This design comes from an exercise in tuning for small area, a short achievable clock period and few clock cycles on the open sky130 flow, not from production work. At most, simulation tests tie the RTL to the original design; equivalence was not proved. The series may have gaps, and a smaller design here may also do less where the tests do not look. For runs 4 and 9, only the layout was checked, not whether the RTL still works.

==> run_1/met1.png <==
Supply wires on this layer in gray. Cells faint in the background.
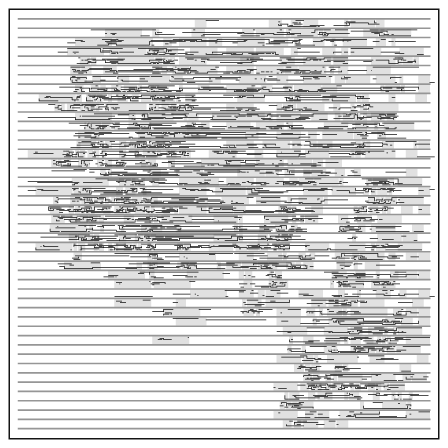
==> run_1/met2.png <==
Scale bar: 50 µm. Cells faint in the background.
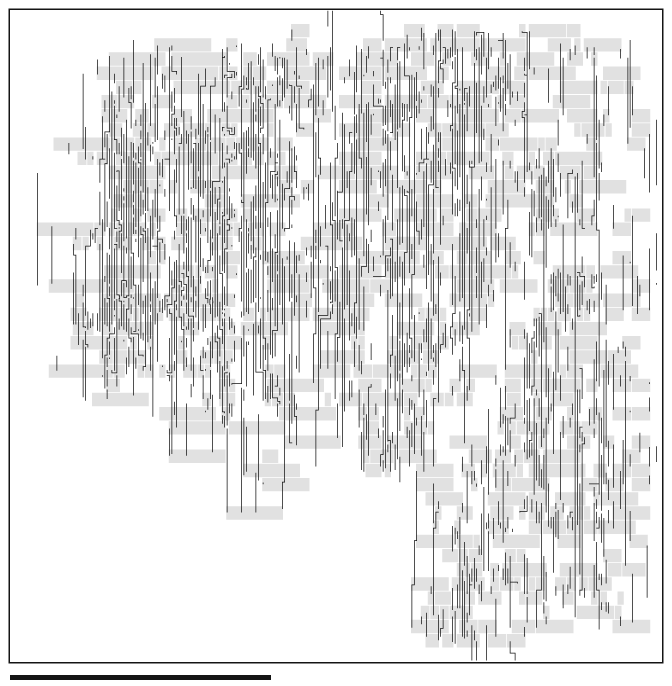
==> run_1/met3.png <==
Scale bar: 50 µm. Cells faint in the background.
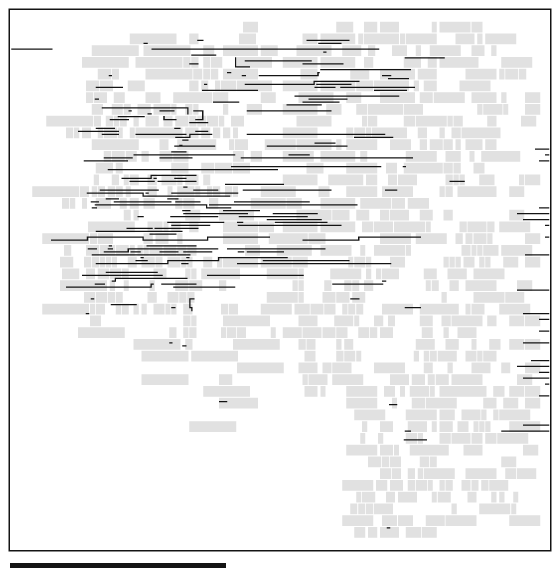
### flow/config.mk
export PLATFORM = sky130hd
export DESIGN_NAME = JAM
export DESIGN_NICKNAME = JAM
export VERILOG_FILES = /design/flow/design.v
export SDC_FILE = /design/flow/constraint.sdc
export NUM_CORES = 4
export LEC_CHECK = 0
export CAP_MARGIN = 20
export CORE_MARGIN = 2
export CORE_UTILIZATION = 40
export PLACE_DENSITY = 0.6
export SLEW_MARGIN = 20
### flow/constraint.sdc
create_clock -name core_clock -period 4.5 [get_ports {CLK}]
set_input_delay 0.9000 -clock core_clock [delete_from_list [all_inputs] [get_ports {CLK}]]
set_output_delay 0.9000 -clock core_clock [all_outputs]
set_load 0.01 [all_outputs]
### flow/design.v
module JAM (
    input CLK,
    input RST,
    output reg [2:0] W,
    output reg [2:0] J,
    input [6:0] Cost,
    output reg [3:0] MatchCount,
    output reg [9:0] MinCost,
    output Valid
);
    parameter [2:0] IDLE = 3'd0, DELAY_CLK = 3'd1, CAL = 3'd2, FIND_PNT = 3'd3, FIND_CPNT =3'd4,SORT = 3'd5, RESULT = 3'd6;
    reg [2:0] state,next_state;
    reg [2:0] n[0:7];
    reg [3:0] cal_counter; 
    reg finish,find_fin,change_fin;
    reg [9:0] sum;
    integer i;
    assign Valid = (state==RESULT);
    always @(posedge CLK or posedge RST) begin
        if(RST) state <= IDLE;
        else state <= next_state;
    end
    always @(*) begin
        case(state)
            IDLE: next_state = DELAY_CLK;
            DELAY_CLK: next_state = CAL;
            CAL: next_state = (cal_counter == 4'd8)? FIND_PNT : CAL;  
            FIND_PNT: 
                if(finish) next_state = RESULT; 
                else if(find_fin) next_state = FIND_CPNT;
                else next_state = FIND_PNT;
            FIND_CPNT: next_state = (change_fin)? SORT:FIND_CPNT;
            SORT: next_state = CAL;
            RESULT: next_state = RESULT;
            default: next_state = IDLE;
        endcase
    end
    always @(posedge CLK) begin
        if(state==IDLE) cal_counter <= 4'd0;
        else if(state==CAL) cal_counter <= cal_counter + 4'd1;
        else cal_counter <= 4'd0;
    end
    always @(*) begin
        W = cal_counter[2:0];
        J = n[cal_counter[2:0]];
    end
    always @(posedge CLK) begin
        case(state)
            CAL: sum <= sum + Cost;
            default: sum <= 10'd0;
        endcase
    end
    always @(posedge CLK) begin
        if(state==IDLE) MinCost <= 10'd0;
        else if(state==CAL && cal_counter==4'd8) begin
            if(MinCost==10'd0) MinCost <= sum;
            else if(sum < MinCost) MinCost <= sum;
            else;
        end
        else;
    end
    always @(posedge CLK) begin
        if(state==IDLE) MatchCount <= 4'd1;
        else if(state==CAL && cal_counter==4'd8 && MinCost != 10'd0) begin
            if(sum == MinCost) MatchCount <= MatchCount + 4'd1;
            else if(sum < MinCost) MatchCount <= 1'b1;
            else;
        end
        else;
    end
    reg [2:0] point;
    reg [2:0] p_counter;
    wire [2:0] p_counter_minus1;
    assign p_counter_minus1 = p_counter - 3'd1;
    always @(posedge CLK) begin  
        if(next_state==FIND_PNT) p_counter <= p_counter - 3'd1;  
        else p_counter <= 3'd7;
    end
    always @(posedge CLK) begin
        if(state==IDLE) {point,find_fin} <= 4'd0;
        else if(next_state==FIND_PNT) begin  
            if(n[p_counter] > n[p_counter_minus1]) begin
                point <= p_counter_minus1;
                find_fin <= 1'b1;
            end
            else;
        end
        else find_fin <= 1'b0;
    end
    always @(posedge CLK) begin
        if(next_state==FIND_PNT&&p_counter==3'd0) finish <= 1'b1;  
        else finish <= 1'b0;
    end
    reg [2:0] c_counter;
    reg [2:0] mini_max;
    reg [2:0] c_point;
    always @(posedge CLK) begin
        if(next_state==FIND_CPNT) c_counter <= c_counter + 3'd1;  
        else c_counter <= 3'd0;
    end
    always @(posedge CLK) begin
        if(state==IDLE) {c_point,mini_max} <= {3'd0,3'd7};
        else if(next_state==FIND_CPNT) begin  
            if(n[point + c_counter] > n[point]) begin
                if(mini_max >= n[point + c_counter]) begin
                    mini_max <= n[point + c_counter];
                    c_point <= point + c_counter;
                end
                else;
            end
            else;
        end
        else mini_max <= 3'd7;
    end
    always @(posedge CLK) begin
        if(state==IDLE) change_fin <= 1'b0;
        else if(next_state==FIND_CPNT && point + c_counter == 3'd7) change_fin <= 1'b1;  
        else if(next_state==FIND_CPNT && (mini_max == n[point] + 3'd1) && mini_max != 3'd7) change_fin <= 1'b1;
        else change_fin <= 1'b0;
    end
    always @(posedge CLK) begin
        if(state==IDLE) for(i=0;i<8;i=i+1) n[i] <= i;
        else if(next_state==SORT) begin
            n[point] <= n[c_point];
            n[c_point] <= n[point];
        end
        else if(state==SORT) begin
            case(point)
                3'd0:begin
                    n[1] <= n[7];
                    n[2] <= n[6];
                    n[3] <= n[5];
                    n[7] <= n[1];
                    n[6] <= n[2];
                    n[5] <= n[3];
                end
                3'd1:begin
                    n[2] <= n[7];
                    n[3] <= n[6];
                    n[4] <= n[5];
                    n[7] <= n[2];
                    n[6] <= n[3];
                    n[5] <= n[4];
                end
                3'd2:begin
                    n[3] <= n[7];
                    n[4] <= n[6];
                    n[7] <= n[3];
                    n[6] <= n[4];
                end
                3'd3:begin
                    n[4] <= n[7];
                    n[5] <= n[6];
                    n[7] <= n[4];
                    n[6] <= n[5];
                end
                3'd4:begin
                    n[5] <= n[7];
                    n[7] <= n[5];
                end
                3'd5:begin
                    n[6] <= n[7];
                    n[7] <= n[6];
                end
                default:;
            endcase
        end
        else;
    end
endmodule
### flow/run.sh
#!/bin/bash
# synth_recipe.tcl (not shown) runs the flow's synth.tcl, then flattens the netlist and writes it again
# the make line also repeats each setting of config.mk as NAME=value (left out here)
make -C /OpenROAD-flow-scripts/flow DESIGN_CONFIG=/design/flow/config.mk WORK_HOME=/design/flow/orfs CLKGATE_MAP_FILE= SYNTH_SCRIPT=/design/flow/synth_recipe.tcl finish
==> results by group, run 1 <==
Synth
  • Commonest cells in the netlist: dfxtp_1 (52), nand2_1 (49), nor2_1 (45), inv_1 (35)
  • Count leader, synth: dfxtp_1
  • Largest family of logic cells by synthesized area: multiplexers
  • Yosys warns: 1
  • Xor and xnor area share after synthesis: 0.02094
  • Synth area leader: dfxtp_1
  • Synth cell types: ~70
  • Simple-Gate Fraction of Synth Area: 0.1606
  • Syn_nets: roughly 650
  • Main synth FF type: dfxtp_1
  • Post-synth EDFFs: 24
  • Adder-cell area share of the yosys netlist: 0.07947
  • Seq/Total Area, Yosys: 0.3136
  • Compound-Gate Fraction of Synth Area: 0.1809
  • Mapped cell area: 5857 µm²
  • Synth Instances: 606
  • Mapped Avg Cell Area: between 9 and 10 µm²

Worst setup path
  • Reg2reg path depth: 14
  • Reg2reg end: c_point[0]
  • CP bufs+invs: 1
  • Crit-path cells: ha_1, fa_1, mux2_2, o22ai_1, o21ai_0, o21ai_1, inv_1, ha_1, nand2b_1, a21oi_1, nor2b_1, o221ai_1, or2_4, mux2i_1
  • CP endpoint: c_point[0]
  • Reg2Reg Launch Point: point[0]
  • Startpoint types: flip-flop
  • Worst-path fanout max: 9
  • Crit path launch: point[0]
  • Critical path required time: 4760 ps
  • Arrival time worst endpoint: 4070 ps
  • Cell family with most CP delay: adder cells
  • Largest stage delay, worst path: ~730 ps
  • Most frequent CP cell: ha_1
  • CP Class: reg -> reg

Min path
  • Min-Delay Startpoint: c_counter[0]

Die
  • Initial core utilization: 0.4061
  • DIE AREA: about 16000 µm²
  • Die Height: 125.0 µm
  • Taps Inserted: approximately 180
  • Ports: 30

Final layout
  • Most frequent cells in the layout: dfxtp_1 (52), nand2_1 (49), nor2_1 (45), inv_1 (35)
  • Registers with the most flip-flops: n: 24 flops, MinCost: 10 flops, sum: 10 flops
  • Fraction of area in multi-input gates: 0.5668
  • Multi-input gate area: 3716 µm²
  • Register Area: around 1800 µm²
  • Share of cells above drive strength 1: 0.1359
  • CLK BUF: 10
  • Multi-In Gates: about 450
  • Commonest non-fill, non-tap cell in the layout: dfxtp_1
  • Largest Register: n
  • Filler cells: roughly 1400
  • Final instance area: 6556 µm²
  • Largest cell class by area: multi-input combinational cells
  • # nets final: 658
  • Buffers excl. clock: 34
  • Sequential share of cell area: 0.2802
  • Layout area overhead: 11.94%

Placement
  • IO Port Bufs: 29
  • Routability-driven placement congestion ratio: between 0.9 and 1
  • Post-DP Area: around 6200 µm²
  • Dpl hpwl: 12.13 mm

Timing
  • Hold_ws: 465.5 ps
  • Crit share post-route: 0.8469
  • Pins Over Slew Limit: 0
  • Clock Skews: slightly below 10 ps
  • Min Tclk post-route: 3811 ps
  • Final setup violation count: 0
  • Final setup margin: 688.9 ps
  • Setup total negative slack: 0 ps
  • Max-Slew Margin vs Limit: 0.3186
  • Peak Freq: around 260 MHz
  • Worst-Margin Slew: ~990 ps

Clock network
  • Cts hold-fix bufs: 0
  • CTS clk-pin slew, worst paths: roughly 70 ps
  • CTS Sinks: roughly 80
  • # Post-CTS Setup Buffers: 0
  • TritonCTS clock tree: built

GRT
  • Vias in the first global route: between 5000 and 6000
  • Grt total ovfl: 0
  • GR peak layer: met2

Outcome
  • Outcome: timing/DRC/antenna clean

Drt
  • Met1 WL: just over 7 mm
  • DR top layer: met4
  • Vias per inst: 6.325
  • Routed wl met2: between 7 and 8 mm
  • Post-DRT Antenna Nets: 0
  • DRC Markers: 0
  • DRT Pass-1 Iters: 7
  • Initial DRC count: 563
Testbench counts for the RTL of run 1, summed over its fixed seeds: cycles 18,591,584.
Back to the opening pictures, met1.png:
- nets with wire on the layer: 615
- wire length on this layer: 7050 µm
- longest straight run: 34.5 µm
M1 GR Usage: 0.2992
Total Wirelength: 17.21 mm
DR vias: 5073

Back to the opening pictures, met2.png:
- share of all routed wire: 45%
- nets with wire on the layer: 564
met2 usage: 0.3437

Back to the opening pictures, met3.png:
- nets with wire on the layer: 95
- wire length on this layer: 1620 µm
- main direction: horizontal
GRT met3 Usage: 0.04236

==> run_1/final_congestion.png <==
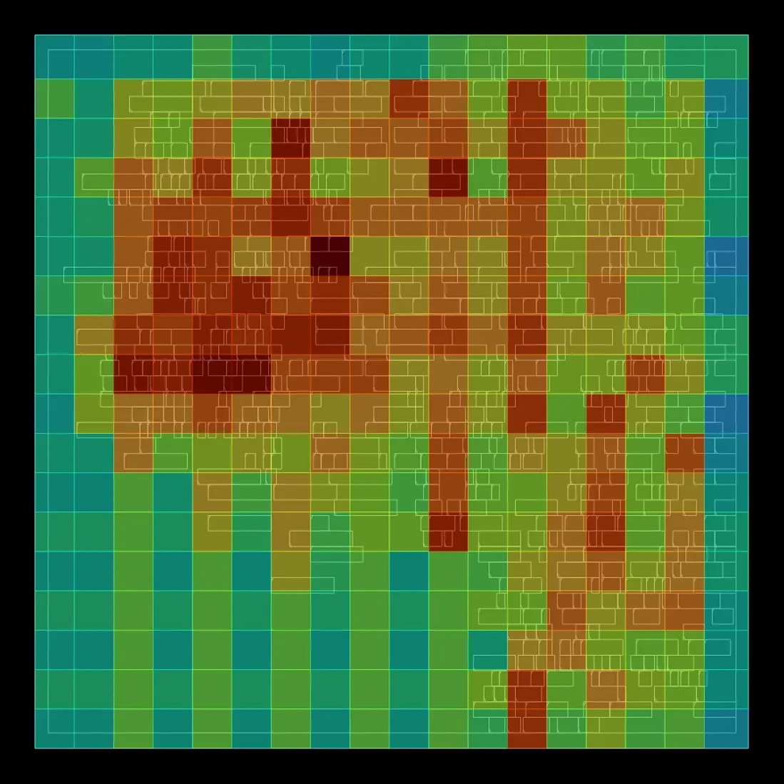

==> inputs of run 2 (changes only) <==
==> flow/design.v (replaced) <==
module JAM (
    input CLK,
    input RST,
    output [2:0] W,
    output [2:0] J,
    input [6:0] Cost,
    output [3:0] MatchCount,
    output [9:0] MinCost,
    output Valid
);
    localparam [1:0] P1 = 2'd0, P2 = 2'd1, DFS = 2'd2, DONE = 2'd3;
    reg [1:0] ph;
    reg [5:0] t;           
    reg       jv;          
    reg [7:0] used;        
    reg [6:0] u [0:7];
    reg [6:0] v [0:7];
    reg [9:0] lb [1:7];    
    reg [9:0] lb0;         
    reg [2:0] js [0:6];    
    reg [6:0] last;        
    reg [9:0] best;
    reg [3:0] cnt;
    reg [6:0] gmin;
    reg [2:0] gj;
    reg [9:0] g2;
    assign Valid = (ph == DONE);
    assign MinCost = best;
    assign MatchCount = cnt;
    wire [2:0] hi = t[5:3];
    wire [2:0] lo = t[2:0];
    assign W = (ph == P2) ? lo : hi;
    assign J = (ph == P2) ? hi : lo;
    wire [6:0] uw = u[W];
    wire [6:0] vj = v[J];
    wire [6:0] red = Cost - uw;                  
    wire [6:0] pv  = (ph == P2) ? red : Cost;    
    wire [6:0] acc = (ph == P2) ? vj : uw;       
    wire       first = (lo == 3'd0);
    wire       lastc = (lo == 3'd7);
    wire [6:0] rmin = (first || pv < acc) ? pv : acc;
    wire       gfree = (ph == P2) ? used[lo] : (~used[lo] || hi == 3'd0);
    wire [6:0] gcur = first ? 7'd127 : gmin;
    wire       gtake = gfree && (pv <= gcur);
    wire [6:0] gval = gtake ? pv : gcur;
    wire [2:0] gidx = gtake ? lo : gj;
    wire [2:0] k = hi;
    wire [2:0] j = lo;
    wire [9:0] lbk = (k == 3'd0) ? lb0 : lb[k];
    wire [9:0] base = lbk - {3'd0, uw} - {3'd0, vj};        
    wire [10:0] room = {1'b0, best} - {1'b0, base};       
    wire       rneg = room[10];
    wire       rbig = !rneg && (room[9:7] != 3'd0);           
    wire       le = rbig || (!rneg && Cost <= room[6:0]);
    wire       eq = !rneg && !rbig && (Cost == room[6:0]);
    wire [9:0] s = base + {3'd0, Cost};
    wire       leaf = (k == 3'd7);
    wire       desc = jv && !leaf && le;
    function [2:0] lowest;
        input [7:0] m;
        begin
            casez (m)
                8'b???????1: lowest = 3'd0;
                8'b??????10: lowest = 3'd1;
                8'b?????100: lowest = 3'd2;
                8'b????1000: lowest = 3'd3;
                8'b???10000: lowest = 3'd4;
                8'b??100000: lowest = 3'd5;
                8'b?1000000: lowest = 3'd6;
                default:     lowest = 3'd7;
            endcase
        end
    endfunction
    function [7:0] above;    
        input [2:0] x;
        begin
            above = 8'hfe << x;
        end
    endfunction
    wire [7:0] jbit = 8'd1 << j;
    wire [7:0] nextm = ~used & above(j);          
    wire       has_next = jv && (nextm != 8'd0);
    wire [2:0] nextj = lowest(nextm);
    wire [2:0] downj = lowest(~(used | jbit));    
    wire [2:0] km1 = k - 3'd1;
    wire [2:0] jsp = js[km1];
    wire [2:0] popj = lowest(~used & above(jsp));
    wire       popv = ~last[km1];
    integer i;
    always @(posedge CLK or posedge RST) begin
        if (RST) begin
            ph <= P1;
            t <= 6'd0;
        end else begin
            case (ph)
                P1: begin
                    t <= t + 6'd1;
                    if (t == 6'd63) ph <= P2;
                end
                P2: begin
                    t <= t + 6'd1;
                    if (t == 6'd63) ph <= DFS;
                end
                DFS: begin
                    if (desc) t <= {k + 3'd1, downj};
                    else if (has_next) t <= {k, nextj};
                    else if (k == 3'd0) ph <= DONE;
                    else t <= {km1, popj};
                end
                default: ;
            endcase
        end
    end
    always @(posedge CLK) begin
        case (ph)
            P1: begin
                u[hi] <= rmin;
                gmin <= gval;
                gj <= gidx;
                if (lastc) begin
                    lb0 <= (hi == 3'd0) ? {3'd0, rmin} : lb0 + {3'd0, rmin};
                    best <= ((hi == 3'd0) ? 10'd0 : best) + {3'd0, gval};
                    used <= ((hi == 3'd0) ? 8'd0 : used) | (8'd1 << gidx);
                end
            end
            P2: begin
                v[hi] <= rmin;
                gmin <= gval;
                gj <= gidx;
                if (lastc) begin
                    lb0 <= lb0 + {3'd0, rmin};
                    g2 <= ((hi == 3'd0) ? lb0 : g2) + {3'd0, gval};
                    used <= used & ~(8'd1 << gidx);
                    if (hi == 3'd7) begin
                        if (g2 + {3'd0, gval} < best) best <= g2 + {3'd0, gval};
                        cnt <= 4'd0;
                        jv <= 1'b1;
                    end
                end
            end
            DFS: begin
                if (jv && leaf) begin
                    if (le && !eq) begin
                        best <= s;
                        cnt <= 4'd1;
                    end else if (eq) cnt <= cnt + 4'd1;
                end
                if (desc) begin
                    lb[k + 3'd1] <= s;
                    js[k] <= j;
                    last[k] <= ~has_next;
                    used <= used | jbit;
                    jv <= 1'b1;
                end else if (has_next) begin
                    jv <= 1'b1;
                end else begin
                    used <= used & ~(8'd1 << jsp);
                    jv <= popv;
                end
            end
            default: ;
        endcase
    end
endmodule
==> run_2/final_congestion.png <==
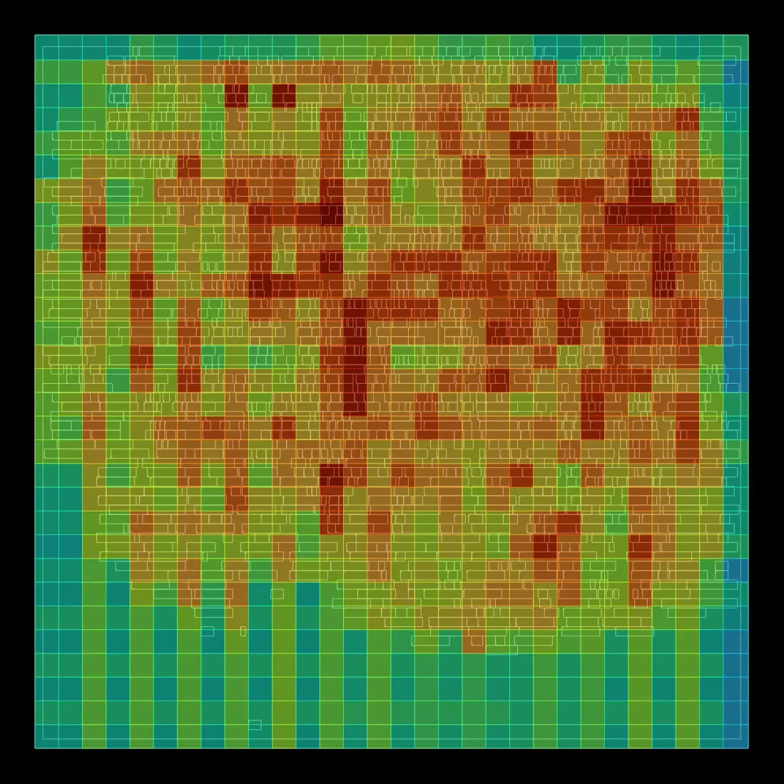
wire per inst: 22.11 µm
fin util: 0.5761
met2 usage: 0.4051

==> run 2 against run 1 <==
Net effect: the layout now fails its checks (setup timing); synthesized cell count increased by 130%; setup slack worse by 2900 ps; utilization is 12 points higher; register-to-register slack lost 2900 ps; clock-buffer cell count up 22; global-route usage up 1.2 points; critical path depth is 17 higher; clock skew rose by 18 ps; flip-flop and latch count rose by 192; hold slack improved by 100 ps; critical path type unchanged.
==> results by group, run 2 <==
Die
  • DIE AREA: 43010 µm² (+180%)
  • Initial core utilization: 0.4053 (-0.0008026)
  • Die Height: 207.4 µm (+66%)

Clock network
  • CTS Sinks: 271 (+240%)
  • CTS clk-pin slew, worst paths: 60 ps (about the same)
  • Cts hold-fix bufs: 0 (unchanged)
  • # Post-CTS Setup Buffers: 54 (+54)

Drt
  • DRC Markers: 0 (unchanged)
  • DRT Pass-1 Iters: 7 (unchanged)
  • Post-DRT Antenna Nets: 0 (unchanged)
  • Routed wl met2: 26.21 mm (+240%)
  • Met1 WL: 22.97 mm (+230%)

Final layout
  • CLK BUF: 32 (+22)
  • Sequential share of cell area: 0.3444 (+0.06424)
  • Most frequent cells in the layout: buf_4 (365), edfxtp_1 (263), inv_1 (96), nor2_1 (85), ha_1 (72)
  • Largest Register: lb
  • Commonest non-fill, non-tap cell in the layout: buf_4
  • Largest cell class by area: multi-input combinational cells
  • # nets final: 1975 (+200%)
  • Filler cells: 3211 (+130%)
  • Register Area: 8102 µm² (+340%)
  • Multi-input gate area: 9299 µm² (+150%)
  • Layout area overhead: 42.16%
  • Multi-In Gates: 971 (+110%)
  • Fraction of area in multi-input gates: 0.3953 (-0.1715)
  • Share of cells above drive strength 1: 0.4250 (+0.2891)
  • Registers with the most flip-flops: lb: 70 flops, u: 56 flops, v: 56 flops
  • Final instance area: 23520 µm² (+260%)

Worst setup path
  • Reg2reg end: lb[4][2]
  • CP Class: reg -> reg
  • Largest stage delay, worst path: 530 ps (-200 ps)
  • CP endpoint: lb[4][2]
  • Critical path required time: 4800 ps (+40 ps)
  • Cell family with most CP delay: buffers and inverters
  • Worst-path fanout max: 10 (+1)
  • Startpoint types: flip-flop
  • CP bufs+invs: 13 (+12)

Timing
  • Min Tclk post-route: 6704 ps (+2893 ps)
  • Final setup violation count: 340 (+340)
  • Max-Slew Margin vs Limit: 0.2976 (-0.02101)
  • Pins Over Slew Limit: 0 (unchanged)
  • Crit share post-route: 1.490 (+0.6430)
  • Clock Skews: 27.85 ps (+18.05 ps)
  • Peak Freq: 149.2 MHz (-43%)
  • Setup total negative slack: -456750 ps (-456750 ps)
  • Final setup margin: -2204 ps (-2893 ps)

Outcome
  • Violated checks: setup timing
  • Outcome: failed layout checks

Synth
  • Adder-cell area share of the yosys netlist: 0.09452 (+0.01505)
  • Synth area leader: edfxtp_1
  • Post-synth EDFFs: 263 (+1000%)
  • Commonest cells in the netlist: edfxtp_1 (263), inv_1 (107), ha_1 (105), nor2_1 (96), a21oi_1 (83)
  • Mapped cell area: 16550 µm² (+180%)
  • Xor and xnor area share after synthesis: 0.02994 (+0.009008)
  • Compound-Gate Fraction of Synth Area: 0.1654 (-0.01558)
  • Count leader, synth: edfxtp_1
  • Yosys warns: 1 (unchanged)
  • Syn_nets: 1541 (+140%)
  • Synth cell types: 101 (+42%)
  • Main synth FF type: edfxtp_1

Placement
  • Dpl hpwl: 38.62 mm (+220%)
  • Routability-driven placement congestion ratio: 0.8972 (-7.8%)
  • IO Port Bufs: 29 (unchanged)

GRT
  • Vias in the first global route: 13415 (+160%)
  • GR peak layer: met2
Testbench counts for the RTL of run 2, summed over its fixed seeds: cycles 29,529.
==> run_2/met2.png <==
Scale bar: 50 µm. Cells faint in the background.
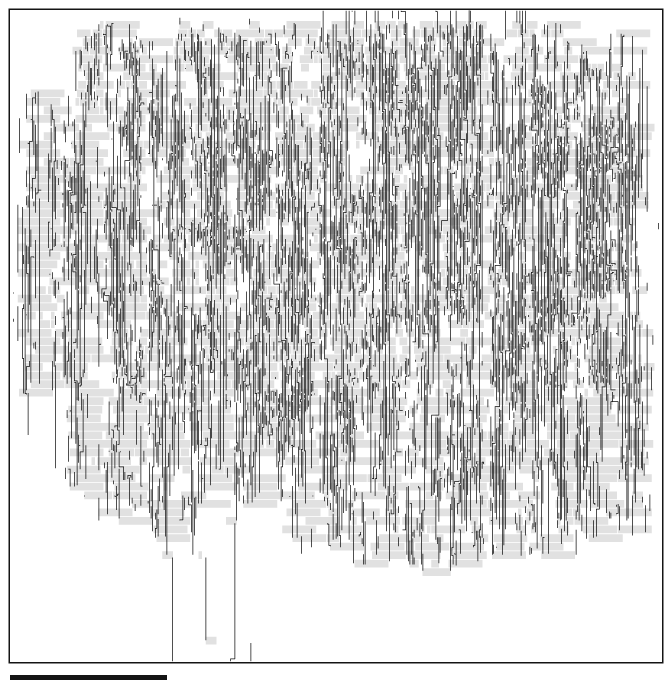
- main direction: vertical
- longest straight run: 81.4 µm
- wire length on this layer: 26.2 mm
- share of all routed wire: 49%
- nets with wire on the layer: 1736
Total Wirelength: 53.19 mm
DR vias: 13567

==> run_2/met4.png <==
Supply wires on this layer in gray. Cells faint in the background.
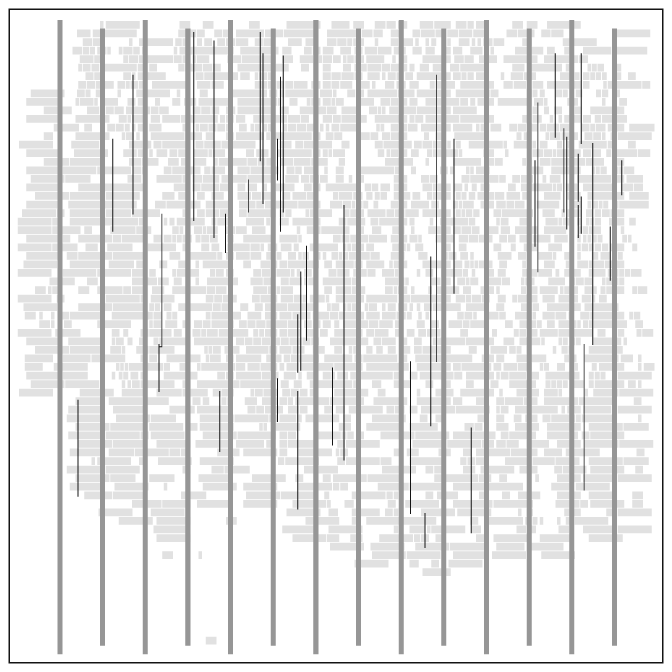

==> run 3: a larger rewrite; changed files in full <==
==> flow/design.v <==
module JAM (
    input CLK,
    input RST,
    output [2:0] W,
    output [2:0] J,
    input [6:0] Cost,
    output [3:0] MatchCount,
    output [9:0] MinCost,
    output Valid
);
    localparam [2:0] P1 = 3'd0, P2 = 3'd1, GAP = 3'd2, GAP2 = 3'd5, DFS = 3'd3, DONE = 3'd4;
    reg [2:0]  ph;
    reg [5:0]  t;           
    reg [5:0]  tq;          
    reg [6:0]  Creg;
    reg [6:0]  u [0:7];
    reg [6:0]  v [0:7];
    reg [7:0]  tb;          
    reg [63:0] tm;          
    reg [9:0]  lb0;         
    reg [9:0]  lb [1:7];    
    reg [10:0] sg;          
    reg [9:0]  best;
    reg [3:0]  cnt;
    reg [2:0]  js [0:6];    
    reg [6:0]  rds;         
    reg [7:0]  used;
    reg        jv;          
    reg        rd;          
    assign Valid = (ph == DONE);
    assign MinCost = best;
    assign MatchCount = cnt;
    wire [2:0] hi = t[5:3];
    wire [2:0] lo = t[2:0];
    assign W = (ph == P2) ? lo : hi;
    assign J = (ph == P2) ? hi : lo;
    integer i;
    function [2:0] lowest;
        input [7:0] m;
        begin
            casez (m)
                8'b???????1: lowest = 3'd0;
                8'b??????10: lowest = 3'd1;
                8'b?????100: lowest = 3'd2;
                8'b????1000: lowest = 3'd3;
                8'b???10000: lowest = 3'd4;
                8'b??100000: lowest = 3'd5;
                8'b?1000000: lowest = 3'd6;
                default:     lowest = 3'd7;
            endcase
        end
    endfunction
    wire [2:0] qhi = tq[5:3];
    wire [2:0] qlo = tq[2:0];
    wire [6:0] uq  = u[qlo];
    wire [6:0] red = Creg - uq;
    wire [6:0] vq  = v[qhi];
    wire       qfirst = (qlo == 3'd0);
    wire       qlast  = (qlo == 3'd7);
    wire [6:0] umin = (qfirst || Creg < u[qhi]) ? Creg : u[qhi];
    wire       vlt = qfirst || red < vq;
    wire       veq = !qfirst && red == vq;
    wire [6:0] vmin = vlt ? red : vq;
    wire [7:0] qbit = 8'd1 << qlo;
    wire [7:0] tbn = vlt ? qbit : veq ? (tb | qbit) : tb;
    reg        qp;          
    reg        qv;          
    wire [2:0] k = hi;
    wire [2:0] j = lo;
    wire       leaf = (k == 3'd7);
    wire [7:0] jbit = 8'd1 << j;
    wire [7:0] above = 8'hfe << j;
    wire [7:0] Tk  = tm[{k, 3'd0} +: 8];
    wire [2:0] kp1 = k + 3'd1;
    wire [2:0] km1 = k - 3'd1;
    wire [7:0] Tk1 = tm[{kp1, 3'd0} +: 8];
    wire [7:0] Tkm = tm[{km1, 3'd0} +: 8];
    wire [10:0] room = sg + {4'd0, u[k]} + {4'd0, v[j]};
    wire       rneg = room[10];
    wire       rbig = !rneg && (room[9:7] != 3'd0);
    wire       le = rbig || (!rneg && Cost <= room[6:0]);
    wire       eq = !rneg && !rbig && (Cost == room[6:0]);
    wire [10:0] sgd = room - {4'd0, Cost};             
    wire [9:0] s = best - sgd[9:0];                    
    wire       nzk = (sg != 11'd0);
    wire [7:0] m0 = Tk & ~used & above;
    wire [7:0] m1a = ~Tk & ~used & {8{nzk}};
    wire [7:0] m1b = m1a & above;
    wire       st_v = jv && (rd ? (m1b != 8'd0) : (m0 != 8'd0 || m1a != 8'd0));
    wire [2:0] st_j = rd ? lowest(m1b) : (m0 != 8'd0) ? lowest(m0) : lowest(m1a);
    wire       st_r = rd || (m0 == 8'd0);
    wire [7:0] usedn = used | jbit;
    wire [7:0] d0 = Tk1 & ~usedn;
    wire       d0v = (d0 != 8'd0);
    wire [2:0] dn_j = d0v ? lowest(d0) : lowest(~usedn);
    wire       desc = jv && !leaf && le && !(eq && !d0v);
    wire [2:0] jsp = js[km1];
    wire       rdp = rds[km1];
    wire [9:0] lbp = (km1 == 3'd0) ? lb0 : lb[km1];
    wire [10:0] sgp = {1'b0, best} - {1'b0, lbp};
    wire       nzp = (sgp != 11'd0);
    wire [7:0] abp = 8'hfe << jsp;
    wire [7:0] p0 = Tkm & ~used & abp;
    wire [7:0] p1a = ~Tkm & ~used & {8{nzp}};
    wire [7:0] p1b = p1a & abp;
    wire       pp_v = !sgp[10] && (rdp ? (p1b != 8'd0) : (p0 != 8'd0 || p1a != 8'd0));
    wire [2:0] pp_j = rdp ? lowest(p1b) : (p0 != 8'd0) ? lowest(p0) : lowest(p1a);
    wire       pp_r = rdp || (p0 == 8'd0);
    wire       better = jv && leaf && le && !eq;
    always @(posedge CLK or posedge RST) begin
        if (RST) begin
            ph <= P1;
            t <= 6'd0;
            qv <= 1'b0;
        end else begin
            qv <= (ph == P1) || (ph == P2);
            case (ph)
                P1: begin
                    t <= t + 6'd1;
                    if (t == 6'd63) ph <= P2;
                end
                P2: begin
                    t <= t + 6'd1;
                    if (t == 6'd63) ph <= GAP;
                end
                GAP: ph <= GAP2;
                GAP2: begin
                    ph <= DFS;
                    t <= {3'd0, (tm[7:0] != 8'd0) ? lowest(tm[7:0]) : 3'd0};
                end
                DFS: begin
                    if (better) ;                     
                    else if (desc) t <= {kp1, dn_j};
                    else if (st_v) t <= {k, st_j};
                    else if (k == 3'd0) ph <= DONE;
                    else t <= {km1, pp_j};
                end
                default: ;
            endcase
        end
    end
    always @(posedge CLK) begin
        Creg <= Cost;
        tq <= t;
        qp <= (ph != P1);
        if (qv && !qp) begin
            u[qhi] <= umin;
            if (qlast) lb0 <= ((qhi == 3'd0) ? 10'd0 : lb0) + {3'd0, umin};
        end
        if (qv && qp) begin
            v[qhi] <= vmin;
            tb <= tbn;
            if (qlast) begin
                lb0 <= lb0 + {3'd0, vmin};
                for (i = 0; i < 8; i = i + 1) tm[8*i + qhi] <= tbn[i];
            end
        end
        case (ph)
            GAP2: begin
                best <= 10'h3ff;
                sg <= {1'b0, ~lb0};
                cnt <= 4'd0;
                used <= 8'd0;
                jv <= 1'b1;
                rd <= (tm[7:0] == 8'd0);
            end
            DFS: begin
                if (jv && leaf) begin
                    if (le && !eq) begin
                        best <= s;
                        cnt <= 4'd1;
                    end else if (eq) cnt <= cnt + 4'd1;
                end
                if (better) begin
                    jv <= 1'b0;
                end else if (desc) begin
                    lb[kp1] <= s;
                    sg <= sgd;
                    js[k] <= j;
                    rds[k] <= rd;
                    used <= usedn;
                    rd <= !d0v;
                    jv <= 1'b1;
                end else if (st_v) begin
                    rd <= st_r;
                    jv <= 1'b1;
                end else begin
                    used <= used & ~(8'd1 << jsp);
                    sg <= sgp;
                    rd <= pp_r;
                    jv <= pp_v;
                end
            end
            default: ;
        endcase
    end
endmodule
==> run_3/met4.png <==
Supply wires on this layer in gray. Cells faint in the background.
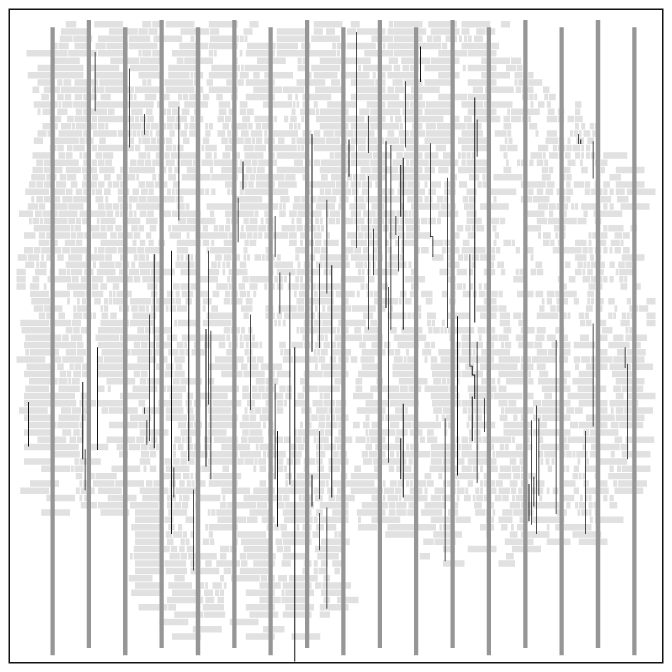
- longest straight run: 117 µm
- share of all routed wire: 3.4%
DR vias: 20052
Total Wirelength: 80.46 mm

==> run_3/met1.png <==
Supply wires on this layer in gray. Cells faint in the background.
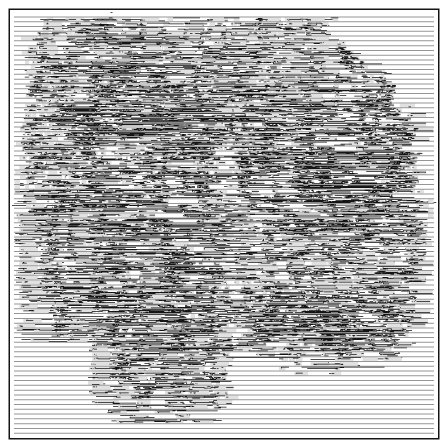
- main direction: horizontal
- share of all routed wire: 42%
- wire length on this layer: 34.2 mm
M1 GR Usage: 0.3647

==> run 3 against run 2 <==
Net effect: still fails the layout checks on setup timing; setup slack better by 1300 ps; die area is 38% higher; hold slack worse by 1.2 ps; wire length is 51% higher; flip-flop and latch count is 80 higher; global-route usage is 3.0 points higher; non-clock buffer count is 86 higher; critical path type unchanged; critical endpoint is now t[3].
==> results by group, run 3 <==
Outcome
  • Outcome: failed layout checks
  • Violated checks: setup timing

Synth
  • Synth area leader: edfxtp_1
  • Synth Instances: 2113
  • Seq/Total Area, Yosys: 0.4475
  • Syn_nets: 2232 (+45%)
  • Simple-Gate Fraction of Synth Area: 0.1244
  • Mapped cell area: 22910 µm² (+38%)
  • Synth cell types: 100 (-0.99%)
  • Count leader, synth: edfxtp_1
  • Multiplexer share of the synthesized area: 0.1414
  • Adder-cell area share of the yosys netlist: 0.06467 (-0.02984)
  • Main synth FF type: edfxtp_1
  • Xor and xnor area share after synthesis: 0.01377 (-0.01618)
  • Compound-Gate Fraction of Synth Area: 0.1642 (-0.001169)
  • Yosys warns: 1 (unchanged)
  • Post-synth EDFFs: 317 (+21%)
  • Commonest cells in the netlist: edfxtp_1 (317), nand2_1 (170), nor2_1 (161), o21ai_0 (146), a21oi_1 (127)

Worst setup path
  • CP Class: reg -> reg
  • Reg2reg end: t[3]
  • Cell family with most CP delay: adder cells
  • CP bufs+invs: 6 (-7)
  • Startpoint types: flip-flop
  • Worst Setup End Kind: flip-flop
  • CP endpoint: t[3]
  • Most frequent CP cell: buf_6
  • Crit-path cells: buf_12, buf_4, mux4_2, mux2i_4, fa_1, inv_2, ha_4, fa_2, a21o_1, a21oi_2, xnor2_2, ha_4, buf_6, nand3_4, o21bai_4, a211oi_4, o21a_1, and3b_2, buf_6, buf_6, o21ai_2, o211ai_1, or4_4, nand2_4
  • Critical path required time: 5010 ps (+210 ps)
  • Worst-path fanout max: 7 (-3)
  • CP max stage cell: or4_4
  • Largest stage delay, worst path: 550 ps (+20 ps)
  • Crit path launch: t[0]

Timing
  • Final setup violation count: 284 (-16%)
  • Peak Freq: 186.5 MHz (+25%)
  • Final setup margin: -863.1 ps (+1341 ps)
  • Min Tclk post-route: 5363 ps (-1341 ps)
  • RSZ-0062 raised after global routing: yes
  • Setup total negative slack: -146700 ps (+310050 ps)
  • Pins Over Slew Limit: 0 (unchanged)
  • Crit share post-route: 1.192 (-0.2981)
  • Max-Slew Margin vs Limit: 0.2769 (-0.02069)
  • Clock Skews: 20.11 ps (-7.735 ps)
  • Hold_ws: roughly 570 ps

Drt
  • Met3 routed WL: approximately 5.6 mm
  • Post-DRT Antenna Nets: 0 (unchanged)
  • DRT Pass-1 Iters: 6 (-1)
  • Routed wl met2: 37.92 mm (+45%)
  • DRC Markers: 0 (unchanged)
  • Vias per inst: a little under 6
  • Met1 WL: 34.18 mm (+49%)
  • Wire per inst: 23.88 µm (+8.0%)

Final layout
  • Fin util: 0.5588 (-0.01728)
  • Final instance area: 31570 µm² (+34%)
  • # nets final: 2702 (+37%)
  • Register Area: 10260 µm² (+27%)
  • Commonest non-fill, non-tap cell in the layout: buf_4
  • Multi-input gate area: 13690 µm² (+47%)
  • CLK BUF: 51 (+59%)
  • Multi-In Gates: 1522 (+57%)
  • Non-clk invs: between 100 and 150
  • Registers with the most flip-flops: lb: 70 flops, tm: 64 flops
  • Filler cells: 4632 (+44%)
  • Largest Register: lb
  • Fraction of area in multi-input gates: 0.4337 (+0.03838)
  • Largest cell class by area: multi-input combinational cells
  • Most frequent cells in the layout: buf_4 (417), edfxtp_1 (317), nand2_1 (151), nor2_1 (137), inv_1 (102)
  • Share of cells above drive strength 1: 0.3902 (-0.03478)
  • Sequential share of cell area: 0.3251 (-0.01931)
  • Layout area overhead: 37.83%

Clock network
  • Cts hold-fix bufs: 0 (unchanged)
  • CTS Sinks: 351 (+30%)
  • CTS clk-pin slew, worst paths: 70 ps (about the same)
  • Num CTS Buffers: between 40 and 50
  • # Post-CTS Setup Buffers: 75 (+39%)

Placement
  • Dpl hpwl: 58.78 mm (+52%)
  • IO Port Bufs: 29 (unchanged)
  • Post-DP Area: around 27000 µm²
  • Routability-driven placement congestion ratio: 0.9532 (+6.2%)

Die
  • DIE AREA: 59190 µm² (+38%)
  • Initial core utilization: 0.4054 (about the same)
  • Die Height: 243.3 µm (+17%)
  • Rows: slightly below 90
  • Ports: 30

GRT
  • GRT Total Usage: 0.2664
  • GRT met3 Usage: 0.04318
  • Largest net degree at the start of global routing: 44
  • Grt total ovfl: 0
  • Vias in the first global route: 19824 (+48%)
  • Antenna violations before repair: 1
  • First-pass GRT wire length: 121.1 mm
  • Met2 usage: 0.4309 (+0.02581)
  • GR peak layer: met2
Testbench counts for the RTL of run 3, summed over its fixed seeds: cycles 16,838.
==> run_3/met2.png <==
Scale bar: 50 µm. Cells faint in the background.
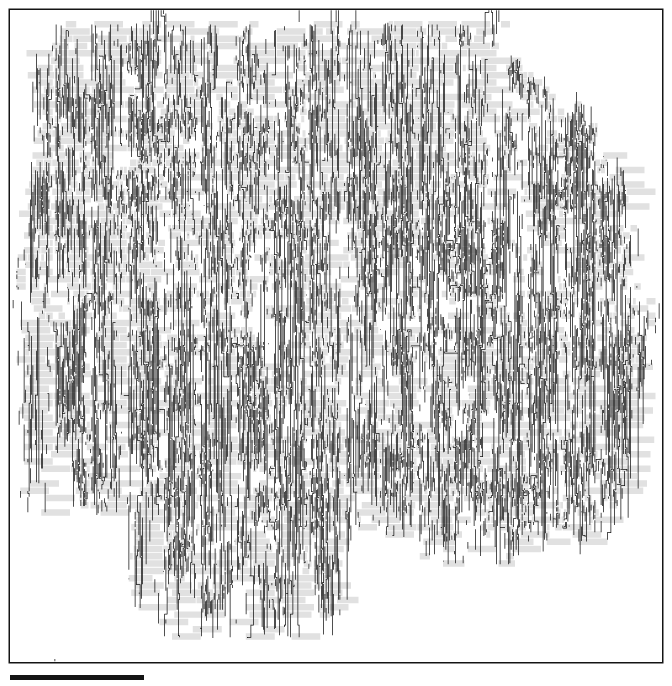

## Run 4: files that changed since run 3, shown whole
==> flow/design.v <==
module JAM (
    input CLK,
    input RST,
    output [2:0] W,
    output [2:0] J,
    input [6:0] Cost,
    output [3:0] MatchCount,
    output [9:0] MinCost,
    output Valid
);
    localparam [2:0] P1 = 3'd0, P2 = 3'd1, GAP = 3'd2, GAP2 = 3'd5, GAP3 = 3'd6, DFS = 3'd3, DONE = 3'd4;
    reg [2:0]  ph;
    reg [5:0]  t;           
    reg [5:0]  tq;          
    reg        qp;          
    reg        qv;          
    reg [6:0]  Creg;        
    reg        pendq;       
    reg        pend;        
    reg [6:0]  u [0:7];
    reg [6:0]  v [0:7];
    reg [7:0]  tb;          
    reg [63:0] tm;          
    reg [9:0]  lb0;         
    reg [9:0]  lb [1:6];    
    reg [10:0] S;           
    reg [6:0]  U;           
    reg [6:0]  V;           
    reg [9:0]  best;
    reg [3:0]  cnt;
    reg [2:0]  js [0:6];    
    reg [2:0]  nj [0:6];    
    reg [6:0]  nr;          
    reg [6:0]  lastf;       
    reg [7:0]  used;
    reg        jv;          
    reg        rd;          
    reg        upd;         
    assign Valid = (ph == DONE);
    assign MinCost = best;
    assign MatchCount = cnt;
    wire [2:0] hi = t[5:3];
    wire [2:0] lo = t[2:0];
    assign W = (ph == P2) ? lo : hi;
    assign J = (ph == P2) ? hi : lo;
    integer i, a, b;
    function [2:0] lowest;
        input [7:0] m;
        begin
            casez (m)
                8'b???????1: lowest = 3'd0;
                8'b??????10: lowest = 3'd1;
                8'b?????100: lowest = 3'd2;
                8'b????1000: lowest = 3'd3;
                8'b???10000: lowest = 3'd4;
                8'b??100000: lowest = 3'd5;
                8'b?1000000: lowest = 3'd6;
                default:     lowest = 3'd7;
            endcase
        end
    endfunction
    wire       indfs = (ph == DFS);
    wire [2:0] k = hi;
    wire [2:0] j = lo;
    wire [2:0] kp1 = k + 3'd1;
    wire [2:0] qhi = tq[5:3];
    wire [2:0] qlo = tq[2:0];
    wire [6:0] udn = u[indfs ? kp1 : lo];            
    wire       qfirst = (qlo == 3'd0);
    wire       qlast  = (qlo == 3'd7);
    wire [6:0] umin = (qfirst || Creg < U) ? Creg : U;
    wire       vlt = qfirst || Creg < V;
    wire       veq = !qfirst && Creg == V;
    wire [6:0] vmin = vlt ? Creg : V;
    wire [7:0] qbit = 8'd1 << qlo;
    wire [7:0] tbn = vlt ? qbit : veq ? (tb | qbit) : tb;
    wire       leaf = (k == 3'd7);
    wire [7:0] jbit = 8'd1 << j;
    wire [7:0] above = 8'hfe << j;
    wire [7:0] Tk  = tm[{k, 3'd0} +: 8];
    wire [7:0] Tk1 = tm[{kp1, 3'd0} +: 8];
    wire [10:0] room = S + {4'd0, U} + {4'd0, V};
    wire       rneg = room[10];
    wire       rbig = !rneg && (room[9:7] != 3'd0);
    wire       le = rbig || (!rneg && Cost <= room[6:0]);
    wire       eq = !rneg && !rbig && (Cost == room[6:0]);
    wire [10:0] sgd = room - {4'd0, Cost};             
    wire       sok = !S[10];
    wire       nzk = sok && (S != 11'd0);
    wire [7:0] m0 = Tk & ~used & above & {8{sok}};
    wire [7:0] m1a = ~Tk & ~used & {8{nzk}};
    wire [7:0] m1b = m1a & above;
    wire       st_v = jv && (rd ? (m1b != 8'd0) : (m0 != 8'd0 || m1a != 8'd0));
    wire [2:0] st_j = rd ? lowest(m1b) : (m0 != 8'd0) ? lowest(m0) : lowest(m1a);
    wire       st_r = rd || (m0 == 8'd0);
    wire [7:0] usedn = used | jbit;
    wire [7:0] d0 = Tk1 & ~usedn;
    wire       d0v = (d0 != 8'd0);
    wire [2:0] dn_j = d0v ? lowest(d0) : lowest(~usedn);
    wire       desc = jv && !leaf && le && !(eq && !d0v);
    wire       better = jv && leaf && le && !eq;
    wire [7:0] below = ~(8'hff << k);                  
    wire [7:0] openl = {1'b0, ~lastf} & below;
    wire       popok = (openl != 8'd0);
    reg  [2:0] pl;
    always @(*) begin
        pl = 3'd0;
        for (a = 0; a < 7; a = a + 1) if (openl[a]) pl = a;
    end
    reg  [7:0] freed;       
    always @(*) begin
        freed = 8'd0;
        for (b = 0; b < 7; b = b + 1)
            if (b >= pl && b < k) freed = freed | (8'd1 << js[b]);
    end
    wire [2:0] pj = nj[pl];
    wire [9:0] lbp = (pl == 3'd0) ? lb0 : lb[pl];
    wire [2:0] fj = (tm[7:0] != 8'd0) ? lowest(tm[7:0]) : 3'd0;
    wire [2:0] vs = indfs ? (st_v ? st_j : pj) : fj;
    wire [6:0] vstay = v[vs];
    wire [6:0] vdown = v[dn_j];
    wire [6:0] upop = u[pl];
    always @(posedge CLK or posedge RST) begin
        if (RST) begin
            ph <= P1;
            t <= 6'd0;
            qv <= 1'b0;
        end else begin
            qv <= (ph == P1) || (ph == P2);
            case (ph)
                P1: begin
                    t <= t + 6'd1;
                    if (t == 6'd63) ph <= P2;
                end
                P2: begin
                    t <= t + 6'd1;
                    if (t == 6'd63) ph <= GAP;
                end
                GAP: ph <= GAP2;
                GAP2: ph <= GAP3;
                GAP3: begin
                    ph <= DFS;
                    t <= {3'd0, fj};
                end
                DFS: begin
                    if (upd || better) ;
                    else if (desc) t <= {kp1, dn_j};
                    else if (st_v) t <= {k, st_j};
                    else if (!popok) ph <= DONE;
                    else t <= {pl, pj};
                end
                default: ;
            endcase
        end
    end
    always @(posedge CLK) begin
        Creg <= (ph == P2) ? Cost - udn : Cost;
        tq <= t;
        qp <= (ph != P1);
        pend <= qv && qlast;
        pendq <= qp;
        if (pend) lb0 <= lb0 + {3'd0, pendq ? V : U};
        if (qv && !qp) begin
            U <= umin;
            if (qlast) u[qhi] <= umin;
            if (tq == 6'd0) lb0 <= 10'd0;
        end
        if (qv && qp) begin
            V <= vmin;
            tb <= tbn;
            if (qlast) begin
                v[qhi] <= vmin;
                for (i = 0; i < 8; i = i + 1) tm[8*i + qhi] <= tbn[i];
            end
        end
        case (ph)
            GAP3: begin
                best <= 10'h3ff;
                S <= {1'b0, ~lb0};
                U <= u[0];
                V <= vstay;
                cnt <= 4'd0;
                used <= 8'd0;
                jv <= 1'b1;
                upd <= 1'b0;
                rd <= (tm[7:0] == 8'd0);
            end
            DFS: begin
                if (k != 3'd0 && k != 3'd7) lb[k] <= best - S[9:0];
                if (upd) begin
                    best <= best - S[9:0];
                    cnt <= 4'd1;
                    upd <= 1'b0;
                end else if (better) begin
                    S <= sgd;
                    jv <= 1'b0;
                    upd <= 1'b1;
                end else begin
                    if (jv && leaf && eq) cnt <= cnt + 4'd1;
                    if (desc) begin
                        S <= sgd;
                        U <= udn;
                        V <= vdown;
                        js[k] <= j;
                        nj[k] <= st_j;
                        nr[k] <= st_r;
                        lastf[k] <= !st_v;
                        used <= usedn;
                        rd <= !d0v;
                        jv <= 1'b1;
                    end else if (st_v) begin
                        V <= vstay;
                        rd <= st_r;
                        jv <= 1'b1;
                    end else begin
                        S <= {1'b0, best} - {1'b0, lbp};
                        U <= upop;
                        V <= vstay;
                        used <= used & ~freed;
                        rd <= nr[pl];
                        jv <= 1'b1;
                    end
                end
            end
            default: ;
        endcase
    end
endmodule
==> run_4/met2.png <==
Scale bar: 50 µm. Cells faint in the background.
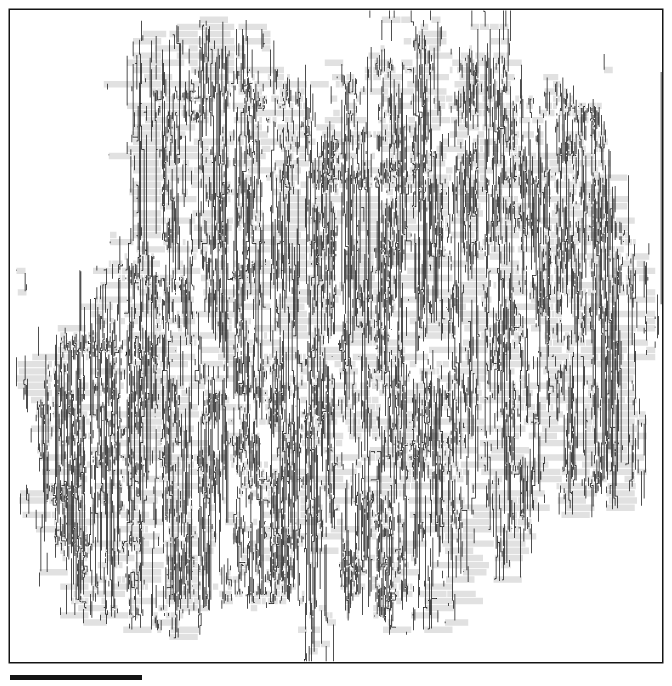
- wire length on this layer: 36.3 mm
- longest straight run: 103 µm
- main direction: vertical
- share of all routed wire: 47%
- nets with wire on the layer: 2210
DR vias: 19713
Total Wirelength: 76.93 mm
met2 usage: 0.4131

==> run_4/met4.png <==
Supply wires on this layer in gray. Cells faint in the background.
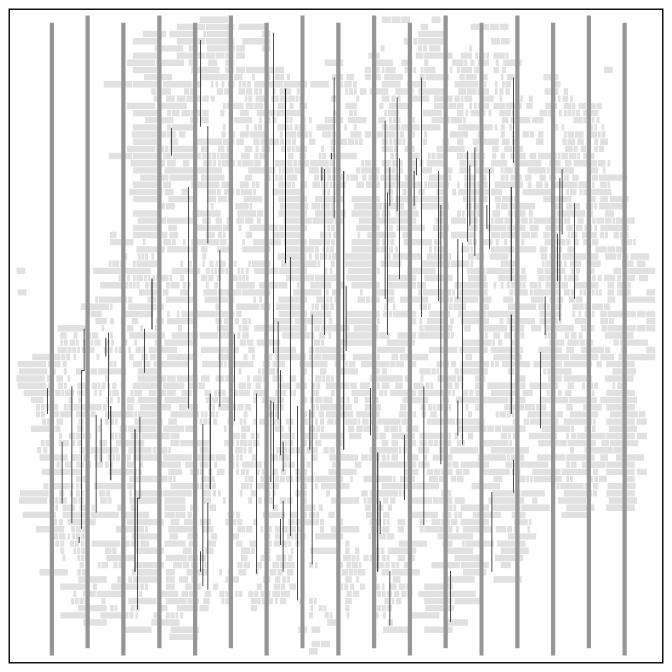
- share of all routed wire: 4.0%
- main direction: vertical
- nets with wire on the layer: 60
- longest straight run: 121 µm
- wire length on this layer: 3070 µm

==> run 4 against run 3 <==
Net effect: the layout still fails its checks (setup timing); synthesized cell count is 9.1% higher; clock skew is 1.1 ps lower; register-to-register slack better by 830 ps; via count is 1.7% lower; non-clock buffer count is 317 lower; utilization is 7.9 points lower; area after synthesis is 3.2% higher; setup slack better by 830 ps; largest cell class unchanged.
==> results by group, run 4 <==
Placement
  • Post-DP Area: 25970 µm² (-5.5%)
  • IO Port Bufs: 29 (unchanged)
  • Dpl hpwl: 56.88 mm (-3.2%)
  • Routability-driven placement congestion ratio: 0.9137 (-4.1%)

Die
  • DIE AREA: 61070 µm² (+3.2%)
  • Initial core utilization: 0.4029 (-0.002570)
  • Rows: 89 (+2.3%)
  • Die Height: 247.1 µm (+1.6%)

Outcome
  • Outcome: failed layout checks
  • Violated checks: setup timing

Drt
  • Routed wl met2: 36.32 mm (-4.2%)
  • DRT Pass-1 Iters: 7 (+1)
  • Vias per inst: 6.008 (+0.98%)
  • DRC Markers: 0 (unchanged)
  • Wire per inst: 23.45 µm (-1.8%)

Synth
  • Simple-Gate Fraction of Synth Area: 0.1433 (+0.01893)
  • Synth area leader: edfxtp_1
  • Count leader, synth: edfxtp_1
  • Syn_nets: 2417 (+8.3%)
  • Commonest cells in the netlist: edfxtp_1 (336), nand2_1 (270), nor2_1 (186), o21ai_0 (183), a21oi_1 (122)
  • Main synth FF type: edfxtp_1
  • Compound-Gate Fraction of Synth Area: 0.1820 (+0.01785)
  • Multiplexer share of the synthesized area: 0.08870 (-0.05267)
  • Xor and xnor area share after synthesis: 0.01482 (+0.001053)
  • Adder-cell area share of the yosys netlist: 0.05864 (-0.006038)
  • Post-synth EDFFs: 336 (+6.0%)
  • Yosys warns: 1 (unchanged)
  • Mapped cell area: 23640 µm² (+3.2%)
  • Synth cell types: 94 (-6.0%)

GRT
  • GR peak layer: met2
  • M1 GR Usage: 0.3318 (-0.03289)
  • GRT Total Usage: 0.2496 (-0.01680)
  • Grt total ovfl: 0 (unchanged)
  • Antenna violations before repair: 0 (-1)
  • Largest net degree at the start of global routing: 65 (+48%)
  • First-pass GRT wire length: 115.8 mm (-4.4%)
  • GRT met3 Usage: 0.03495 (-0.008234)

Final layout
  • # nets final: 2582 (-4.4%)
  • Sequential share of cell area: 0.3954 (+0.07026)
  • Filler cells: 5265 (+14%)
  • CLK BUF: 62 (+22%)
  • Largest Register: tm
  • Final instance area: 28190 µm² (-11%)
  • Commonest non-fill, non-tap cell in the layout: edfxtp_1
  • Multi-input gate area: 12030 µm² (-12%)
  • Fin util: 0.4803 (-0.07850)
  • Multi-In Gates: 1688 (+11%)
  • Largest cell class by area: multi-input combinational cells
  • Register Area: 11140 µm² (+8.6%)
  • Registers with the most flip-flops: tm: 64 flops, lb: 60 flops

Timing
  • Peak Freq: 220.7 MHz (+18%)
  • Crit share post-route: 1.007 (-0.1850)
  • Setup total negative slack: -44.34 ps (+146660 ps)
  • Final setup margin: -30.63 ps (+832.5 ps)
  • Hold_ws: 404.5 ps (-161.4 ps)
  • Min Tclk post-route: 4531 ps (-832.5 ps)
  • Final setup violation count: 2 (-99%)
  • Clock Skews: 18.98 ps (-1.133 ps)
  • Pins Over Slew Limit: 0 (unchanged)

Clock network
  • Num CTS Buffers: 46 (+12%)
  • # Post-CTS Setup Buffers: 14 (-81%)
  • CTS clk-pin slew, worst paths: 60 ps (about the same)
  • CTS Sinks: 386 (+10%)

Worst setup path
  • Startpoint types: flip-flop
  • Reg2reg end: S[9]
  • Cell family with most CP delay: compound AO/OA/AOI/OAI gates
  • Crit path launch: t[4]
  • Largest stage delay, worst path: 390 ps (-160 ps)
  • CP bufs+invs: 4 (-2)
  • Critical path required time: 4830 ps (-180 ps)
  • Worst Setup End Kind: flip-flop
  • CP max stage cell: dfrtp_1
  • Most frequent CP cell: o21ai_2
==> run_4/final_congestion.png <==
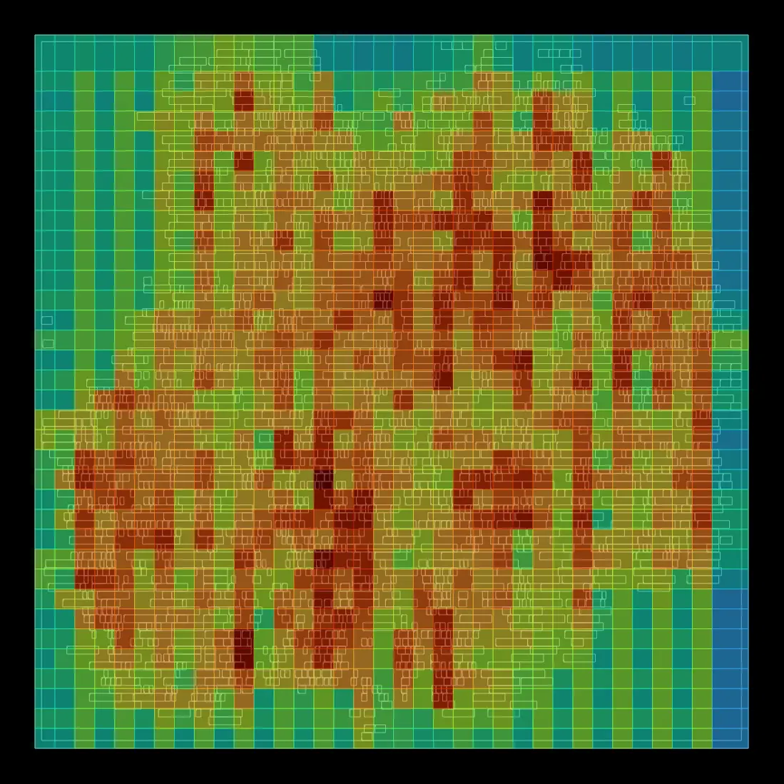

==> inputs of run 5 (changes only) <==
--- a/flow/design.v
+++ b/flow/design.v
@@ -8,15 +8,13 @@
     output [9:0] MinCost,
     output Valid
 );
-    localparam [2:0] P1 = 3'd0, P2 = 3'd1, GAP = 3'd2, GAP2 = 3'd5, GAP3 = 3'd6, DFS = 3'd3, DONE = 3'd4;
+    localparam [2:0] P1 = 3'd0, P2 = 3'd1, GAP = 3'd2, GAP2 = 3'd5, DFS = 3'd3, DONE = 3'd4;
     reg [2:0]  ph;
     reg [5:0]  t;           
     reg [5:0]  tq;          
     reg        qp;          
     reg        qv;          
-    reg [6:0]  Creg;        
-    reg        pendq;       
-    reg        pend;        
+    reg [6:0]  Creg;
     reg [6:0]  u [0:7];
     reg [6:0]  v [0:7];
     reg [7:0]  tb;          
@@ -65,13 +63,14 @@
     wire [2:0] kp1 = k + 3'd1;
     wire [2:0] qhi = tq[5:3];
     wire [2:0] qlo = tq[2:0];
-    wire [6:0] udn = u[indfs ? kp1 : lo];            
+    wire [6:0] udn = u[indfs ? kp1 : qlo];           
+    wire [6:0] red = Creg - udn;
     wire       qfirst = (qlo == 3'd0);
     wire       qlast  = (qlo == 3'd7);
     wire [6:0] umin = (qfirst || Creg < U) ? Creg : U;
-    wire       vlt = qfirst || Creg < V;
-    wire       veq = !qfirst && Creg == V;
-    wire [6:0] vmin = vlt ? Creg : V;
+    wire       vlt = qfirst || red < V;
+    wire       veq = !qfirst && red == V;
+    wire [6:0] vmin = vlt ? red : V;
     wire [7:0] qbit = 8'd1 << qlo;
     wire [7:0] tbn = vlt ? qbit : veq ? (tb | qbit) : tb;
     wire       leaf = (k == 3'd7);
@@ -137,8 +136,7 @@
                     if (t == 6'd63) ph <= GAP;
                 end
                 GAP: ph <= GAP2;
-                GAP2: ph <= GAP3;
-                GAP3: begin
+                GAP2: begin
                     ph <= DFS;
                     t <= {3'd0, fj};
                 end
@@ -154,27 +152,27 @@
         end
     end
     always @(posedge CLK) begin
-        Creg <= (ph == P2) ? Cost - udn : Cost;
+        Creg <= Cost;
         tq <= t;
         qp <= (ph != P1);
-        pend <= qv && qlast;
-        pendq <= qp;
-        if (pend) lb0 <= lb0 + {3'd0, pendq ? V : U};
         if (qv && !qp) begin
             U <= umin;
-            if (qlast) u[qhi] <= umin;
-            if (tq == 6'd0) lb0 <= 10'd0;
+            if (qlast) begin
+                u[qhi] <= umin;
+                lb0 <= ((qhi == 3'd0) ? 10'd0 : lb0) + {3'd0, umin};
+            end
         end
         if (qv && qp) begin
             V <= vmin;
             tb <= tbn;
             if (qlast) begin
                 v[qhi] <= vmin;
+                lb0 <= lb0 + {3'd0, vmin};
                 for (i = 0; i < 8; i = i + 1) tm[8*i + qhi] <= tbn[i];
             end
         end
         case (ph)
-            GAP3: begin
+            GAP2: begin
                 best <= 10'h3ff;
                 S <= {1'b0, ~lb0};
                 U <= u[0];
==> run_5/final_congestion.png <==
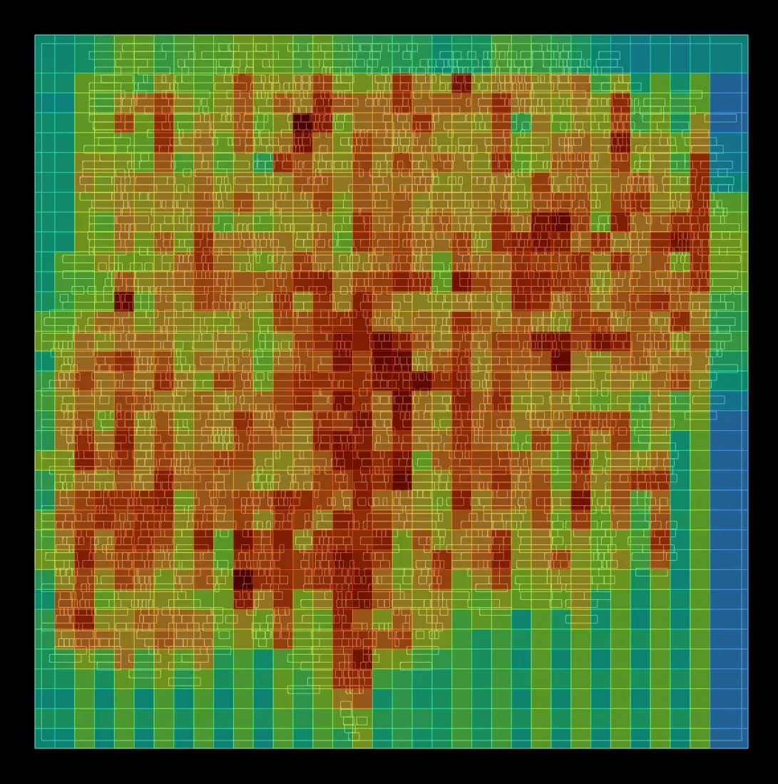
GRT Total Usage: 0.2719
M1 GR Usage: 0.3510

==> run 5 against run 4 <==
Net effect: still fails the layout checks on setup timing; synthesized cell count is 1.6% higher; utilization increased by 3.0 points; critical endpoint is now lb0[9]; die area grew 0.57%; cell count up 5.9%; area after synthesis increased by 0.58%; critical path type unchanged; critical path depth grew 6; register-to-register slack lost 1200 ps.
==> results by group, run 5 <==
Drt
  • Routed wl met2: 40.38 mm (+11%)
  • Wire per inst: 24.48 µm (+4.4%)
  • Post-DRT Antenna Nets: 0
  • Met3 routed WL: between 6 and 7 mm
  • Total Wirelength: 85.03 mm (+11%)
  • Vias per inst: 6.053 (+0.75%)
  • Met1 WL: between 30 and 40 mm
  • DRT Pass-1 Iters: 6 (-1)
  • DRC Markers: 0 (unchanged)
  • DR top layer: met5
  • Initial DRC count: 2043

Worst setup path
  • CP Class: reg -> reg
  • CP endpoint: lb0[9]
  • Arrival time worst endpoint: 6170 ps
  • Reg2Reg Launch Point: t[3]
  • Cell family with most CP delay: compound AO/OA/AOI/OAI gates
  • Largest stage delay, worst path: 520 ps (+130 ps)
  • R2R setup slack: -1200 ps
  • Reg2reg end: lb0[9]
  • Stages on the worst setup path: 32
  • Reg2reg path depth: 32
  • Worst Setup End Kind: flip-flop
  • Crit path launch: t[3]
  • Critical path required time: 4980 ps (+150 ps)
  • Startpoint types: flip-flop
  • CP max stage cell: dfrtp_4
  • CP bufs+invs: 7 (+3)

Synth
  • Synth area leader: edfxtp_1
  • Yosys warns: 1 (unchanged)
  • Commonest cells in the netlist: edfxtp_1 (336), nand2_1 (247), nor2_1 (199), o21ai_0 (155), a21oi_1 (153)
  • Post-synth EDFFs: 336 (unchanged)
  • Synth cell types: 97 (+3.2%)
  • Flops & latches, synth: between 300 and 400
  • Xor and xnor area share after synthesis: 0.01731 (+0.002492)
  • Synth Instances: around 2300
  • Adder-cell area share of the yosys netlist: 0.06230 (+0.003659)
  • Largest family of logic cells by synthesized area: compound AO/OA/AOI/OAI gates
  • Compound-Gate Fraction of Synth Area: 0.1936 (+0.01152)
  • Mapped Avg Cell Area: about 10 µm²
  • Seq/Total Area, Yosys: 0.4668
  • Asr flop ratio synth: 0.02604
  • Synth area leaders: edfxtp_1 (42%), ha_1 (5.1%), mux2i_1 (4.6%)
  • Count leader, synth: edfxtp_1
  • Simple-Gate Fraction of Synth Area: 0.1400 (-0.003302)
  • Syn_nets: 2461 (+1.8%)
  • Multiplexer share of the synthesized area: 0.07824 (-0.01046)
  • Main synth FF type: edfxtp_1
  • Mapped cell area: 23780 µm² (+0.58%)

Final layout
  • Fin util: 0.5107 (+0.03034)
  • Multi-In Gates: 1726 (+2.3%)
  • Sequential share of cell area: 0.3691 (-0.02623)
  • Multi-input gate area: 12700 µm² (+5.5%)
  • Largest cell class by area: multi-input combinational cells
  • Largest Register: tm
  • Diodes inserted: 0
  • Fraction of area in multi-input gates: 0.4221
  • Max reg flops: 64
  • # nets final: 2788 (+8.0%)
  • Non-Filler Instances: approximately 3500
  • Layout area overhead: 26.50%
  • Buffers excl. clock: ~410
  • CLK BUF: 55 (-11%)
  • Commonest non-fill, non-tap cell in the layout: edfxtp_1
  • Final instance area: 30080 µm² (+6.7%)
  • Registers with the most flip-flops: tm: 64 flops, lb: 60 flops
  • Register Area: 11100 µm² (-0.36%)
  • Clock-cell share of area: 0.04346
  • Layout sequential cell count: 384
  • Non-clock buffers, area share: 0.1197
  • Most frequent cells in the layout: edfxtp_1 (336), buf_4 (317), nand2_1 (233), nor2_1 (180), a21oi_1 (129)
  • Share of cells above drive strength 1: 0.2551
  • Filler cells: 5246 (-0.36%)

Timing
  • Clock Skews: 32.83 ps (+13.85 ps)
  • Max-Slew Margin vs Limit: 0.2125
  • Min Tclk post-route: 5695 ps (+1164 ps)
  • Worst-Margin Slew: 1177 ps
  • Peak Freq: 175.6 MHz (-20%)
  • Hold Vio Cnt, Final: 0
  • Final setup margin: -1195 ps (-1164 ps)
  • RSZ-0062 raised after global routing: yes
  • Setup total negative slack: -75500 ps (-75450 ps)
  • Pins Over Slew Limit: 0 (unchanged)
  • Final setup violation count: 146 (+144)
  • Hold_ws: 562.1 ps (+157.5 ps)
  • Crit share post-route: 1.266 (+0.2588)

Placement
  • Post-DP Area: 27320 µm² (+5.2%)
  • Placed insts: between 3000 and 4000
  • Dpl hpwl: 63.55 mm (+12%)
  • IO Port Bufs: 29 (unchanged)
  • Routability-driven placement congestion ratio: 0.9659 (+5.7%)

Clock network
  • CTS clk-pin slew, worst paths: 70 ps (about the same)
  • CTS Sinks: 384 (-0.52%)
  • Clock Latency Late Sink: 590 ps
  • TritonCTS clock tree: built
  • # Post-CTS Setup Buffers: 47 (+33)
  • Root Buffer: clkbuf_16
  • Num CTS Buffers: 43 (-6.5%)
  • Post-CTS sizing: roughly 120
  • Maximum root-to-sink buffer count: 3
  • Cts hold-fix bufs: 0
  • H-tree levels: 2

Die
  • DIE AREA: 61420 µm² (+0.57%)
  • Die width: ~250 µm
  • Die Height: 247.8 µm (+0.29%)
  • Rows: 89 (unchanged)
  • Ports: 30
  • Initial core utilization: 0.4037 (+0.0008132)
  • Core Region: 58910 µm²
  • Taps Inserted: 773

Run
  • Max Cap Viol: 0

Min path
  • Hold WC Path Type: reg -> reg
  • Worst Hold Path EP: nr[5]
  • Hold depth: 2
  • Min-Delay Startpoint: nr[5]

GRT
  • Largest net degree at the start of global routing: 79 (+22%)
  • Grt total ovfl: 0 (unchanged)
  • Vias in the first global route: just over 20000
  • Met2 usage: 0.4504 (+0.03727)
  • Antenna violations before repair: 1 (+1)
  • First-pass GRT wire length: 126.0 mm (+8.7%)
  • GR peak layer: met2

Outcome
  • Violated checks: setup timing
  • Outcome: failed layout checks
Testbench counts for the RTL of run 5, summed over its fixed seeds: cycles 14,703.
==> run_5/met3.png <==
Scale bar: 50 µm. Cells faint in the background.
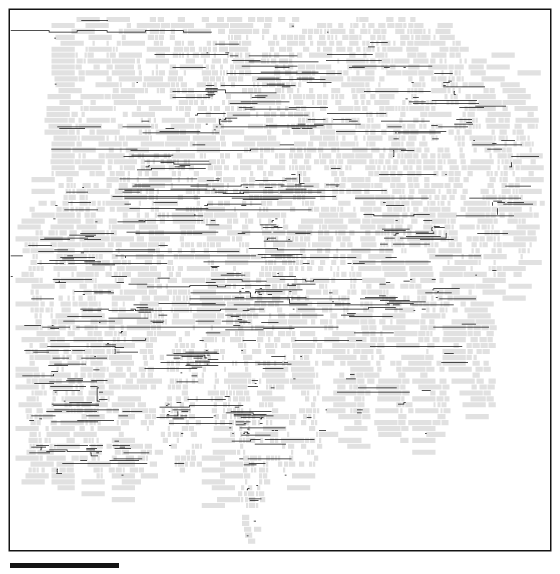
- wire length on this layer: 6500 µm
- main direction: horizontal
- longest straight run: 120 µm
GRT met3 Usage: 0.04369
DR vias: 21029

==> run_5/met4.png <==
Supply wires on this layer in gray. Cells faint in the background.
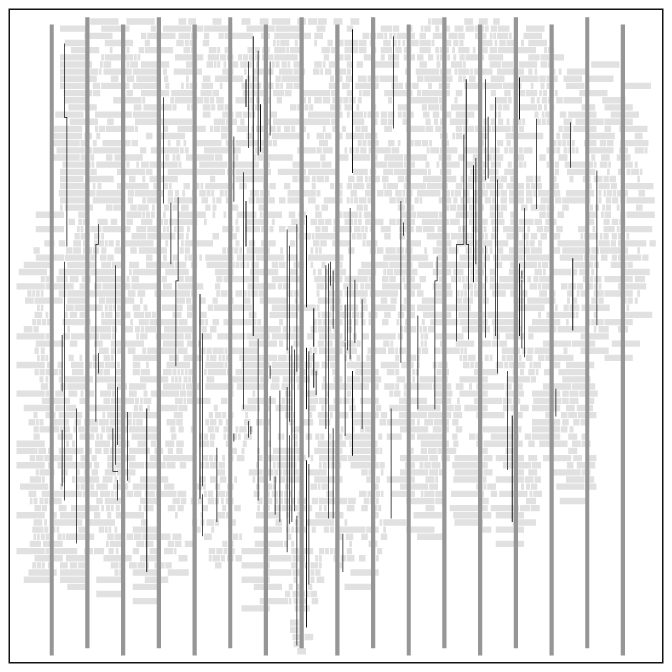

## Run 6: files that changed since run 5, shown whole
==> flow/design.v <==
module JAM (
    input CLK,
    input RST,
    output [2:0] W,
    output [2:0] J,
    input [6:0] Cost,
    output [3:0] MatchCount,
    output [9:0] MinCost,
    output Valid
);
    localparam [2:0] P1 = 3'd0, P2 = 3'd1, GAP = 3'd2, GAP2 = 3'd5, GAP3 = 3'd6, DFS = 3'd3, DONE = 3'd4;
    reg [2:0]  ph;
    reg [5:0]  t;           
    reg [5:0]  tq;          
    reg        qp;          
    reg        qv;          
    reg [6:0]  Creg;        
    reg        pend;        
    reg [6:0]  u [0:7];
    reg [6:0]  v [0:7];
    reg [7:0]  tb;          
    reg [63:0] tm;          
    reg [9:0]  lb0;         
    reg [9:0]  lb [1:6];    
    reg [10:0] S;           
    reg [10:0] A;           
    reg [6:0]  V;           
    reg [9:0]  best;
    reg [3:0]  cnt;
    reg [2:0]  js [0:6];    
    reg [2:0]  nj [0:6];    
    reg [6:0]  nr;          
    reg [6:0]  lastf;       
    reg [2:0]  PL;          
    reg        PLv;         
    reg [7:0]  used;
    reg        jv;          
    reg        rd;          
    reg        upd;         
    assign Valid = (ph == DONE);
    assign MinCost = best;
    assign MatchCount = cnt;
    wire [2:0] hi = t[5:3];
    wire [2:0] lo = t[2:0];
    assign W = (ph == P2) ? lo : hi;
    assign J = (ph == P2) ? hi : lo;
    integer i, a, b;
    function [2:0] lowest;
        input [7:0] m;
        begin
            casez (m)
                8'b???????1: lowest = 3'd0;
                8'b??????10: lowest = 3'd1;
                8'b?????100: lowest = 3'd2;
                8'b????1000: lowest = 3'd3;
                8'b???10000: lowest = 3'd4;
                8'b??100000: lowest = 3'd5;
                8'b?1000000: lowest = 3'd6;
                default:     lowest = 3'd7;
            endcase
        end
    endfunction
    wire       indfs = (ph == DFS);
    wire [2:0] k = hi;
    wire [2:0] j = lo;
    wire [2:0] kp1 = k + 3'd1;
    wire [2:0] qhi = tq[5:3];
    wire [2:0] qlo = tq[2:0];
    wire [6:0] udn = u[indfs ? kp1 : lo];            
    wire       qfirst = (qlo == 3'd0);
    wire       qlast  = (qlo == 3'd7);
    wire       vlt = qfirst || Creg < V;
    wire       veq = !qfirst && Creg == V;
    wire [6:0] vmin = vlt ? Creg : V;
    wire [7:0] qbit = 8'd1 << qlo;
    wire [7:0] tbn = vlt ? qbit : veq ? (tb | qbit) : tb;
    wire       leaf = (k == 3'd7);
    wire [7:0] jbit = 8'd1 << j;
    wire [7:0] above = 8'hfe << j;
    wire [7:0] Tk  = tm[{k, 3'd0} +: 8];
    wire [7:0] Tk1 = tm[{kp1, 3'd0} +: 8];
    wire       sok = !S[10];
    wire [7:0] r7 = {1'b0, A[6:0]} + {1'b0, V};
    wire       rbig = (A[10:7] != 4'd0) || r7[7];
    wire       le = sok && (rbig || Cost <= r7[6:0]);
    wire       eq = sok && !rbig && (Cost == r7[6:0]);
    wire [10:0] sgd = A + {4'd0, V} - {4'd0, Cost};    
    wire [10:0] adn = sgd + {4'd0, udn};                
    wire       nzk = sok && (S != 11'd0);
    wire [7:0] m0 = Tk & ~used & above & {8{sok}};
    wire [7:0] m1a = ~Tk & ~used & {8{nzk}};
    wire [7:0] m1b = m1a & above;
    wire       st_v = jv && (rd ? (m1b != 8'd0) : (m0 != 8'd0 || m1a != 8'd0));
    wire [2:0] st_j = rd ? lowest(m1b) : (m0 != 8'd0) ? lowest(m0) : lowest(m1a);
    wire       st_r = rd || (m0 == 8'd0);
    wire [7:0] usedn = used | jbit;
    wire [7:0] d0 = Tk1 & ~usedn;
    wire       d0v = (d0 != 8'd0);
    wire [2:0] dn_j = d0v ? lowest(d0) : lowest(~usedn);
    wire       desc = jv && !leaf && le && !(eq && !d0v);
    wire       better = jv && leaf && le && !eq;
    wire [7:0] openl = {1'b0, ~lastf} & ~(8'hff << PL);    
    reg  [2:0] pl2;
    always @(*) begin
        pl2 = 3'd0;
        for (a = 0; a < 7; a = a + 1) if (openl[a]) pl2 = a;
    end
    reg  [7:0] freed;       
    always @(*) begin
        freed = 8'd0;
        for (b = 0; b < 7; b = b + 1)
            if (b >= PL && b < k) freed = freed | (8'd1 << js[b]);
    end
    wire [2:0] pj = nj[PL];
    wire [9:0] lbp = (PL == 3'd0) ? lb0 : lb[PL];
    wire [10:0] sp = {1'b0, best} - {1'b0, lbp};
    wire [10:0] ap = sp + {4'd0, u[PL]};
    wire [2:0] fj = (tm[7:0] != 8'd0) ? lowest(tm[7:0]) : 3'd0;
    wire [2:0] vs = indfs ? (st_v ? st_j : pj) : fj;
    wire [6:0] vstay = v[vs];
    wire [6:0] vdown = v[dn_j];
    always @(posedge CLK or posedge RST) begin
        if (RST) begin
            ph <= P1;
            t <= 6'd0;
            qv <= 1'b0;
        end else begin
            qv <= (ph == P1) || (ph == P2);
            case (ph)
                P1: begin
                    t <= t + 6'd1;
                    if (t == 6'd63) ph <= P2;
                end
                P2: begin
                    t <= t + 6'd1;
                    if (t == 6'd63) ph <= GAP;
                end
                GAP: ph <= GAP2;
                GAP2: ph <= GAP3;
                GAP3: begin
                    ph <= DFS;
                    t <= {3'd0, fj};
                end
                DFS: begin
                    if (upd || better) ;
                    else if (desc) t <= {kp1, dn_j};
                    else if (st_v) t <= {k, st_j};
                    else if (!PLv) ph <= DONE;
                    else t <= {PL, pj};
                end
                default: ;
            endcase
        end
    end
    always @(posedge CLK) begin
        Creg <= (ph == P2) ? Cost - udn : Cost;
        tq <= t;
        qp <= (ph != P1);
        pend <= qv && qlast;
        if (pend) lb0 <= lb0 + {3'd0, V};
        if (qv) begin
            V <= vmin;
            if (!qp) begin
                if (qlast) u[qhi] <= vmin;
                if (tq == 6'd0) lb0 <= 10'd0;
            end else begin
                tb <= tbn;
                if (qlast) begin
                    v[qhi] <= vmin;
                    for (i = 0; i < 8; i = i + 1) tm[8*i + qhi] <= tbn[i];
                end
            end
        end
        case (ph)
            GAP3: begin
                best <= 10'h3ff;
                S <= {1'b0, ~lb0};
                A <= {1'b0, ~lb0} + {4'd0, u[0]};
                V <= vstay;
                cnt <= 4'd0;
                used <= 8'd0;
                jv <= 1'b1;
                upd <= 1'b0;
                PLv <= 1'b0;
                rd <= (tm[7:0] == 8'd0);
            end
            DFS: begin
                if (k != 3'd0 && k != 3'd7) lb[k] <= best - S[9:0];
                if (upd) begin
                    best <= best - S[9:0];
                    cnt <= 4'd1;
                    upd <= 1'b0;
                end else if (better) begin
                    S <= sgd;
                    jv <= 1'b0;
                    upd <= 1'b1;
                end else begin
                    if (jv && leaf && eq) cnt <= cnt + 4'd1;
                    if (desc) begin
                        S <= sgd;
                        A <= adn;
                        V <= vdown;
                        js[k] <= j;
                        nj[k] <= st_j;
                        nr[k] <= st_r;
                        lastf[k] <= !st_v;
                        if (st_v) begin
                            PL <= k;
                            PLv <= 1'b1;
                        end
                        used <= usedn;
                        rd <= !d0v;
                        jv <= 1'b1;
                    end else if (st_v) begin
                        V <= vstay;
                        rd <= st_r;
                        jv <= 1'b1;
                    end else begin
                        S <= sp;
                        A <= ap;
                        V <= vstay;
                        used <= used & ~freed;
                        rd <= nr[PL];
                        jv <= 1'b1;
                        PL <= pl2;
                        PLv <= (openl != 8'd0);
                    end
                end
            end
            default: ;
        endcase
    end
endmodule
==> flow/config.mk <==
export PLATFORM = sky130hd
export DESIGN_NAME = JAM
export DESIGN_NICKNAME = JAM
export VERILOG_FILES = /design/flow/design.v
export SDC_FILE = /design/flow/constraint.sdc
export NUM_CORES = 4
export LEC_CHECK = 0
export ABC_CLOCK_PERIOD_IN_PS = 3500
export CAP_MARGIN = 20
export CORE_MARGIN = 2
export CORE_UTILIZATION = 40
export PLACE_DENSITY = 0.6
export SETUP_SLACK_MARGIN = 1.0
export SLEW_MARGIN = 20
==> run_6/met4.png <==
Supply wires on this layer in gray. Cells faint in the background.
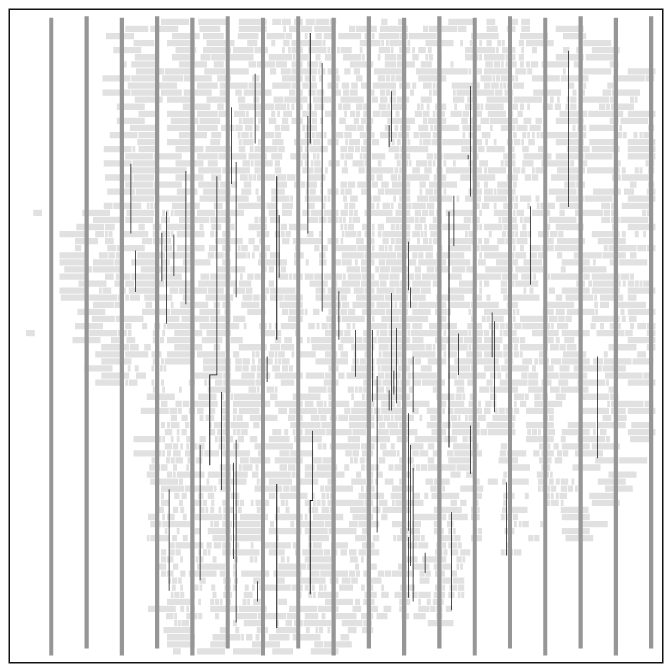
- nets with wire on the layer: 43
- wire length on this layer: 1920 µm
- longest straight run: 95.2 µm
DR vias: 19543
Total Wirelength: 77.17 mm

==> run_6/met1.png <==
Supply wires on this layer in gray. Cells faint in the background.
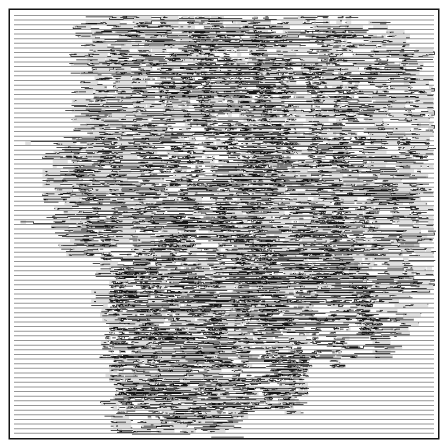
- main direction: horizontal
- nets with wire on the layer: 2494
- longest straight run: 68.1 µm
- share of all routed wire: 44%
- wire length on this layer: 33.7 mm
M1 GR Usage: 0.3373

==> run 6 against run 5 <==
Net effect: now clean on timing, DRC and antenna; area after synthesis is 2.4% higher; utilization is 0.27 points higher; first-iteration DRC count is 4.6% lower; fmax is 36% higher; wire length is 9.2% lower; hold slack worse by 51 ps.
==> results by group, run 6 <==
Clock network
  • CTS Sinks: 396 (+3.1%)
  • # Post-CTS Setup Buffers: 66 (+40%)
  • TritonCTS clock tree: built
  • Post-CTS sizing: 186 (+56%)
  • Num CTS Buffers: 44 (+2.3%)
  • CTS clk-pin slew, worst paths: 70 ps (about the same)
  • Cts hold-fix bufs: 0 (unchanged)
  • Clock Latency Late Sink: 600 ps (about the same)
  • Maximum root-to-sink buffer count: 3 (unchanged)
  • H-tree levels: 2 (unchanged)

Synth
  • Syn_nets: 2361 (-4.1%)
  • Multiplexer share of the synthesized area: 0.1237 (+0.04549)
  • Post-synth EDFFs: 351 (+4.5%)
  • Count leader, synth: edfxtp_1
  • Yosys warns: 1 (unchanged)
  • Asr flop ratio synth: 0.02525 (-0.0007891)
  • Mapped Avg Cell Area: 10.93 µm² (+7.6%)
  • Compound-Gate Fraction of Synth Area: 0.1565 (-0.03706)
  • Main synth FF type: edfxtp_1
  • Xor and xnor area share after synthesis: 0.02374 (+0.006428)
  • Synth area leaders: edfxtp_1 (43%), ha_1 (5.6%), mux4_2 (5.5%)
  • Largest family of logic cells by synthesized area: compound AO/OA/AOI/OAI gates
  • Adder-cell area share of the yosys netlist: 0.06834 (+0.006042)
  • Synth area leader: edfxtp_1
  • Flops & latches, synth: 396 (+3.1%)
  • Simple-Gate Fraction of Synth Area: 0.1156 (-0.02445)
  • Synth cell types: 94 (-3.1%)
  • Mapped cell area: 24350 µm² (+2.4%)
  • Seq/Total Area, Yosys: 0.4719 (+0.005094)
  • Synth Instances: 2228 (-4.9%)

Run
  • Max Cap Viol: 0 (unchanged)

Final layout
  • Multi-In Gates: 1592 (-7.8%)
  • Commonest non-fill, non-tap cell in the layout: edfxtp_1
  • Layout area overhead: 27.02%
  • Buffers excl. clock: 296 (-28%)
  • Register Area: 11510 µm² (+3.7%)
  • Registers with the most flip-flops: tm: 64 flops, lb: 60 flops
  • Fraction of area in multi-input gates: 0.4307 (+0.008627)
  • Non-clock buffers, area share: 0.09648 (-0.02326)
  • Share of cells above drive strength 1: 0.2854 (+0.03028)
  • Fin util: 0.5134 (+0.002723)
  • CLK BUF: 49 (-11%)
  • # nets final: 2592 (-7.0%)
  • Diodes inserted: 0 (unchanged)
  • Largest Register: tm
  • Max reg flops: 64 (unchanged)
  • Largest cell class by area: multi-input combinational cells
  • Non-Filler Instances: 3277 (-5.7%)
  • Multi-input gate area: 13320 µm² (+4.9%)
  • Clock-cell share of area: 0.05247 (+0.009004)
  • Sequential share of cell area: 0.3722 (+0.003036)
  • Layout sequential cell count: 396 (+3.1%)
  • Filler cells: 5167 (-1.5%)
  • Final instance area: 30930 µm² (+2.8%)
  • Most frequent cells in the layout: edfxtp_1 (351), buf_4 (191), nand2_1 (176), nor2_1 (162), inv_1 (115)

Timing
  • Crit share post-route: 0.9280 (-0.3375)
  • Setup total negative slack: 0 ps (+75500 ps)
  • Worst-Margin Slew: 1206 ps (+29.57 ps)
  • Clock Skews: 36.12 ps (+3.286 ps)
  • RSZ-0062 raised after global routing: yes
  • Final setup violation count: 0 (-100%)
  • Hold_ws: 511.0 ps (-51.06 ps)
  • Hold Vio Cnt, Final: 0 (unchanged)
  • Final setup margin: 323.9 ps (+1519 ps)
  • Min Tclk post-route: 4176 ps (-1519 ps)
  • Max-Slew Margin vs Limit: 0.1927 (-0.01979)
  • Peak Freq: 239.5 MHz (+36%)

Worst setup path
  • Stages on the worst setup path: 16 (-50%)
  • CP max stage cell: dfrtp_1
  • Crit path launch: t[2]
  • Worst Setup End Kind: flip-flop
  • Largest stage delay, worst path: 520 ps (about the same)
  • Startpoint types: flip-flop
  • Critical path required time: 4990 ps (about the same)
  • Cell family with most CP delay: compound AO/OA/AOI/OAI gates
  • Reg2Reg Launch Point: t[2]
  • R2R setup slack: 320 ps (+1520 ps)
  • Arrival time worst endpoint: 4670 ps (-1500 ps)
  • CP endpoint: V[6]
  • CP Class: reg -> reg
  • Reg2reg end: V[6]
  • Reg2reg path depth: 16 (-50%)
  • CP bufs+invs: 5 (-2)

Outcome
  • Outcome: timing/DRC/antenna clean

GRT
  • First-pass GRT wire length: 117.0 mm (-7.1%)
  • Largest net degree at the start of global routing: 65 (-18%)
  • Met2 usage: 0.3990 (-0.05130)
  • Vias in the first global route: 19166 (-7.6%)
  • GR peak layer: met2
  • GRT met3 Usage: 0.02941 (-0.01428)
  • GRT Total Usage: 0.2413 (-0.03061)

Drt
  • Vias per inst: 5.964 (-1.5%)
  • DR top layer: met4
  • DRC Markers: 0 (unchanged)
  • Wire per inst: 23.55 µm (-3.8%)
  • Initial DRC count: 1950 (-4.6%)
  • Met1 WL: 33.71 mm (-2.0%)
  • Met3 routed WL: 5.027 mm (-23%)
  • Post-DRT Antenna Nets: 0 (unchanged)
  • Routed wl met2: 36.51 mm (-9.6%)

Placement
  • Post-DP Area: 26820 µm² (-1.8%)
  • IO Port Bufs: 29 (unchanged)
  • Dpl hpwl: 54.57 mm (-14%)
  • Placed insts: 3080 (-7.9%)

Min path
  • Worst Hold Path EP: tq[1]
  • Hold depth: 0 (-2)
  • Hold WC Path Type: reg -> reg
  • Min-Delay Startpoint: t[1]

Die
  • Ports: 30 (unchanged)
  • Core Region: 60250 µm² (+2.3%)
  • Taps Inserted: 782 (+1.2%)
  • Initial core utilization: 0.4042 (+0.0005080)
  • Die width: 250.7 µm (+1.2%)
  • Die Height: 250.7 µm (+1.2%)
Testbench counts for the RTL of run 6, summed over its fixed seeds: cycles 14,735.
==> run_6/met2.png <==
Scale bar: 100 µm. Cells faint in the background.
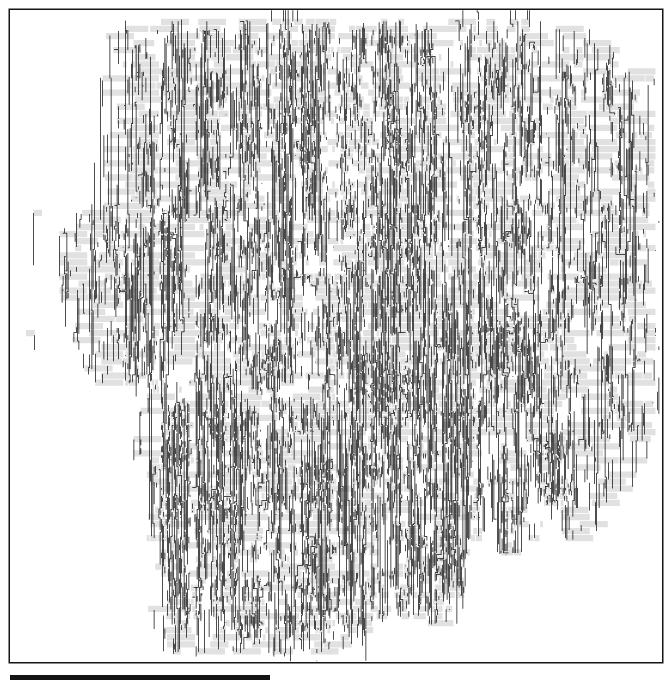

==> inputs of run 7 (changes only) <==
==> flow/config.mk (replaced) <==
export PLATFORM = sky130hd
export DESIGN_NAME = JAM
export DESIGN_NICKNAME = JAM
export VERILOG_FILES = /design/flow/design.v
export SDC_FILE = /design/flow/constraint.sdc
export NUM_CORES = 4
export LEC_CHECK = 0
export CAP_MARGIN = 20
export CORE_MARGIN = 2
export CORE_UTILIZATION = 40
export PLACE_DENSITY = 0.6
export SLEW_MARGIN = 20
==> run_7/met2.png <==
Scale bar: 100 µm. Cells faint in the background.
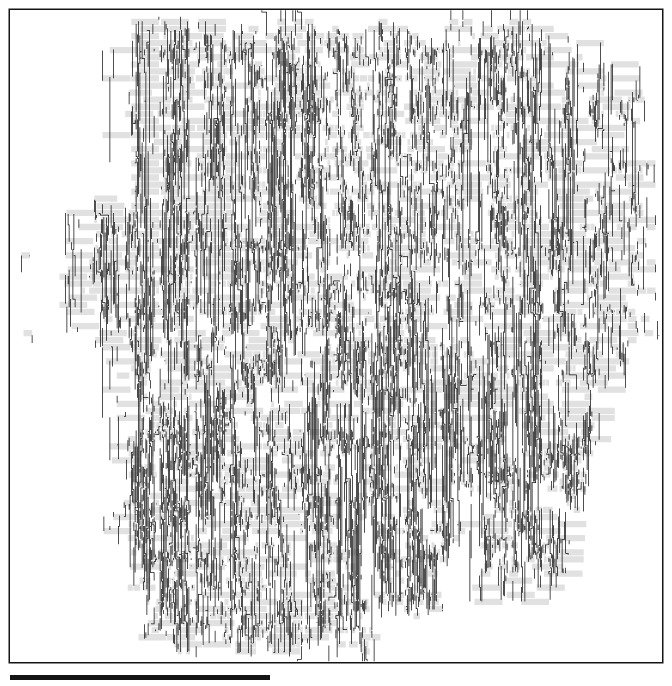
- nets with wire on the layer: 2076
- main direction: vertical
DR vias: 18681
met2 usage: 0.3713
Total Wirelength: 72.70 mm

==> run 7 against run 6 <==
Net effect: wire length is 5.8% lower; critical endpoint unchanged; fmax decreased by 5.5%; utilization down 4.5 points; non-clock buffer count fell by 99; clock-buffer cell count rose by 9; still clean on timing, DRC and antenna; synthesized cell count did not move; hold slack gained 48 ps; register-to-register slack lost 240 ps; largest cell class unchanged; design area fell by 8.7%.
==> results by group, run 7 <==
Synth
  • Mapped Avg Cell Area: 10.93 µm² (unchanged)
  • Synth area leaders: edfxtp_1 (43%), ha_1 (5.6%), mux4_2 (5.5%)
  • Post-synth EDFFs: 351 (unchanged)
  • Count leader, synth: edfxtp_1
  • Seq/Total Area, Yosys: 0.4719 (unchanged)
  • Synth cell types: 94 (unchanged)
  • Mapped cell area: 24350 µm² (unchanged)
  • Xor and xnor area share after synthesis: 0.02374 (unchanged)
  • Simple-Gate Fraction of Synth Area: 0.1156 (unchanged)

Clock network
  • Post-CTS sizing: 2 (-99%)
  • Cts hold-fix bufs: 0 (unchanged)
  • Clock Latency Late Sink: 600 ps (about the same)
  • H-tree levels: 2 (unchanged)
  • CTS clk-pin slew, worst paths: 60 ps (about the same)
  • TritonCTS clock tree: built
  • Num CTS Buffers: 45 (+2.3%)

Final layout
  • Diodes inserted: 1 (+1)
  • Max reg flops: 64 (unchanged)
  • Most frequent cells in the layout: edfxtp_1 (351), nand2_1 (185), nor2_1 (180), buf_4 (150), o21ai_0 (137)
  • Largest Register: tm
  • Layout sequential cell count: 396 (unchanged)
  • Buffers excl. clock: 197 (-33%)
  • Fraction of area in multi-input gates: 0.4278 (-0.002934)
  • Layout area overhead: 15.91%
  • Multi-In Gates: 1592 (unchanged)
  • Register Area: 11500 µm² (about the same)
  • Non-clock buffers, area share: 0.06202 (-0.03447)
  • Largest cell class by area: multi-input combinational cells
  • Sequential share of cell area: 0.4076 (+0.03539)

Timing
  • Final setup violation count: 0 (unchanged)
  • Peak Freq: 226.3 MHz (-5.5%)
  • Worst-Margin Slew: 1106 ps (-100.2 ps)
  • RSZ-0062 raised after global routing: yes
  • Hold Vio Cnt, Final: 0 (unchanged)
  • Max-Slew Margin vs Limit: 0.2585 (+0.06574)
  • Clock Skews: 36.22 ps (+0.1005 ps)

Drt
  • Routed wl met2: 33.80 mm (-7.4%)
  • Vias per inst: 5.875 (-1.5%)
  • Initial DRC count: 2020 (+3.6%)
  • Wire per inst: 22.86 µm (-2.9%)

Worst setup path
  • Startpoint types: flip-flop
  • Critical path required time: 4980 ps (about the same)
  • Arrival time worst endpoint: 4900 ps (+230 ps)
  • Reg2Reg Launch Point: t[4]
  • R2R setup slack: 80 ps (-240 ps)
  • Stages on the worst setup path: 13 (-3)
  • CP bufs+invs: 1 (-4)

GRT
  • Largest net degree at the start of global routing: 65 (unchanged)
  • GRT met3 Usage: 0.02775 (-0.001657)

Die
  • Initial core utilization: 0.4042 (unchanged)
  • Die width: 250.7 µm (unchanged)
  • Core Region: 60250 µm² (unchanged)

Placement
  • IO Port Bufs: 29 (unchanged)
  • Dpl hpwl: 54.49 mm (-0.14%)

Min path
  • Hold WC Path Type: reg -> reg

Outcome
  • Outcome: timing/DRC/antenna clean
==> run_7/met4.png <==
Supply wires on this layer in gray. Cells faint in the background.
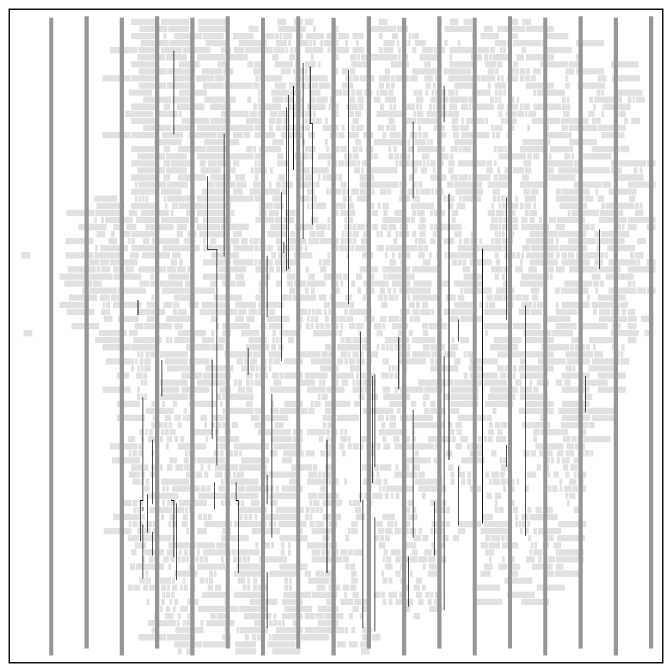
- wire length on this layer: 1980 µm
- longest straight run: 105 µm
- main direction: vertical

==> run_7/met1.png <==
Supply wires on this layer in gray. Cells faint in the background.
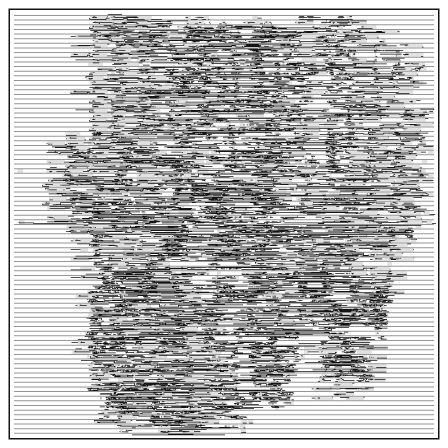

==> inputs of run 8 (changes only) <==
--- a/flow/design.v
+++ b/flow/design.v
@@ -8,7 +8,7 @@
     output [9:0] MinCost,
     output Valid
 );
-    localparam [2:0] P1 = 3'd0, P2 = 3'd1, GAP = 3'd2, GAP2 = 3'd5, GAP3 = 3'd6, DFS = 3'd3, DONE = 3'd4;
+    localparam [2:0] P1 = 3'd0, P2 = 3'd1, GAP = 3'd2, GAP2 = 3'd5, GAP3 = 3'd6, DFS = 3'd3, FIN = 3'd7, DONE = 3'd4;
     reg [2:0]  ph;
     reg [5:0]  t;           
     reg [5:0]  tq;          
@@ -37,6 +37,7 @@
     reg        jv;          
     reg        rd;          
     reg        upd;         
+    reg [3:0]  pc;          
     assign Valid = (ph == DONE);
     assign MinCost = best;
     assign MatchCount = cnt;
@@ -97,8 +98,28 @@
     wire [7:0] d0 = Tk1 & ~usedn;
     wire       d0v = (d0 != 8'd0);
     wire [2:0] dn_j = d0v ? lowest(d0) : lowest(~usedn);
-    wire       desc = jv && !leaf && le && !(eq && !d0v);
+    wire       bulk = (k == 3'd3) && eq;
+    wire       desc = jv && !leaf && le && !(eq && (!d0v || k == 3'd3));
     wire       better = jv && leaf && le && !eq;
+    reg  [1:0] rk [0:7];    
+    reg  [3:0] M [0:3];     
+    reg  [4:0] p4;
+    integer c, r, s0, s1, s2;
+    always @(*) begin
+        rk[0] = 2'd0;
+        for (c = 1; c < 8; c = c + 1) rk[c] = rk[c-1] + {1'b0, ~usedn[c-1]};
+        for (r = 0; r < 4; r = r + 1) begin
+            M[r] = 4'd0;
+            for (c = 0; c < 8; c = c + 1)
+                if (!usedn[c] && tm[8*(4+r) + c]) M[r] = M[r] | (4'd1 << rk[c]);
+        end
+        p4 = 5'd0;
+        for (s0 = 0; s0 < 4; s0 = s0 + 1)
+            for (s1 = 0; s1 < 4; s1 = s1 + 1)
+                for (s2 = 0; s2 < 4; s2 = s2 + 1)
+                    if (s0 != s1 && s0 != s2 && s1 != s2)
+                        p4 = p4 + {4'd0, M[0][s0] & M[1][s1] & M[2][s2] & M[3][6 - s0 - s1 - s2]};
+    end
     wire [7:0] openl = {1'b0, ~lastf} & ~(8'hff << PL);    
     reg  [2:0] pl2;
     always @(*) begin
@@ -137,6 +158,7 @@
                 end
                 GAP: ph <= GAP2;
                 GAP2: ph <= GAP3;
+                FIN: ph <= DONE;
                 GAP3: begin
                     ph <= DFS;
                     t <= {3'd0, fj};
@@ -145,7 +167,7 @@
                     if (upd || better) ;
                     else if (desc) t <= {kp1, dn_j};
                     else if (st_v) t <= {k, st_j};
-                    else if (!PLv) ph <= DONE;
+                    else if (!PLv) ph <= FIN;
                     else t <= {PL, pj};
                 end
                 default: ;
@@ -181,11 +203,13 @@
                 used <= 8'd0;
                 jv <= 1'b1;
                 upd <= 1'b0;
+                pc <= 4'd0;
                 PLv <= 1'b0;
                 rd <= (tm[7:0] == 8'd0);
             end
             DFS: begin
                 if (k != 3'd0 && k != 3'd7) lb[k] <= best - S[9:0];
+                pc <= (jv && bulk) ? p4[3:0] : 4'd0;
                 if (upd) begin
                     best <= best - S[9:0];
                     cnt <= 4'd1;
@@ -195,7 +219,7 @@
                     jv <= 1'b0;
                     upd <= 1'b1;
                 end else begin
-                    if (jv && leaf && eq) cnt <= cnt + 4'd1;
+                    cnt <= cnt + pc + {3'd0, jv && leaf && eq};
                     if (desc) begin
                         S <= sgd;
                         A <= adn;
@@ -227,6 +251,7 @@
                     end
                 end
             end
+            FIN: cnt <= cnt + pc;
             default: ;
         endcase
     end
==> run_8/met1.png <==
Supply wires on this layer in gray. Cells faint in the background.
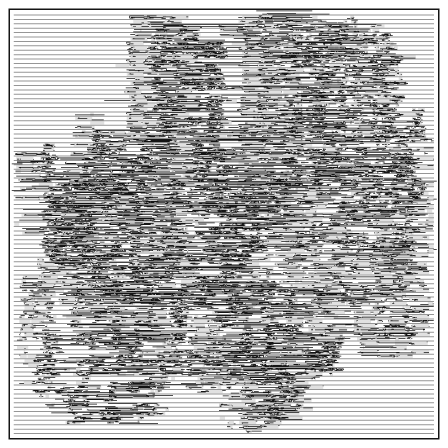
- share of all routed wire: 42%
- wire length on this layer: 38.9 mm
- nets with wire on the layer: 3019
Total Wirelength: 92.97 mm
M1 GR Usage: 0.3522

==> run 8 against run 7 <==
Net effect: now fails the layout checks on setup timing; utilization rose by 2.1 points; flip-flop and latch count increased by 4; non-clock buffer count increased by 182; area after synthesis rose by 11%; design area up 16%.
==> results by group, run 8 <==
Placement
  • IO Port Bufs: 29 (unchanged)
  • Dpl hpwl: 70.83 mm (+30%)
  • Routability-driven placement congestion ratio: 0.9584

Final layout
  • Share of cells above drive strength 1: 0.2150
  • Final instance area: between 30000 and 40000 µm²
  • Register Area: 11620 µm² (+1.1%)
  • Multi-input gate area: about 15000 µm²
  • Max reg flops: 64 (unchanged)
  • Sequential share of cell area: 0.3542 (-0.05335)
  • Non-clock buffers, area share: 0.09451 (+0.03249)
  • Clock-cell share of area: 0.04838
  • CLK BUF: 60
  • Fraction of area in multi-input gates: 0.4502 (+0.02234)
  • Fin util: 0.4896
  • Diodes inserted: 1 (unchanged)
  • Buffers excl. clock: 379 (+92%)
  • Registers with the most flip-flops: tm: 64 flops, lb: 60 flops
  • Layout area overhead: 21.20%
  • Non-clk invs: 167
  • Largest Register: tm
  • # nets final: 3138
  • Non-Filler Instances: 3883
  • Layout sequential cell count: 400 (+1.0%)
  • Largest cell class by area: multi-input combinational cells
  • Commonest non-fill, non-tap cell in the layout: edfxtp_1
  • Multi-In Gates: 1975 (+24%)
  • Most frequent cells in the layout: edfxtp_1 (355), buf_4 (330), nand2_1 (237), nor2_1 (237), o21ai_0 (189)

Synth
  • Post-synth EDFFs: 355 (+1.1%)
  • Flops & latches, synth: 400
  • Mapped cell area: 27080 µm² (+11%)
  • Largest family of logic cells by synthesized area: compound AO/OA/AOI/OAI gates
  • Count leader, synth: edfxtp_1
  • Commonest cells in the netlist: edfxtp_1 (355), nor2_1 (247), nand2_1 (241), o21ai_0 (193), inv_1 (161)
  • Synth Instances: ~2700
  • Main synth FF type: edfxtp_1
  • Synth cell types: 91 (-3.2%)
  • Simple-Gate Fraction of Synth Area: 0.1363 (+0.02074)
  • Share of the synthesized area in the top cell type: 0.3937
  • Syn_nets: between 2000 and 3000
  • Mapped Avg Cell Area: 10.12 µm² (-7.4%)
  • Seq/Total Area, Yosys: 0.4288 (-0.04312)
  • Xor and xnor area share after synthesis: 0.02458 (+0.0008421)
  • Adder-cell area share of the yosys netlist: 0.08289
  • Synth area leaders: edfxtp_1 (39%), ha_1 (5.8%), mux4_2 (5.2%)
  • Asr flop ratio synth: 0.02500

Run
  • Max Cap Viol: 0

Drt
  • Routed wl met2: 43.83 mm (+30%)
  • Wire per inst: 23.94 µm (+4.7%)
  • DRT Pass-1 Iters: 6
  • DR top layer: met4
  • Met3 routed WL: slightly below 7 mm
  • Post-DRT Antenna Nets: 0
  • Met1 WL: slightly below 40 mm
  • Vias per inst: 6.013 (+2.4%)
  • Initial DRC count: 2687 (+33%)
  • DRC Markers: 0

Timing
  • Hold Vio Cnt, Final: 0 (unchanged)
  • Final setup margin: -2458 ps
  • Pins Over Slew Limit: 0
  • Crit share post-route: 1.546
  • Worst-Margin Slew: 1062 ps (-44.23 ps)
  • Setup total negative slack: -9425 ps
  • RSZ-0062 raised after global routing: yes
  • Clock Skews: 22.25 ps (-13.97 ps)
  • Max-Slew Margin vs Limit: 0.2894 (+0.03089)
  • Final setup violation count: 5 (+5)
  • Peak Freq: 143.7 MHz (-36%)

Clock network
  • CTS Sinks: 400
  • H-tree levels: 2 (unchanged)
  • Post-CTS sizing: 29 (+27)
  • Num CTS Buffers: 47 (+4.4%)
  • Root Buffer: clkbuf_16
  • Maximum root-to-sink buffer count: 3
  • Cts hold-fix bufs: 0 (unchanged)
  • CTS clk-pin slew, worst paths: 60 ps (about the same)
  • TritonCTS clock tree: built
  • Clock Latency Late Sink: 610 ps (about the same)

Worst setup path
  • R2R setup slack: -2460 ps (-2540 ps)
  • CP Class: reg -> reg
  • CP bufs+invs: 4 (+3)
  • Critical path required time: 4860 ps (-120 ps)
  • Arrival time worst endpoint: 7320 ps (+2420 ps)
  • CP endpoint: pc[1]
  • Stages on the worst setup path: 24 (+11)
  • Crit-path cells: buf_6, ha_4, a21oi_4, inv_2, fa_1, inv_2, ha_4, ha_4, ha_4, xor2_4, xor2_2, nand2_2, o221ai_4, nand2_2, or3b_4, fa_1, inv_2, fa_2, fa_1, fa_1, fa_1, ha_4, fa_2, and2_4
  • Worst-path fanout max: 5
  • Largest stage delay, worst path: 560 ps
  • Startpoint types: flip-flop
  • Crit path launch: t[0]
  • Reg2reg path depth: 24
  • Reg2Reg Launch Point: t[0]
  • Cell family with most CP delay: adder cells
  • Reg2reg end: pc[1]

Die
  • Initial core utilization: 0.4039 (about the same)
  • Rows: between 90 and 100
  • Taps Inserted: around 870
  • DIE AREA: around 70000 µm²
  • Core Region: 67040 µm² (+11%)
  • Die width: 264.2 µm (+5.4%)
  • Ports: 30
  • Die Height: between 200 and 300 µm

Outcome
  • Outcome: failed layout checks
  • Violated checks: setup timing

Min path
  • Hold depth: 1
  • Worst Hold Path EP: qv
  • Min-Delay Startpoint: ph[1]
  • Hold WC Path Type: reg -> reg

GRT
  • GRT Total Usage: 0.2622
  • Largest net degree at the start of global routing: 65 (unchanged)
  • Met2 usage: 0.4340 (+0.06265)
  • GR peak layer: met2
  • Antenna violations before repair: 2
Testbench counts for the RTL of run 8, summed over its fixed seeds: cycles 10,483.
==> run_8/met3.png <==
Scale bar: 100 µm. Cells faint in the background.
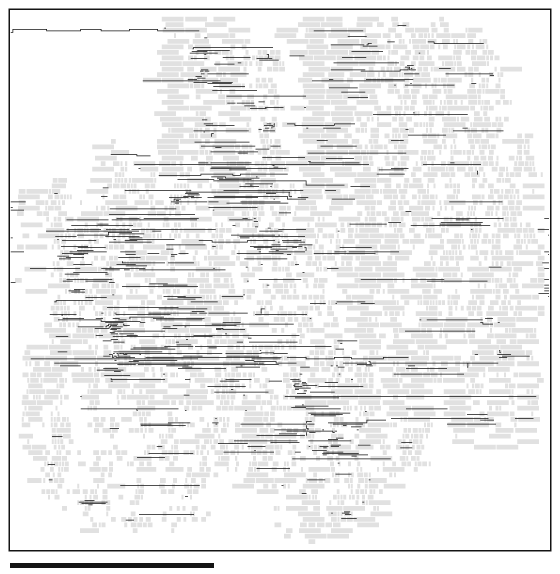
- share of all routed wire: 7.4%
- longest straight run: 123 µm
- nets with wire on the layer: 363
- main direction: horizontal
GRT met3 Usage: 0.03784
DR vias: 23347

==> run_8/met2.png <==
Scale bar: 100 µm. Cells faint in the background.
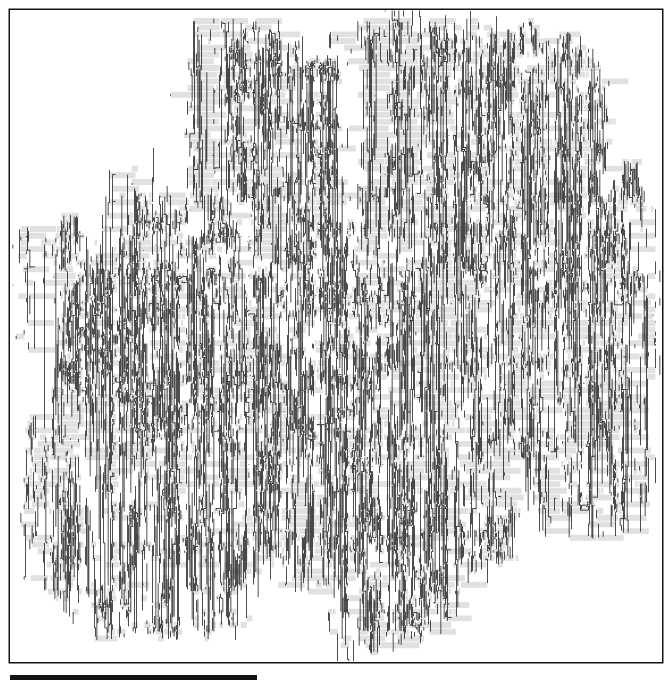

==> inputs of run 9 (changes only) <==
--- a/flow/design.v
+++ b/flow/design.v
@@ -34,6 +34,7 @@
     reg [2:0]  PL;          
     reg        PLv;         
     reg [7:0]  used;
+    reg [7:0]  Trow;        
     reg        jv;          
     reg        rd;          
     reg        upd;         
@@ -46,6 +47,21 @@
     assign W = (ph == P2) ? lo : hi;
     assign J = (ph == P2) ? hi : lo;
     integer i, a, b;
+    function [7:0] lowbit;
+        input [7:0] m;
+        begin
+            lowbit = m & (~m + 8'd1);
+        end
+    endfunction
+    function [6:0] pick;
+        input [7:0] oh;
+        input [55:0] vals;
+        integer x;
+        begin
+            pick = 7'd0;
+            for (x = 0; x < 8; x = x + 1) pick = pick | (vals[7*x +: 7] & {7{oh[x]}});
+        end
+    endfunction
     function [2:0] lowest;
         input [7:0] m;
         begin
@@ -78,13 +94,20 @@
     wire       leaf = (k == 3'd7);
     wire [7:0] jbit = 8'd1 << j;
     wire [7:0] above = 8'hfe << j;
-    wire [7:0] Tk  = tm[{k, 3'd0} +: 8];
+    wire [7:0] Tk  = Trow;
     wire [7:0] Tk1 = tm[{kp1, 3'd0} +: 8];
     wire       sok = !S[10];
-    wire [7:0] r7 = {1'b0, A[6:0]} + {1'b0, V};
-    wire       rbig = (A[10:7] != 4'd0) || r7[7];
-    wire       le = sok && (rbig || Cost <= r7[6:0]);
-    wire       eq = sok && !rbig && (Cost == r7[6:0]);
+    wire [7:0] xa = {1'b0, A[6:0]};
+    wire [7:0] xb = {1'b0, V};
+    wire [7:0] xc = ~{1'b0, Cost};
+    wire [7:0] cs_s = xa ^ xb ^ xc;
+    wire [7:0] cs_c = (xa & xb) | (xa & xc) | (xb & xc);
+    wire [8:0] geq = {1'b0, cs_s} + {cs_c, 1'b1};     
+    wire [7:0] zs = xa ^ xb ^ {1'b0, Cost};             
+    wire [7:0] zc = {(xa[6:0] & xb[6:0]) | ((xa[6:0] | xb[6:0]) & zs[6:0]), 1'b0};
+    wire       abig = (A[10:7] != 4'd0);
+    wire       le = sok && (abig || geq[8]);
+    wire       eq = sok && !abig && (zs == zc) && !((xa[7] & xb[7]) | ((xa[7] | xb[7]) & zs[7]));
     wire [10:0] sgd = A + {4'd0, V} - {4'd0, Cost};    
     wire [10:0] adn = sgd + {4'd0, udn};                
     wire       nzk = sok && (S != 11'd0);
@@ -92,12 +115,14 @@
     wire [7:0] m1a = ~Tk & ~used & {8{nzk}};
     wire [7:0] m1b = m1a & above;
     wire       st_v = jv && (rd ? (m1b != 8'd0) : (m0 != 8'd0 || m1a != 8'd0));
-    wire [2:0] st_j = rd ? lowest(m1b) : (m0 != 8'd0) ? lowest(m0) : lowest(m1a);
+    wire [7:0] st_m = rd ? m1b : (m0 != 8'd0) ? m0 : m1a;
+    wire [2:0] st_j = lowest(st_m);
     wire       st_r = rd || (m0 == 8'd0);
     wire [7:0] usedn = used | jbit;
     wire [7:0] d0 = Tk1 & ~usedn;
     wire       d0v = (d0 != 8'd0);
-    wire [2:0] dn_j = d0v ? lowest(d0) : lowest(~usedn);
+    wire [7:0] dn_m = d0v ? d0 : ~usedn;
+    wire [2:0] dn_j = lowest(dn_m);
     wire       bulk = (k == 3'd3) && eq;
     wire       desc = jv && !leaf && le && !(eq && (!d0v || k == 3'd3));
     wire       better = jv && leaf && le && !eq;
@@ -137,9 +162,11 @@
     wire [10:0] sp = {1'b0, best} - {1'b0, lbp};
     wire [10:0] ap = sp + {4'd0, u[PL]};
     wire [2:0] fj = (tm[7:0] != 8'd0) ? lowest(tm[7:0]) : 3'd0;
-    wire [2:0] vs = indfs ? (st_v ? st_j : pj) : fj;
-    wire [6:0] vstay = v[vs];
-    wire [6:0] vdown = v[dn_j];
+    wire [55:0] vall = {v[7], v[6], v[5], v[4], v[3], v[2], v[1], v[0]};
+    wire [6:0] vst  = pick(lowbit(st_m), vall);
+    wire [6:0] vpop = v[indfs ? pj : fj];
+    wire [6:0] vstay = st_v ? vst : vpop;
+    wire [6:0] vdown = pick(lowbit(dn_m), vall);
     always @(posedge CLK or posedge RST) begin
         if (RST) begin
             ph <= P1;
@@ -198,7 +225,7 @@
                 best <= 10'h3ff;
                 S <= {1'b0, ~lb0};
                 A <= {1'b0, ~lb0} + {4'd0, u[0]};
-                V <= vstay;
+                V <= vpop;
                 cnt <= 4'd0;
                 used <= 8'd0;
                 jv <= 1'b1;
@@ -206,6 +233,7 @@
                 pc <= 4'd0;
                 PLv <= 1'b0;
                 rd <= (tm[7:0] == 8'd0);
+                Trow <= tm[7:0];
             end
             DFS: begin
                 if (k != 3'd0 && k != 3'd7) lb[k] <= best - S[9:0];
@@ -233,6 +261,7 @@
                             PLv <= 1'b1;
                         end
                         used <= usedn;
+                        Trow <= Tk1;
                         rd <= !d0v;
                         jv <= 1'b1;
                     end else if (st_v) begin
@@ -242,7 +271,8 @@
                     end else begin
                         S <= sp;
                         A <= ap;
-                        V <= vstay;
+                        V <= vpop;
+                        Trow <= tm[{PL, 3'd0} +: 8];
                         used <= used & ~freed;
                         rd <= nr[PL];
                         jv <= 1'b1;
==> run_9/met2.png <==
Scale bar: 100 µm. Cells faint in the background.
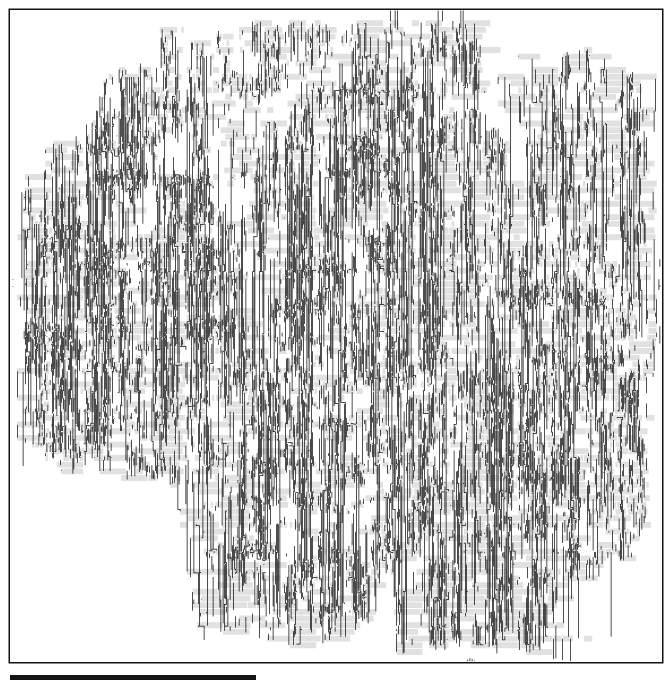
- wire length on this layer: 44.7 mm
- longest straight run: 93.8 µm
- nets with wire on the layer: 2570
DR vias: 22920
Total Wirelength: 94.31 mm

==> run_9/met1.png <==
Supply wires on this layer in gray. Cells faint in the background.
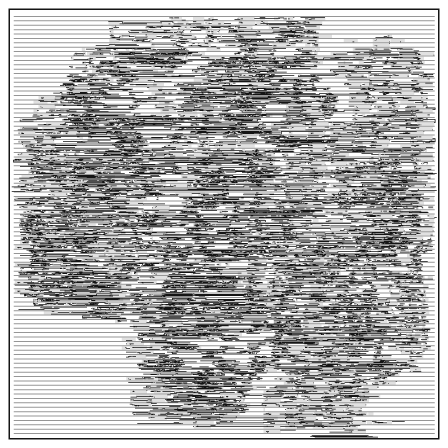
- nets with wire on the layer: 2935
- main direction: horizontal
- share of all routed wire: 43%
- wire length on this layer: 40.2 mm
- longest straight run: 77.7 µm
M1 GR Usage: 0.3561

==> run 9 against run 8 <==
Net effect: still fails the layout checks on setup timing; register-to-register slack about the same; area after synthesis grew 0.73%; clock skew increased by 27 ps; utilization decreased by 0.41 points; design area fell by 0.30%; fmax about the same; via count is 1.8% lower; cell count fell by 1.7%; clock-buffer cell count grew 2; critical endpoint is now pc[3].
==> results by group, run 9 <==
Timing
  • Final setup violation count: 4 (-1)
  • Final setup margin: -2454 ps (+4.520 ps)
  • Hold Vio Cnt, Final: 0 (unchanged)
  • Max-Slew Margin vs Limit: 0.2153 (-0.07406)
  • Pins Over Slew Limit: 0 (unchanged)
  • Clock Skews: 49.05 ps (+26.80 ps)

Synth
  • Flops & latches, synth: 408 (+2.0%)
  • Seq/Total Area, Yosys: 0.4345 (+0.005719)
  • Synth cell types: 87 (-4.4%)
  • Share of the synthesized area in the top cell type: 0.3996 (+0.005972)
  • Largest family of logic cells by synthesized area: compound AO/OA/AOI/OAI gates
  • Commonest cells in the netlist: edfxtp_1 (363), nor2_1 (240), nand2_1 (233), o21ai_0 (169), inv_1 (163)
  • Xor and xnor area share after synthesis: 0.02376 (-0.0008192)
  • Syn_nets: 2818 (-0.95%)
  • Main synth FF type: edfxtp_1
  • Simple-Gate Fraction of Synth Area: 0.1481 (+0.01182)
  • Asr flop ratio synth: 0.02451 (-0.0004902)
  • Mapped cell area: 27280 µm² (+0.73%)

Final layout
  • Fraction of area in multi-input gates: 0.4489 (-0.001300)
  • Multi-In Gates: 1948 (-1.4%)
  • Diodes inserted: 0 (-1)
  • Non-clk invs: 165 (-1.2%)
  • Commonest non-fill, non-tap cell in the layout: edfxtp_1
  • Most frequent cells in the layout: edfxtp_1 (363), buf_4 (290), nor2_1 (233), nand2_1 (232), o21ai_0 (162)
  • Non-clock buffers, area share: 0.08264 (-0.01187)
  • Multi-input gate area: 14690 µm² (-0.59%)
  • Share of cells above drive strength 1: 0.1969 (-0.01808)
  • Largest cell class by area: multi-input combinational cells
  • Sequential share of cell area: 0.3625 (+0.008272)
  • Buffers excl. clock: 332 (-12%)
  • Final instance area: 32720 µm² (-0.30%)
  • Registers with the most flip-flops: tm: 64 flops, lb: 60 flops
  • CLK BUF: 62 (+3.3%)
  • Layout sequential cell count: 408 (+2.0%)
  • Register Area: 11860 µm² (+2.0%)

Drt
  • Vias per inst: 6.003 (-0.16%)
  • Wire per inst: 24.70 µm (+3.2%)
  • DRC Markers: 0 (unchanged)
  • Initial DRC count: 2172 (-19%)
  • Routed wl met2: 44.71 mm (+2.0%)
  • Met3 routed WL: 6.189 mm (-10%)

Clock network
  • CTS clk-pin slew, worst paths: 60 ps (about the same)
  • TritonCTS clock tree: built
  • Post-CTS sizing: 9 (-69%)
  • Root Buffer: clkbuf_16
  • Cts hold-fix bufs: 0 (unchanged)

Die
  • Ports: 30 (unchanged)
  • Rows: 95 (unchanged)
  • Core Region: 67400 µm² (+0.53%)
  • Taps Inserted: 873 (unchanged)
  • DIE AREA: 70290 µm² (+0.71%)
  • Die width: 265.1 µm (+0.36%)
  • Die Height: 265.1 µm (+0.36%)

Worst setup path
  • Cell family with most CP delay: adder cells
  • CP bufs+invs: 10 (+6)
  • Reg2reg path depth: 32 (+33%)
  • Critical path required time: 4870 ps (about the same)
  • Stages on the worst setup path: 32 (+33%)
  • CP Class: reg -> reg
  • R2R setup slack: -2450 ps (about the same)
  • Arrival time worst endpoint: 7330 ps (about the same)
  • Reg2reg end: pc[3]
  • Largest stage delay, worst path: 520 ps (-40 ps)
  • Startpoint types: flip-flop

GRT
  • GR peak layer: met2
  • Met2 usage: 0.4458 (+0.01184)
  • Antenna violations before repair: 1 (-1)
  • GRT Total Usage: 0.2661 (+0.003916)

Min path
  • Worst Hold Path EP: nr[3]
  • Min-Delay Startpoint: nr[3]
  • Hold depth: 2 (+1)
  • Hold WC Path Type: reg -> reg

Placement
  • Routability-driven placement congestion ratio: 0.9446 (-1.4%)
  • IO Port Bufs: 29 (unchanged)

Outcome
  • Outcome: failed layout checks
  • Violated checks: setup timing

==> notes/layouts.md <==
Pictures saved along the way, in no particular order.

Track usage over the die.
Plate I
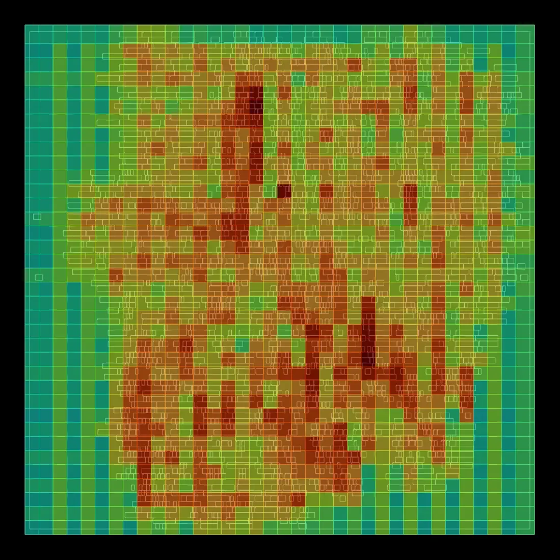
Plate II
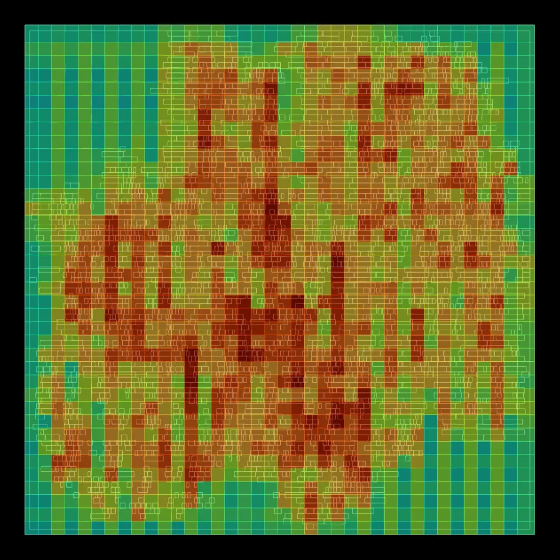
Plate III
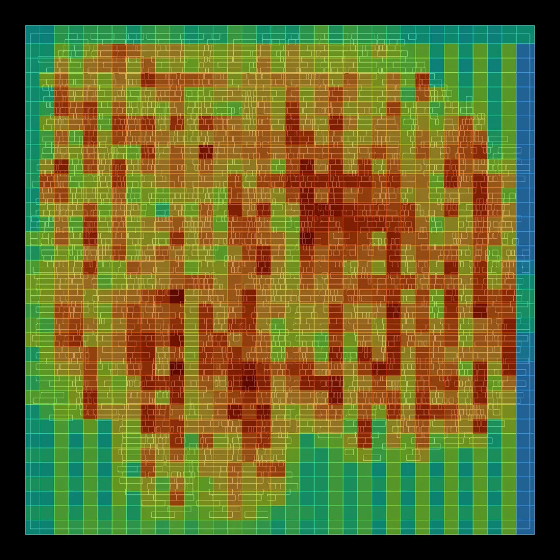
Plate IV
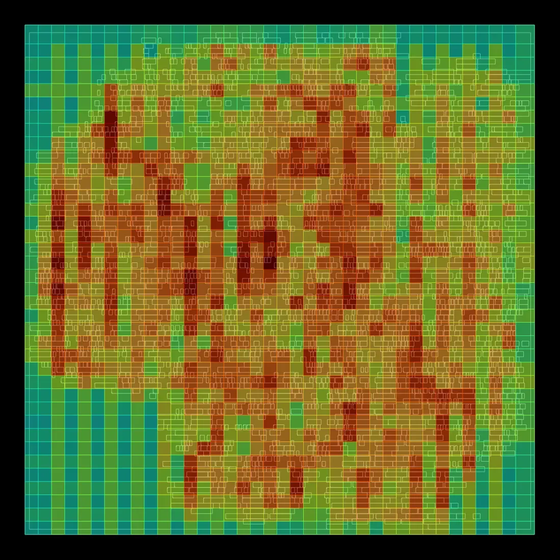
Plate I comes from run 7.
Plate III comes from run 3.
Plate IV comes from run 9.
Plate II comes from run 8.


==> gallery <==
Met4 routing.
Supply wires on this layer in gray. Cells faint in the background.
image #1
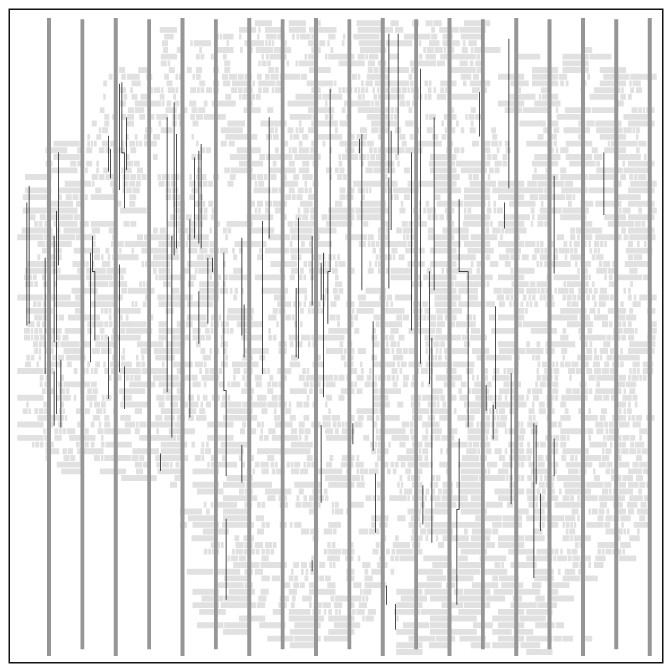
image #2
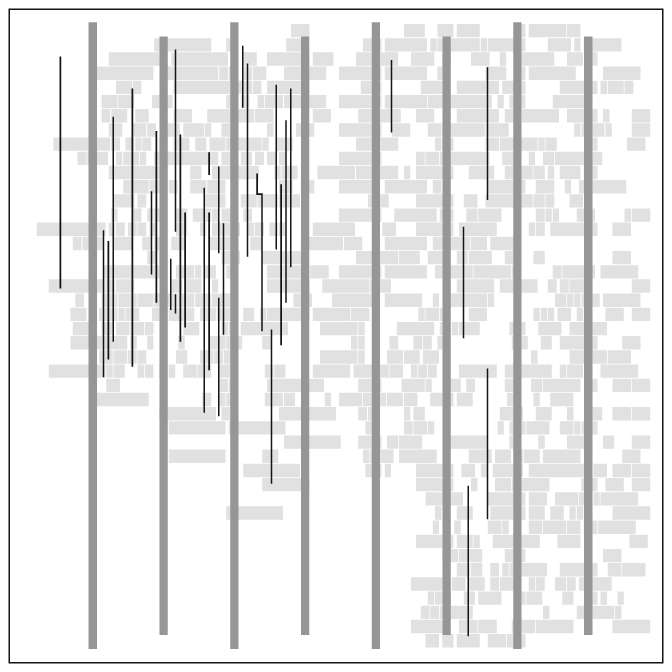
image #3
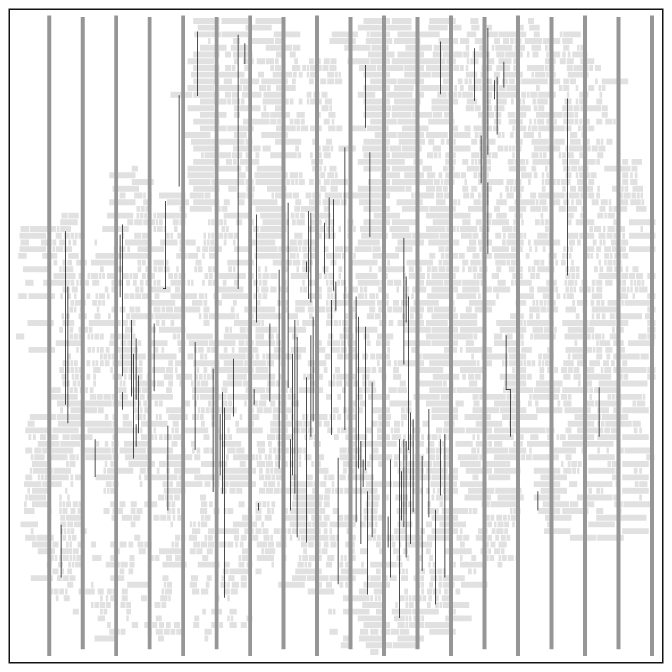
run 1: image #2
run 8: image #3
run 9: image #1

Key to image #2:
- nets with wire on the layer: 25
- longest straight run: 53.0 µm
- share of all routed wire: 4.9%
- wire length on this layer: 840 µm
- main direction: vertical

port drivers added, routing unchanged:
How much do the figures lean on ideal ports? The routed layouts below were timed once more, with nothing changed but the port constraints.
Step 1 sets driving cells, clkbuf_16 on the clock port and buf_2 on the other inputs (assumed; they add their load-dependent delay and slew).
Step 2 moves the port delays by t, midway between the first and last clock arrival at a register: inputs arrive t later, outputs are due t later. That takes back most of the time a late clock gives input paths.
Slacks: ideal / step 1 / step 2; pairs: ideal / step 1.
| run | t, ns | slack for setup (ns) | worst setup path at the end | latest minus earliest clock arrival (ns) | worst register clock-pin slew, ns |
|---|---|---|---|---|---|
| run 1 | 0.387 | 0.689 / 0.689 / 0.689 | register to register | 0.010 / 0.009 | 0.07 / 0.07 |
| run 2 | 0.633 | -2.204 / -2.204 / -2.204 | register to register | 0.027 / 0.027 | 0.07 / 0.07 |
| run 3 | 0.618 | -0.863 / -0.863 / -0.863 | register to register | 0.020 / 0.020 | 0.07 / 0.07 |
| run 4 | 0.642 | -0.031 / -0.031 / -0.031 | register to register | 0.020 / 0.020 | 0.06 / 0.06 |
| run 5 | 0.637 | -1.195 / -1.195 / -1.195 | register to register | 0.034 / 0.034 | 0.07 / 0.07 |
| run 6 | 0.648 | 0.324 / 0.324 / -0.100 | input to register | 0.038 / 0.038 | 0.07 / 0.07 |
| run 7 | 0.642 | 0.081 / 0.081 / -0.192 | input to register | 0.036 / 0.036 | 0.07 / 0.07 |
| run 8 | 0.661 | -2.458 / -2.458 / -2.458 | register to register | 0.025 / 0.025 | 0.07 / 0.07 |
| run 9 | 0.670 | -2.454 / -2.454 / -2.454 | register to register | 0.049 / 0.049 | 0.07 / 0.07 |
With both steps, setup timing fails in run 6 and run 7, where it was met with ideal ports. For run 6, which loses most, drivers alone change the setup slack by 0.000 ns; drivers and shift together by -0.424 ns.
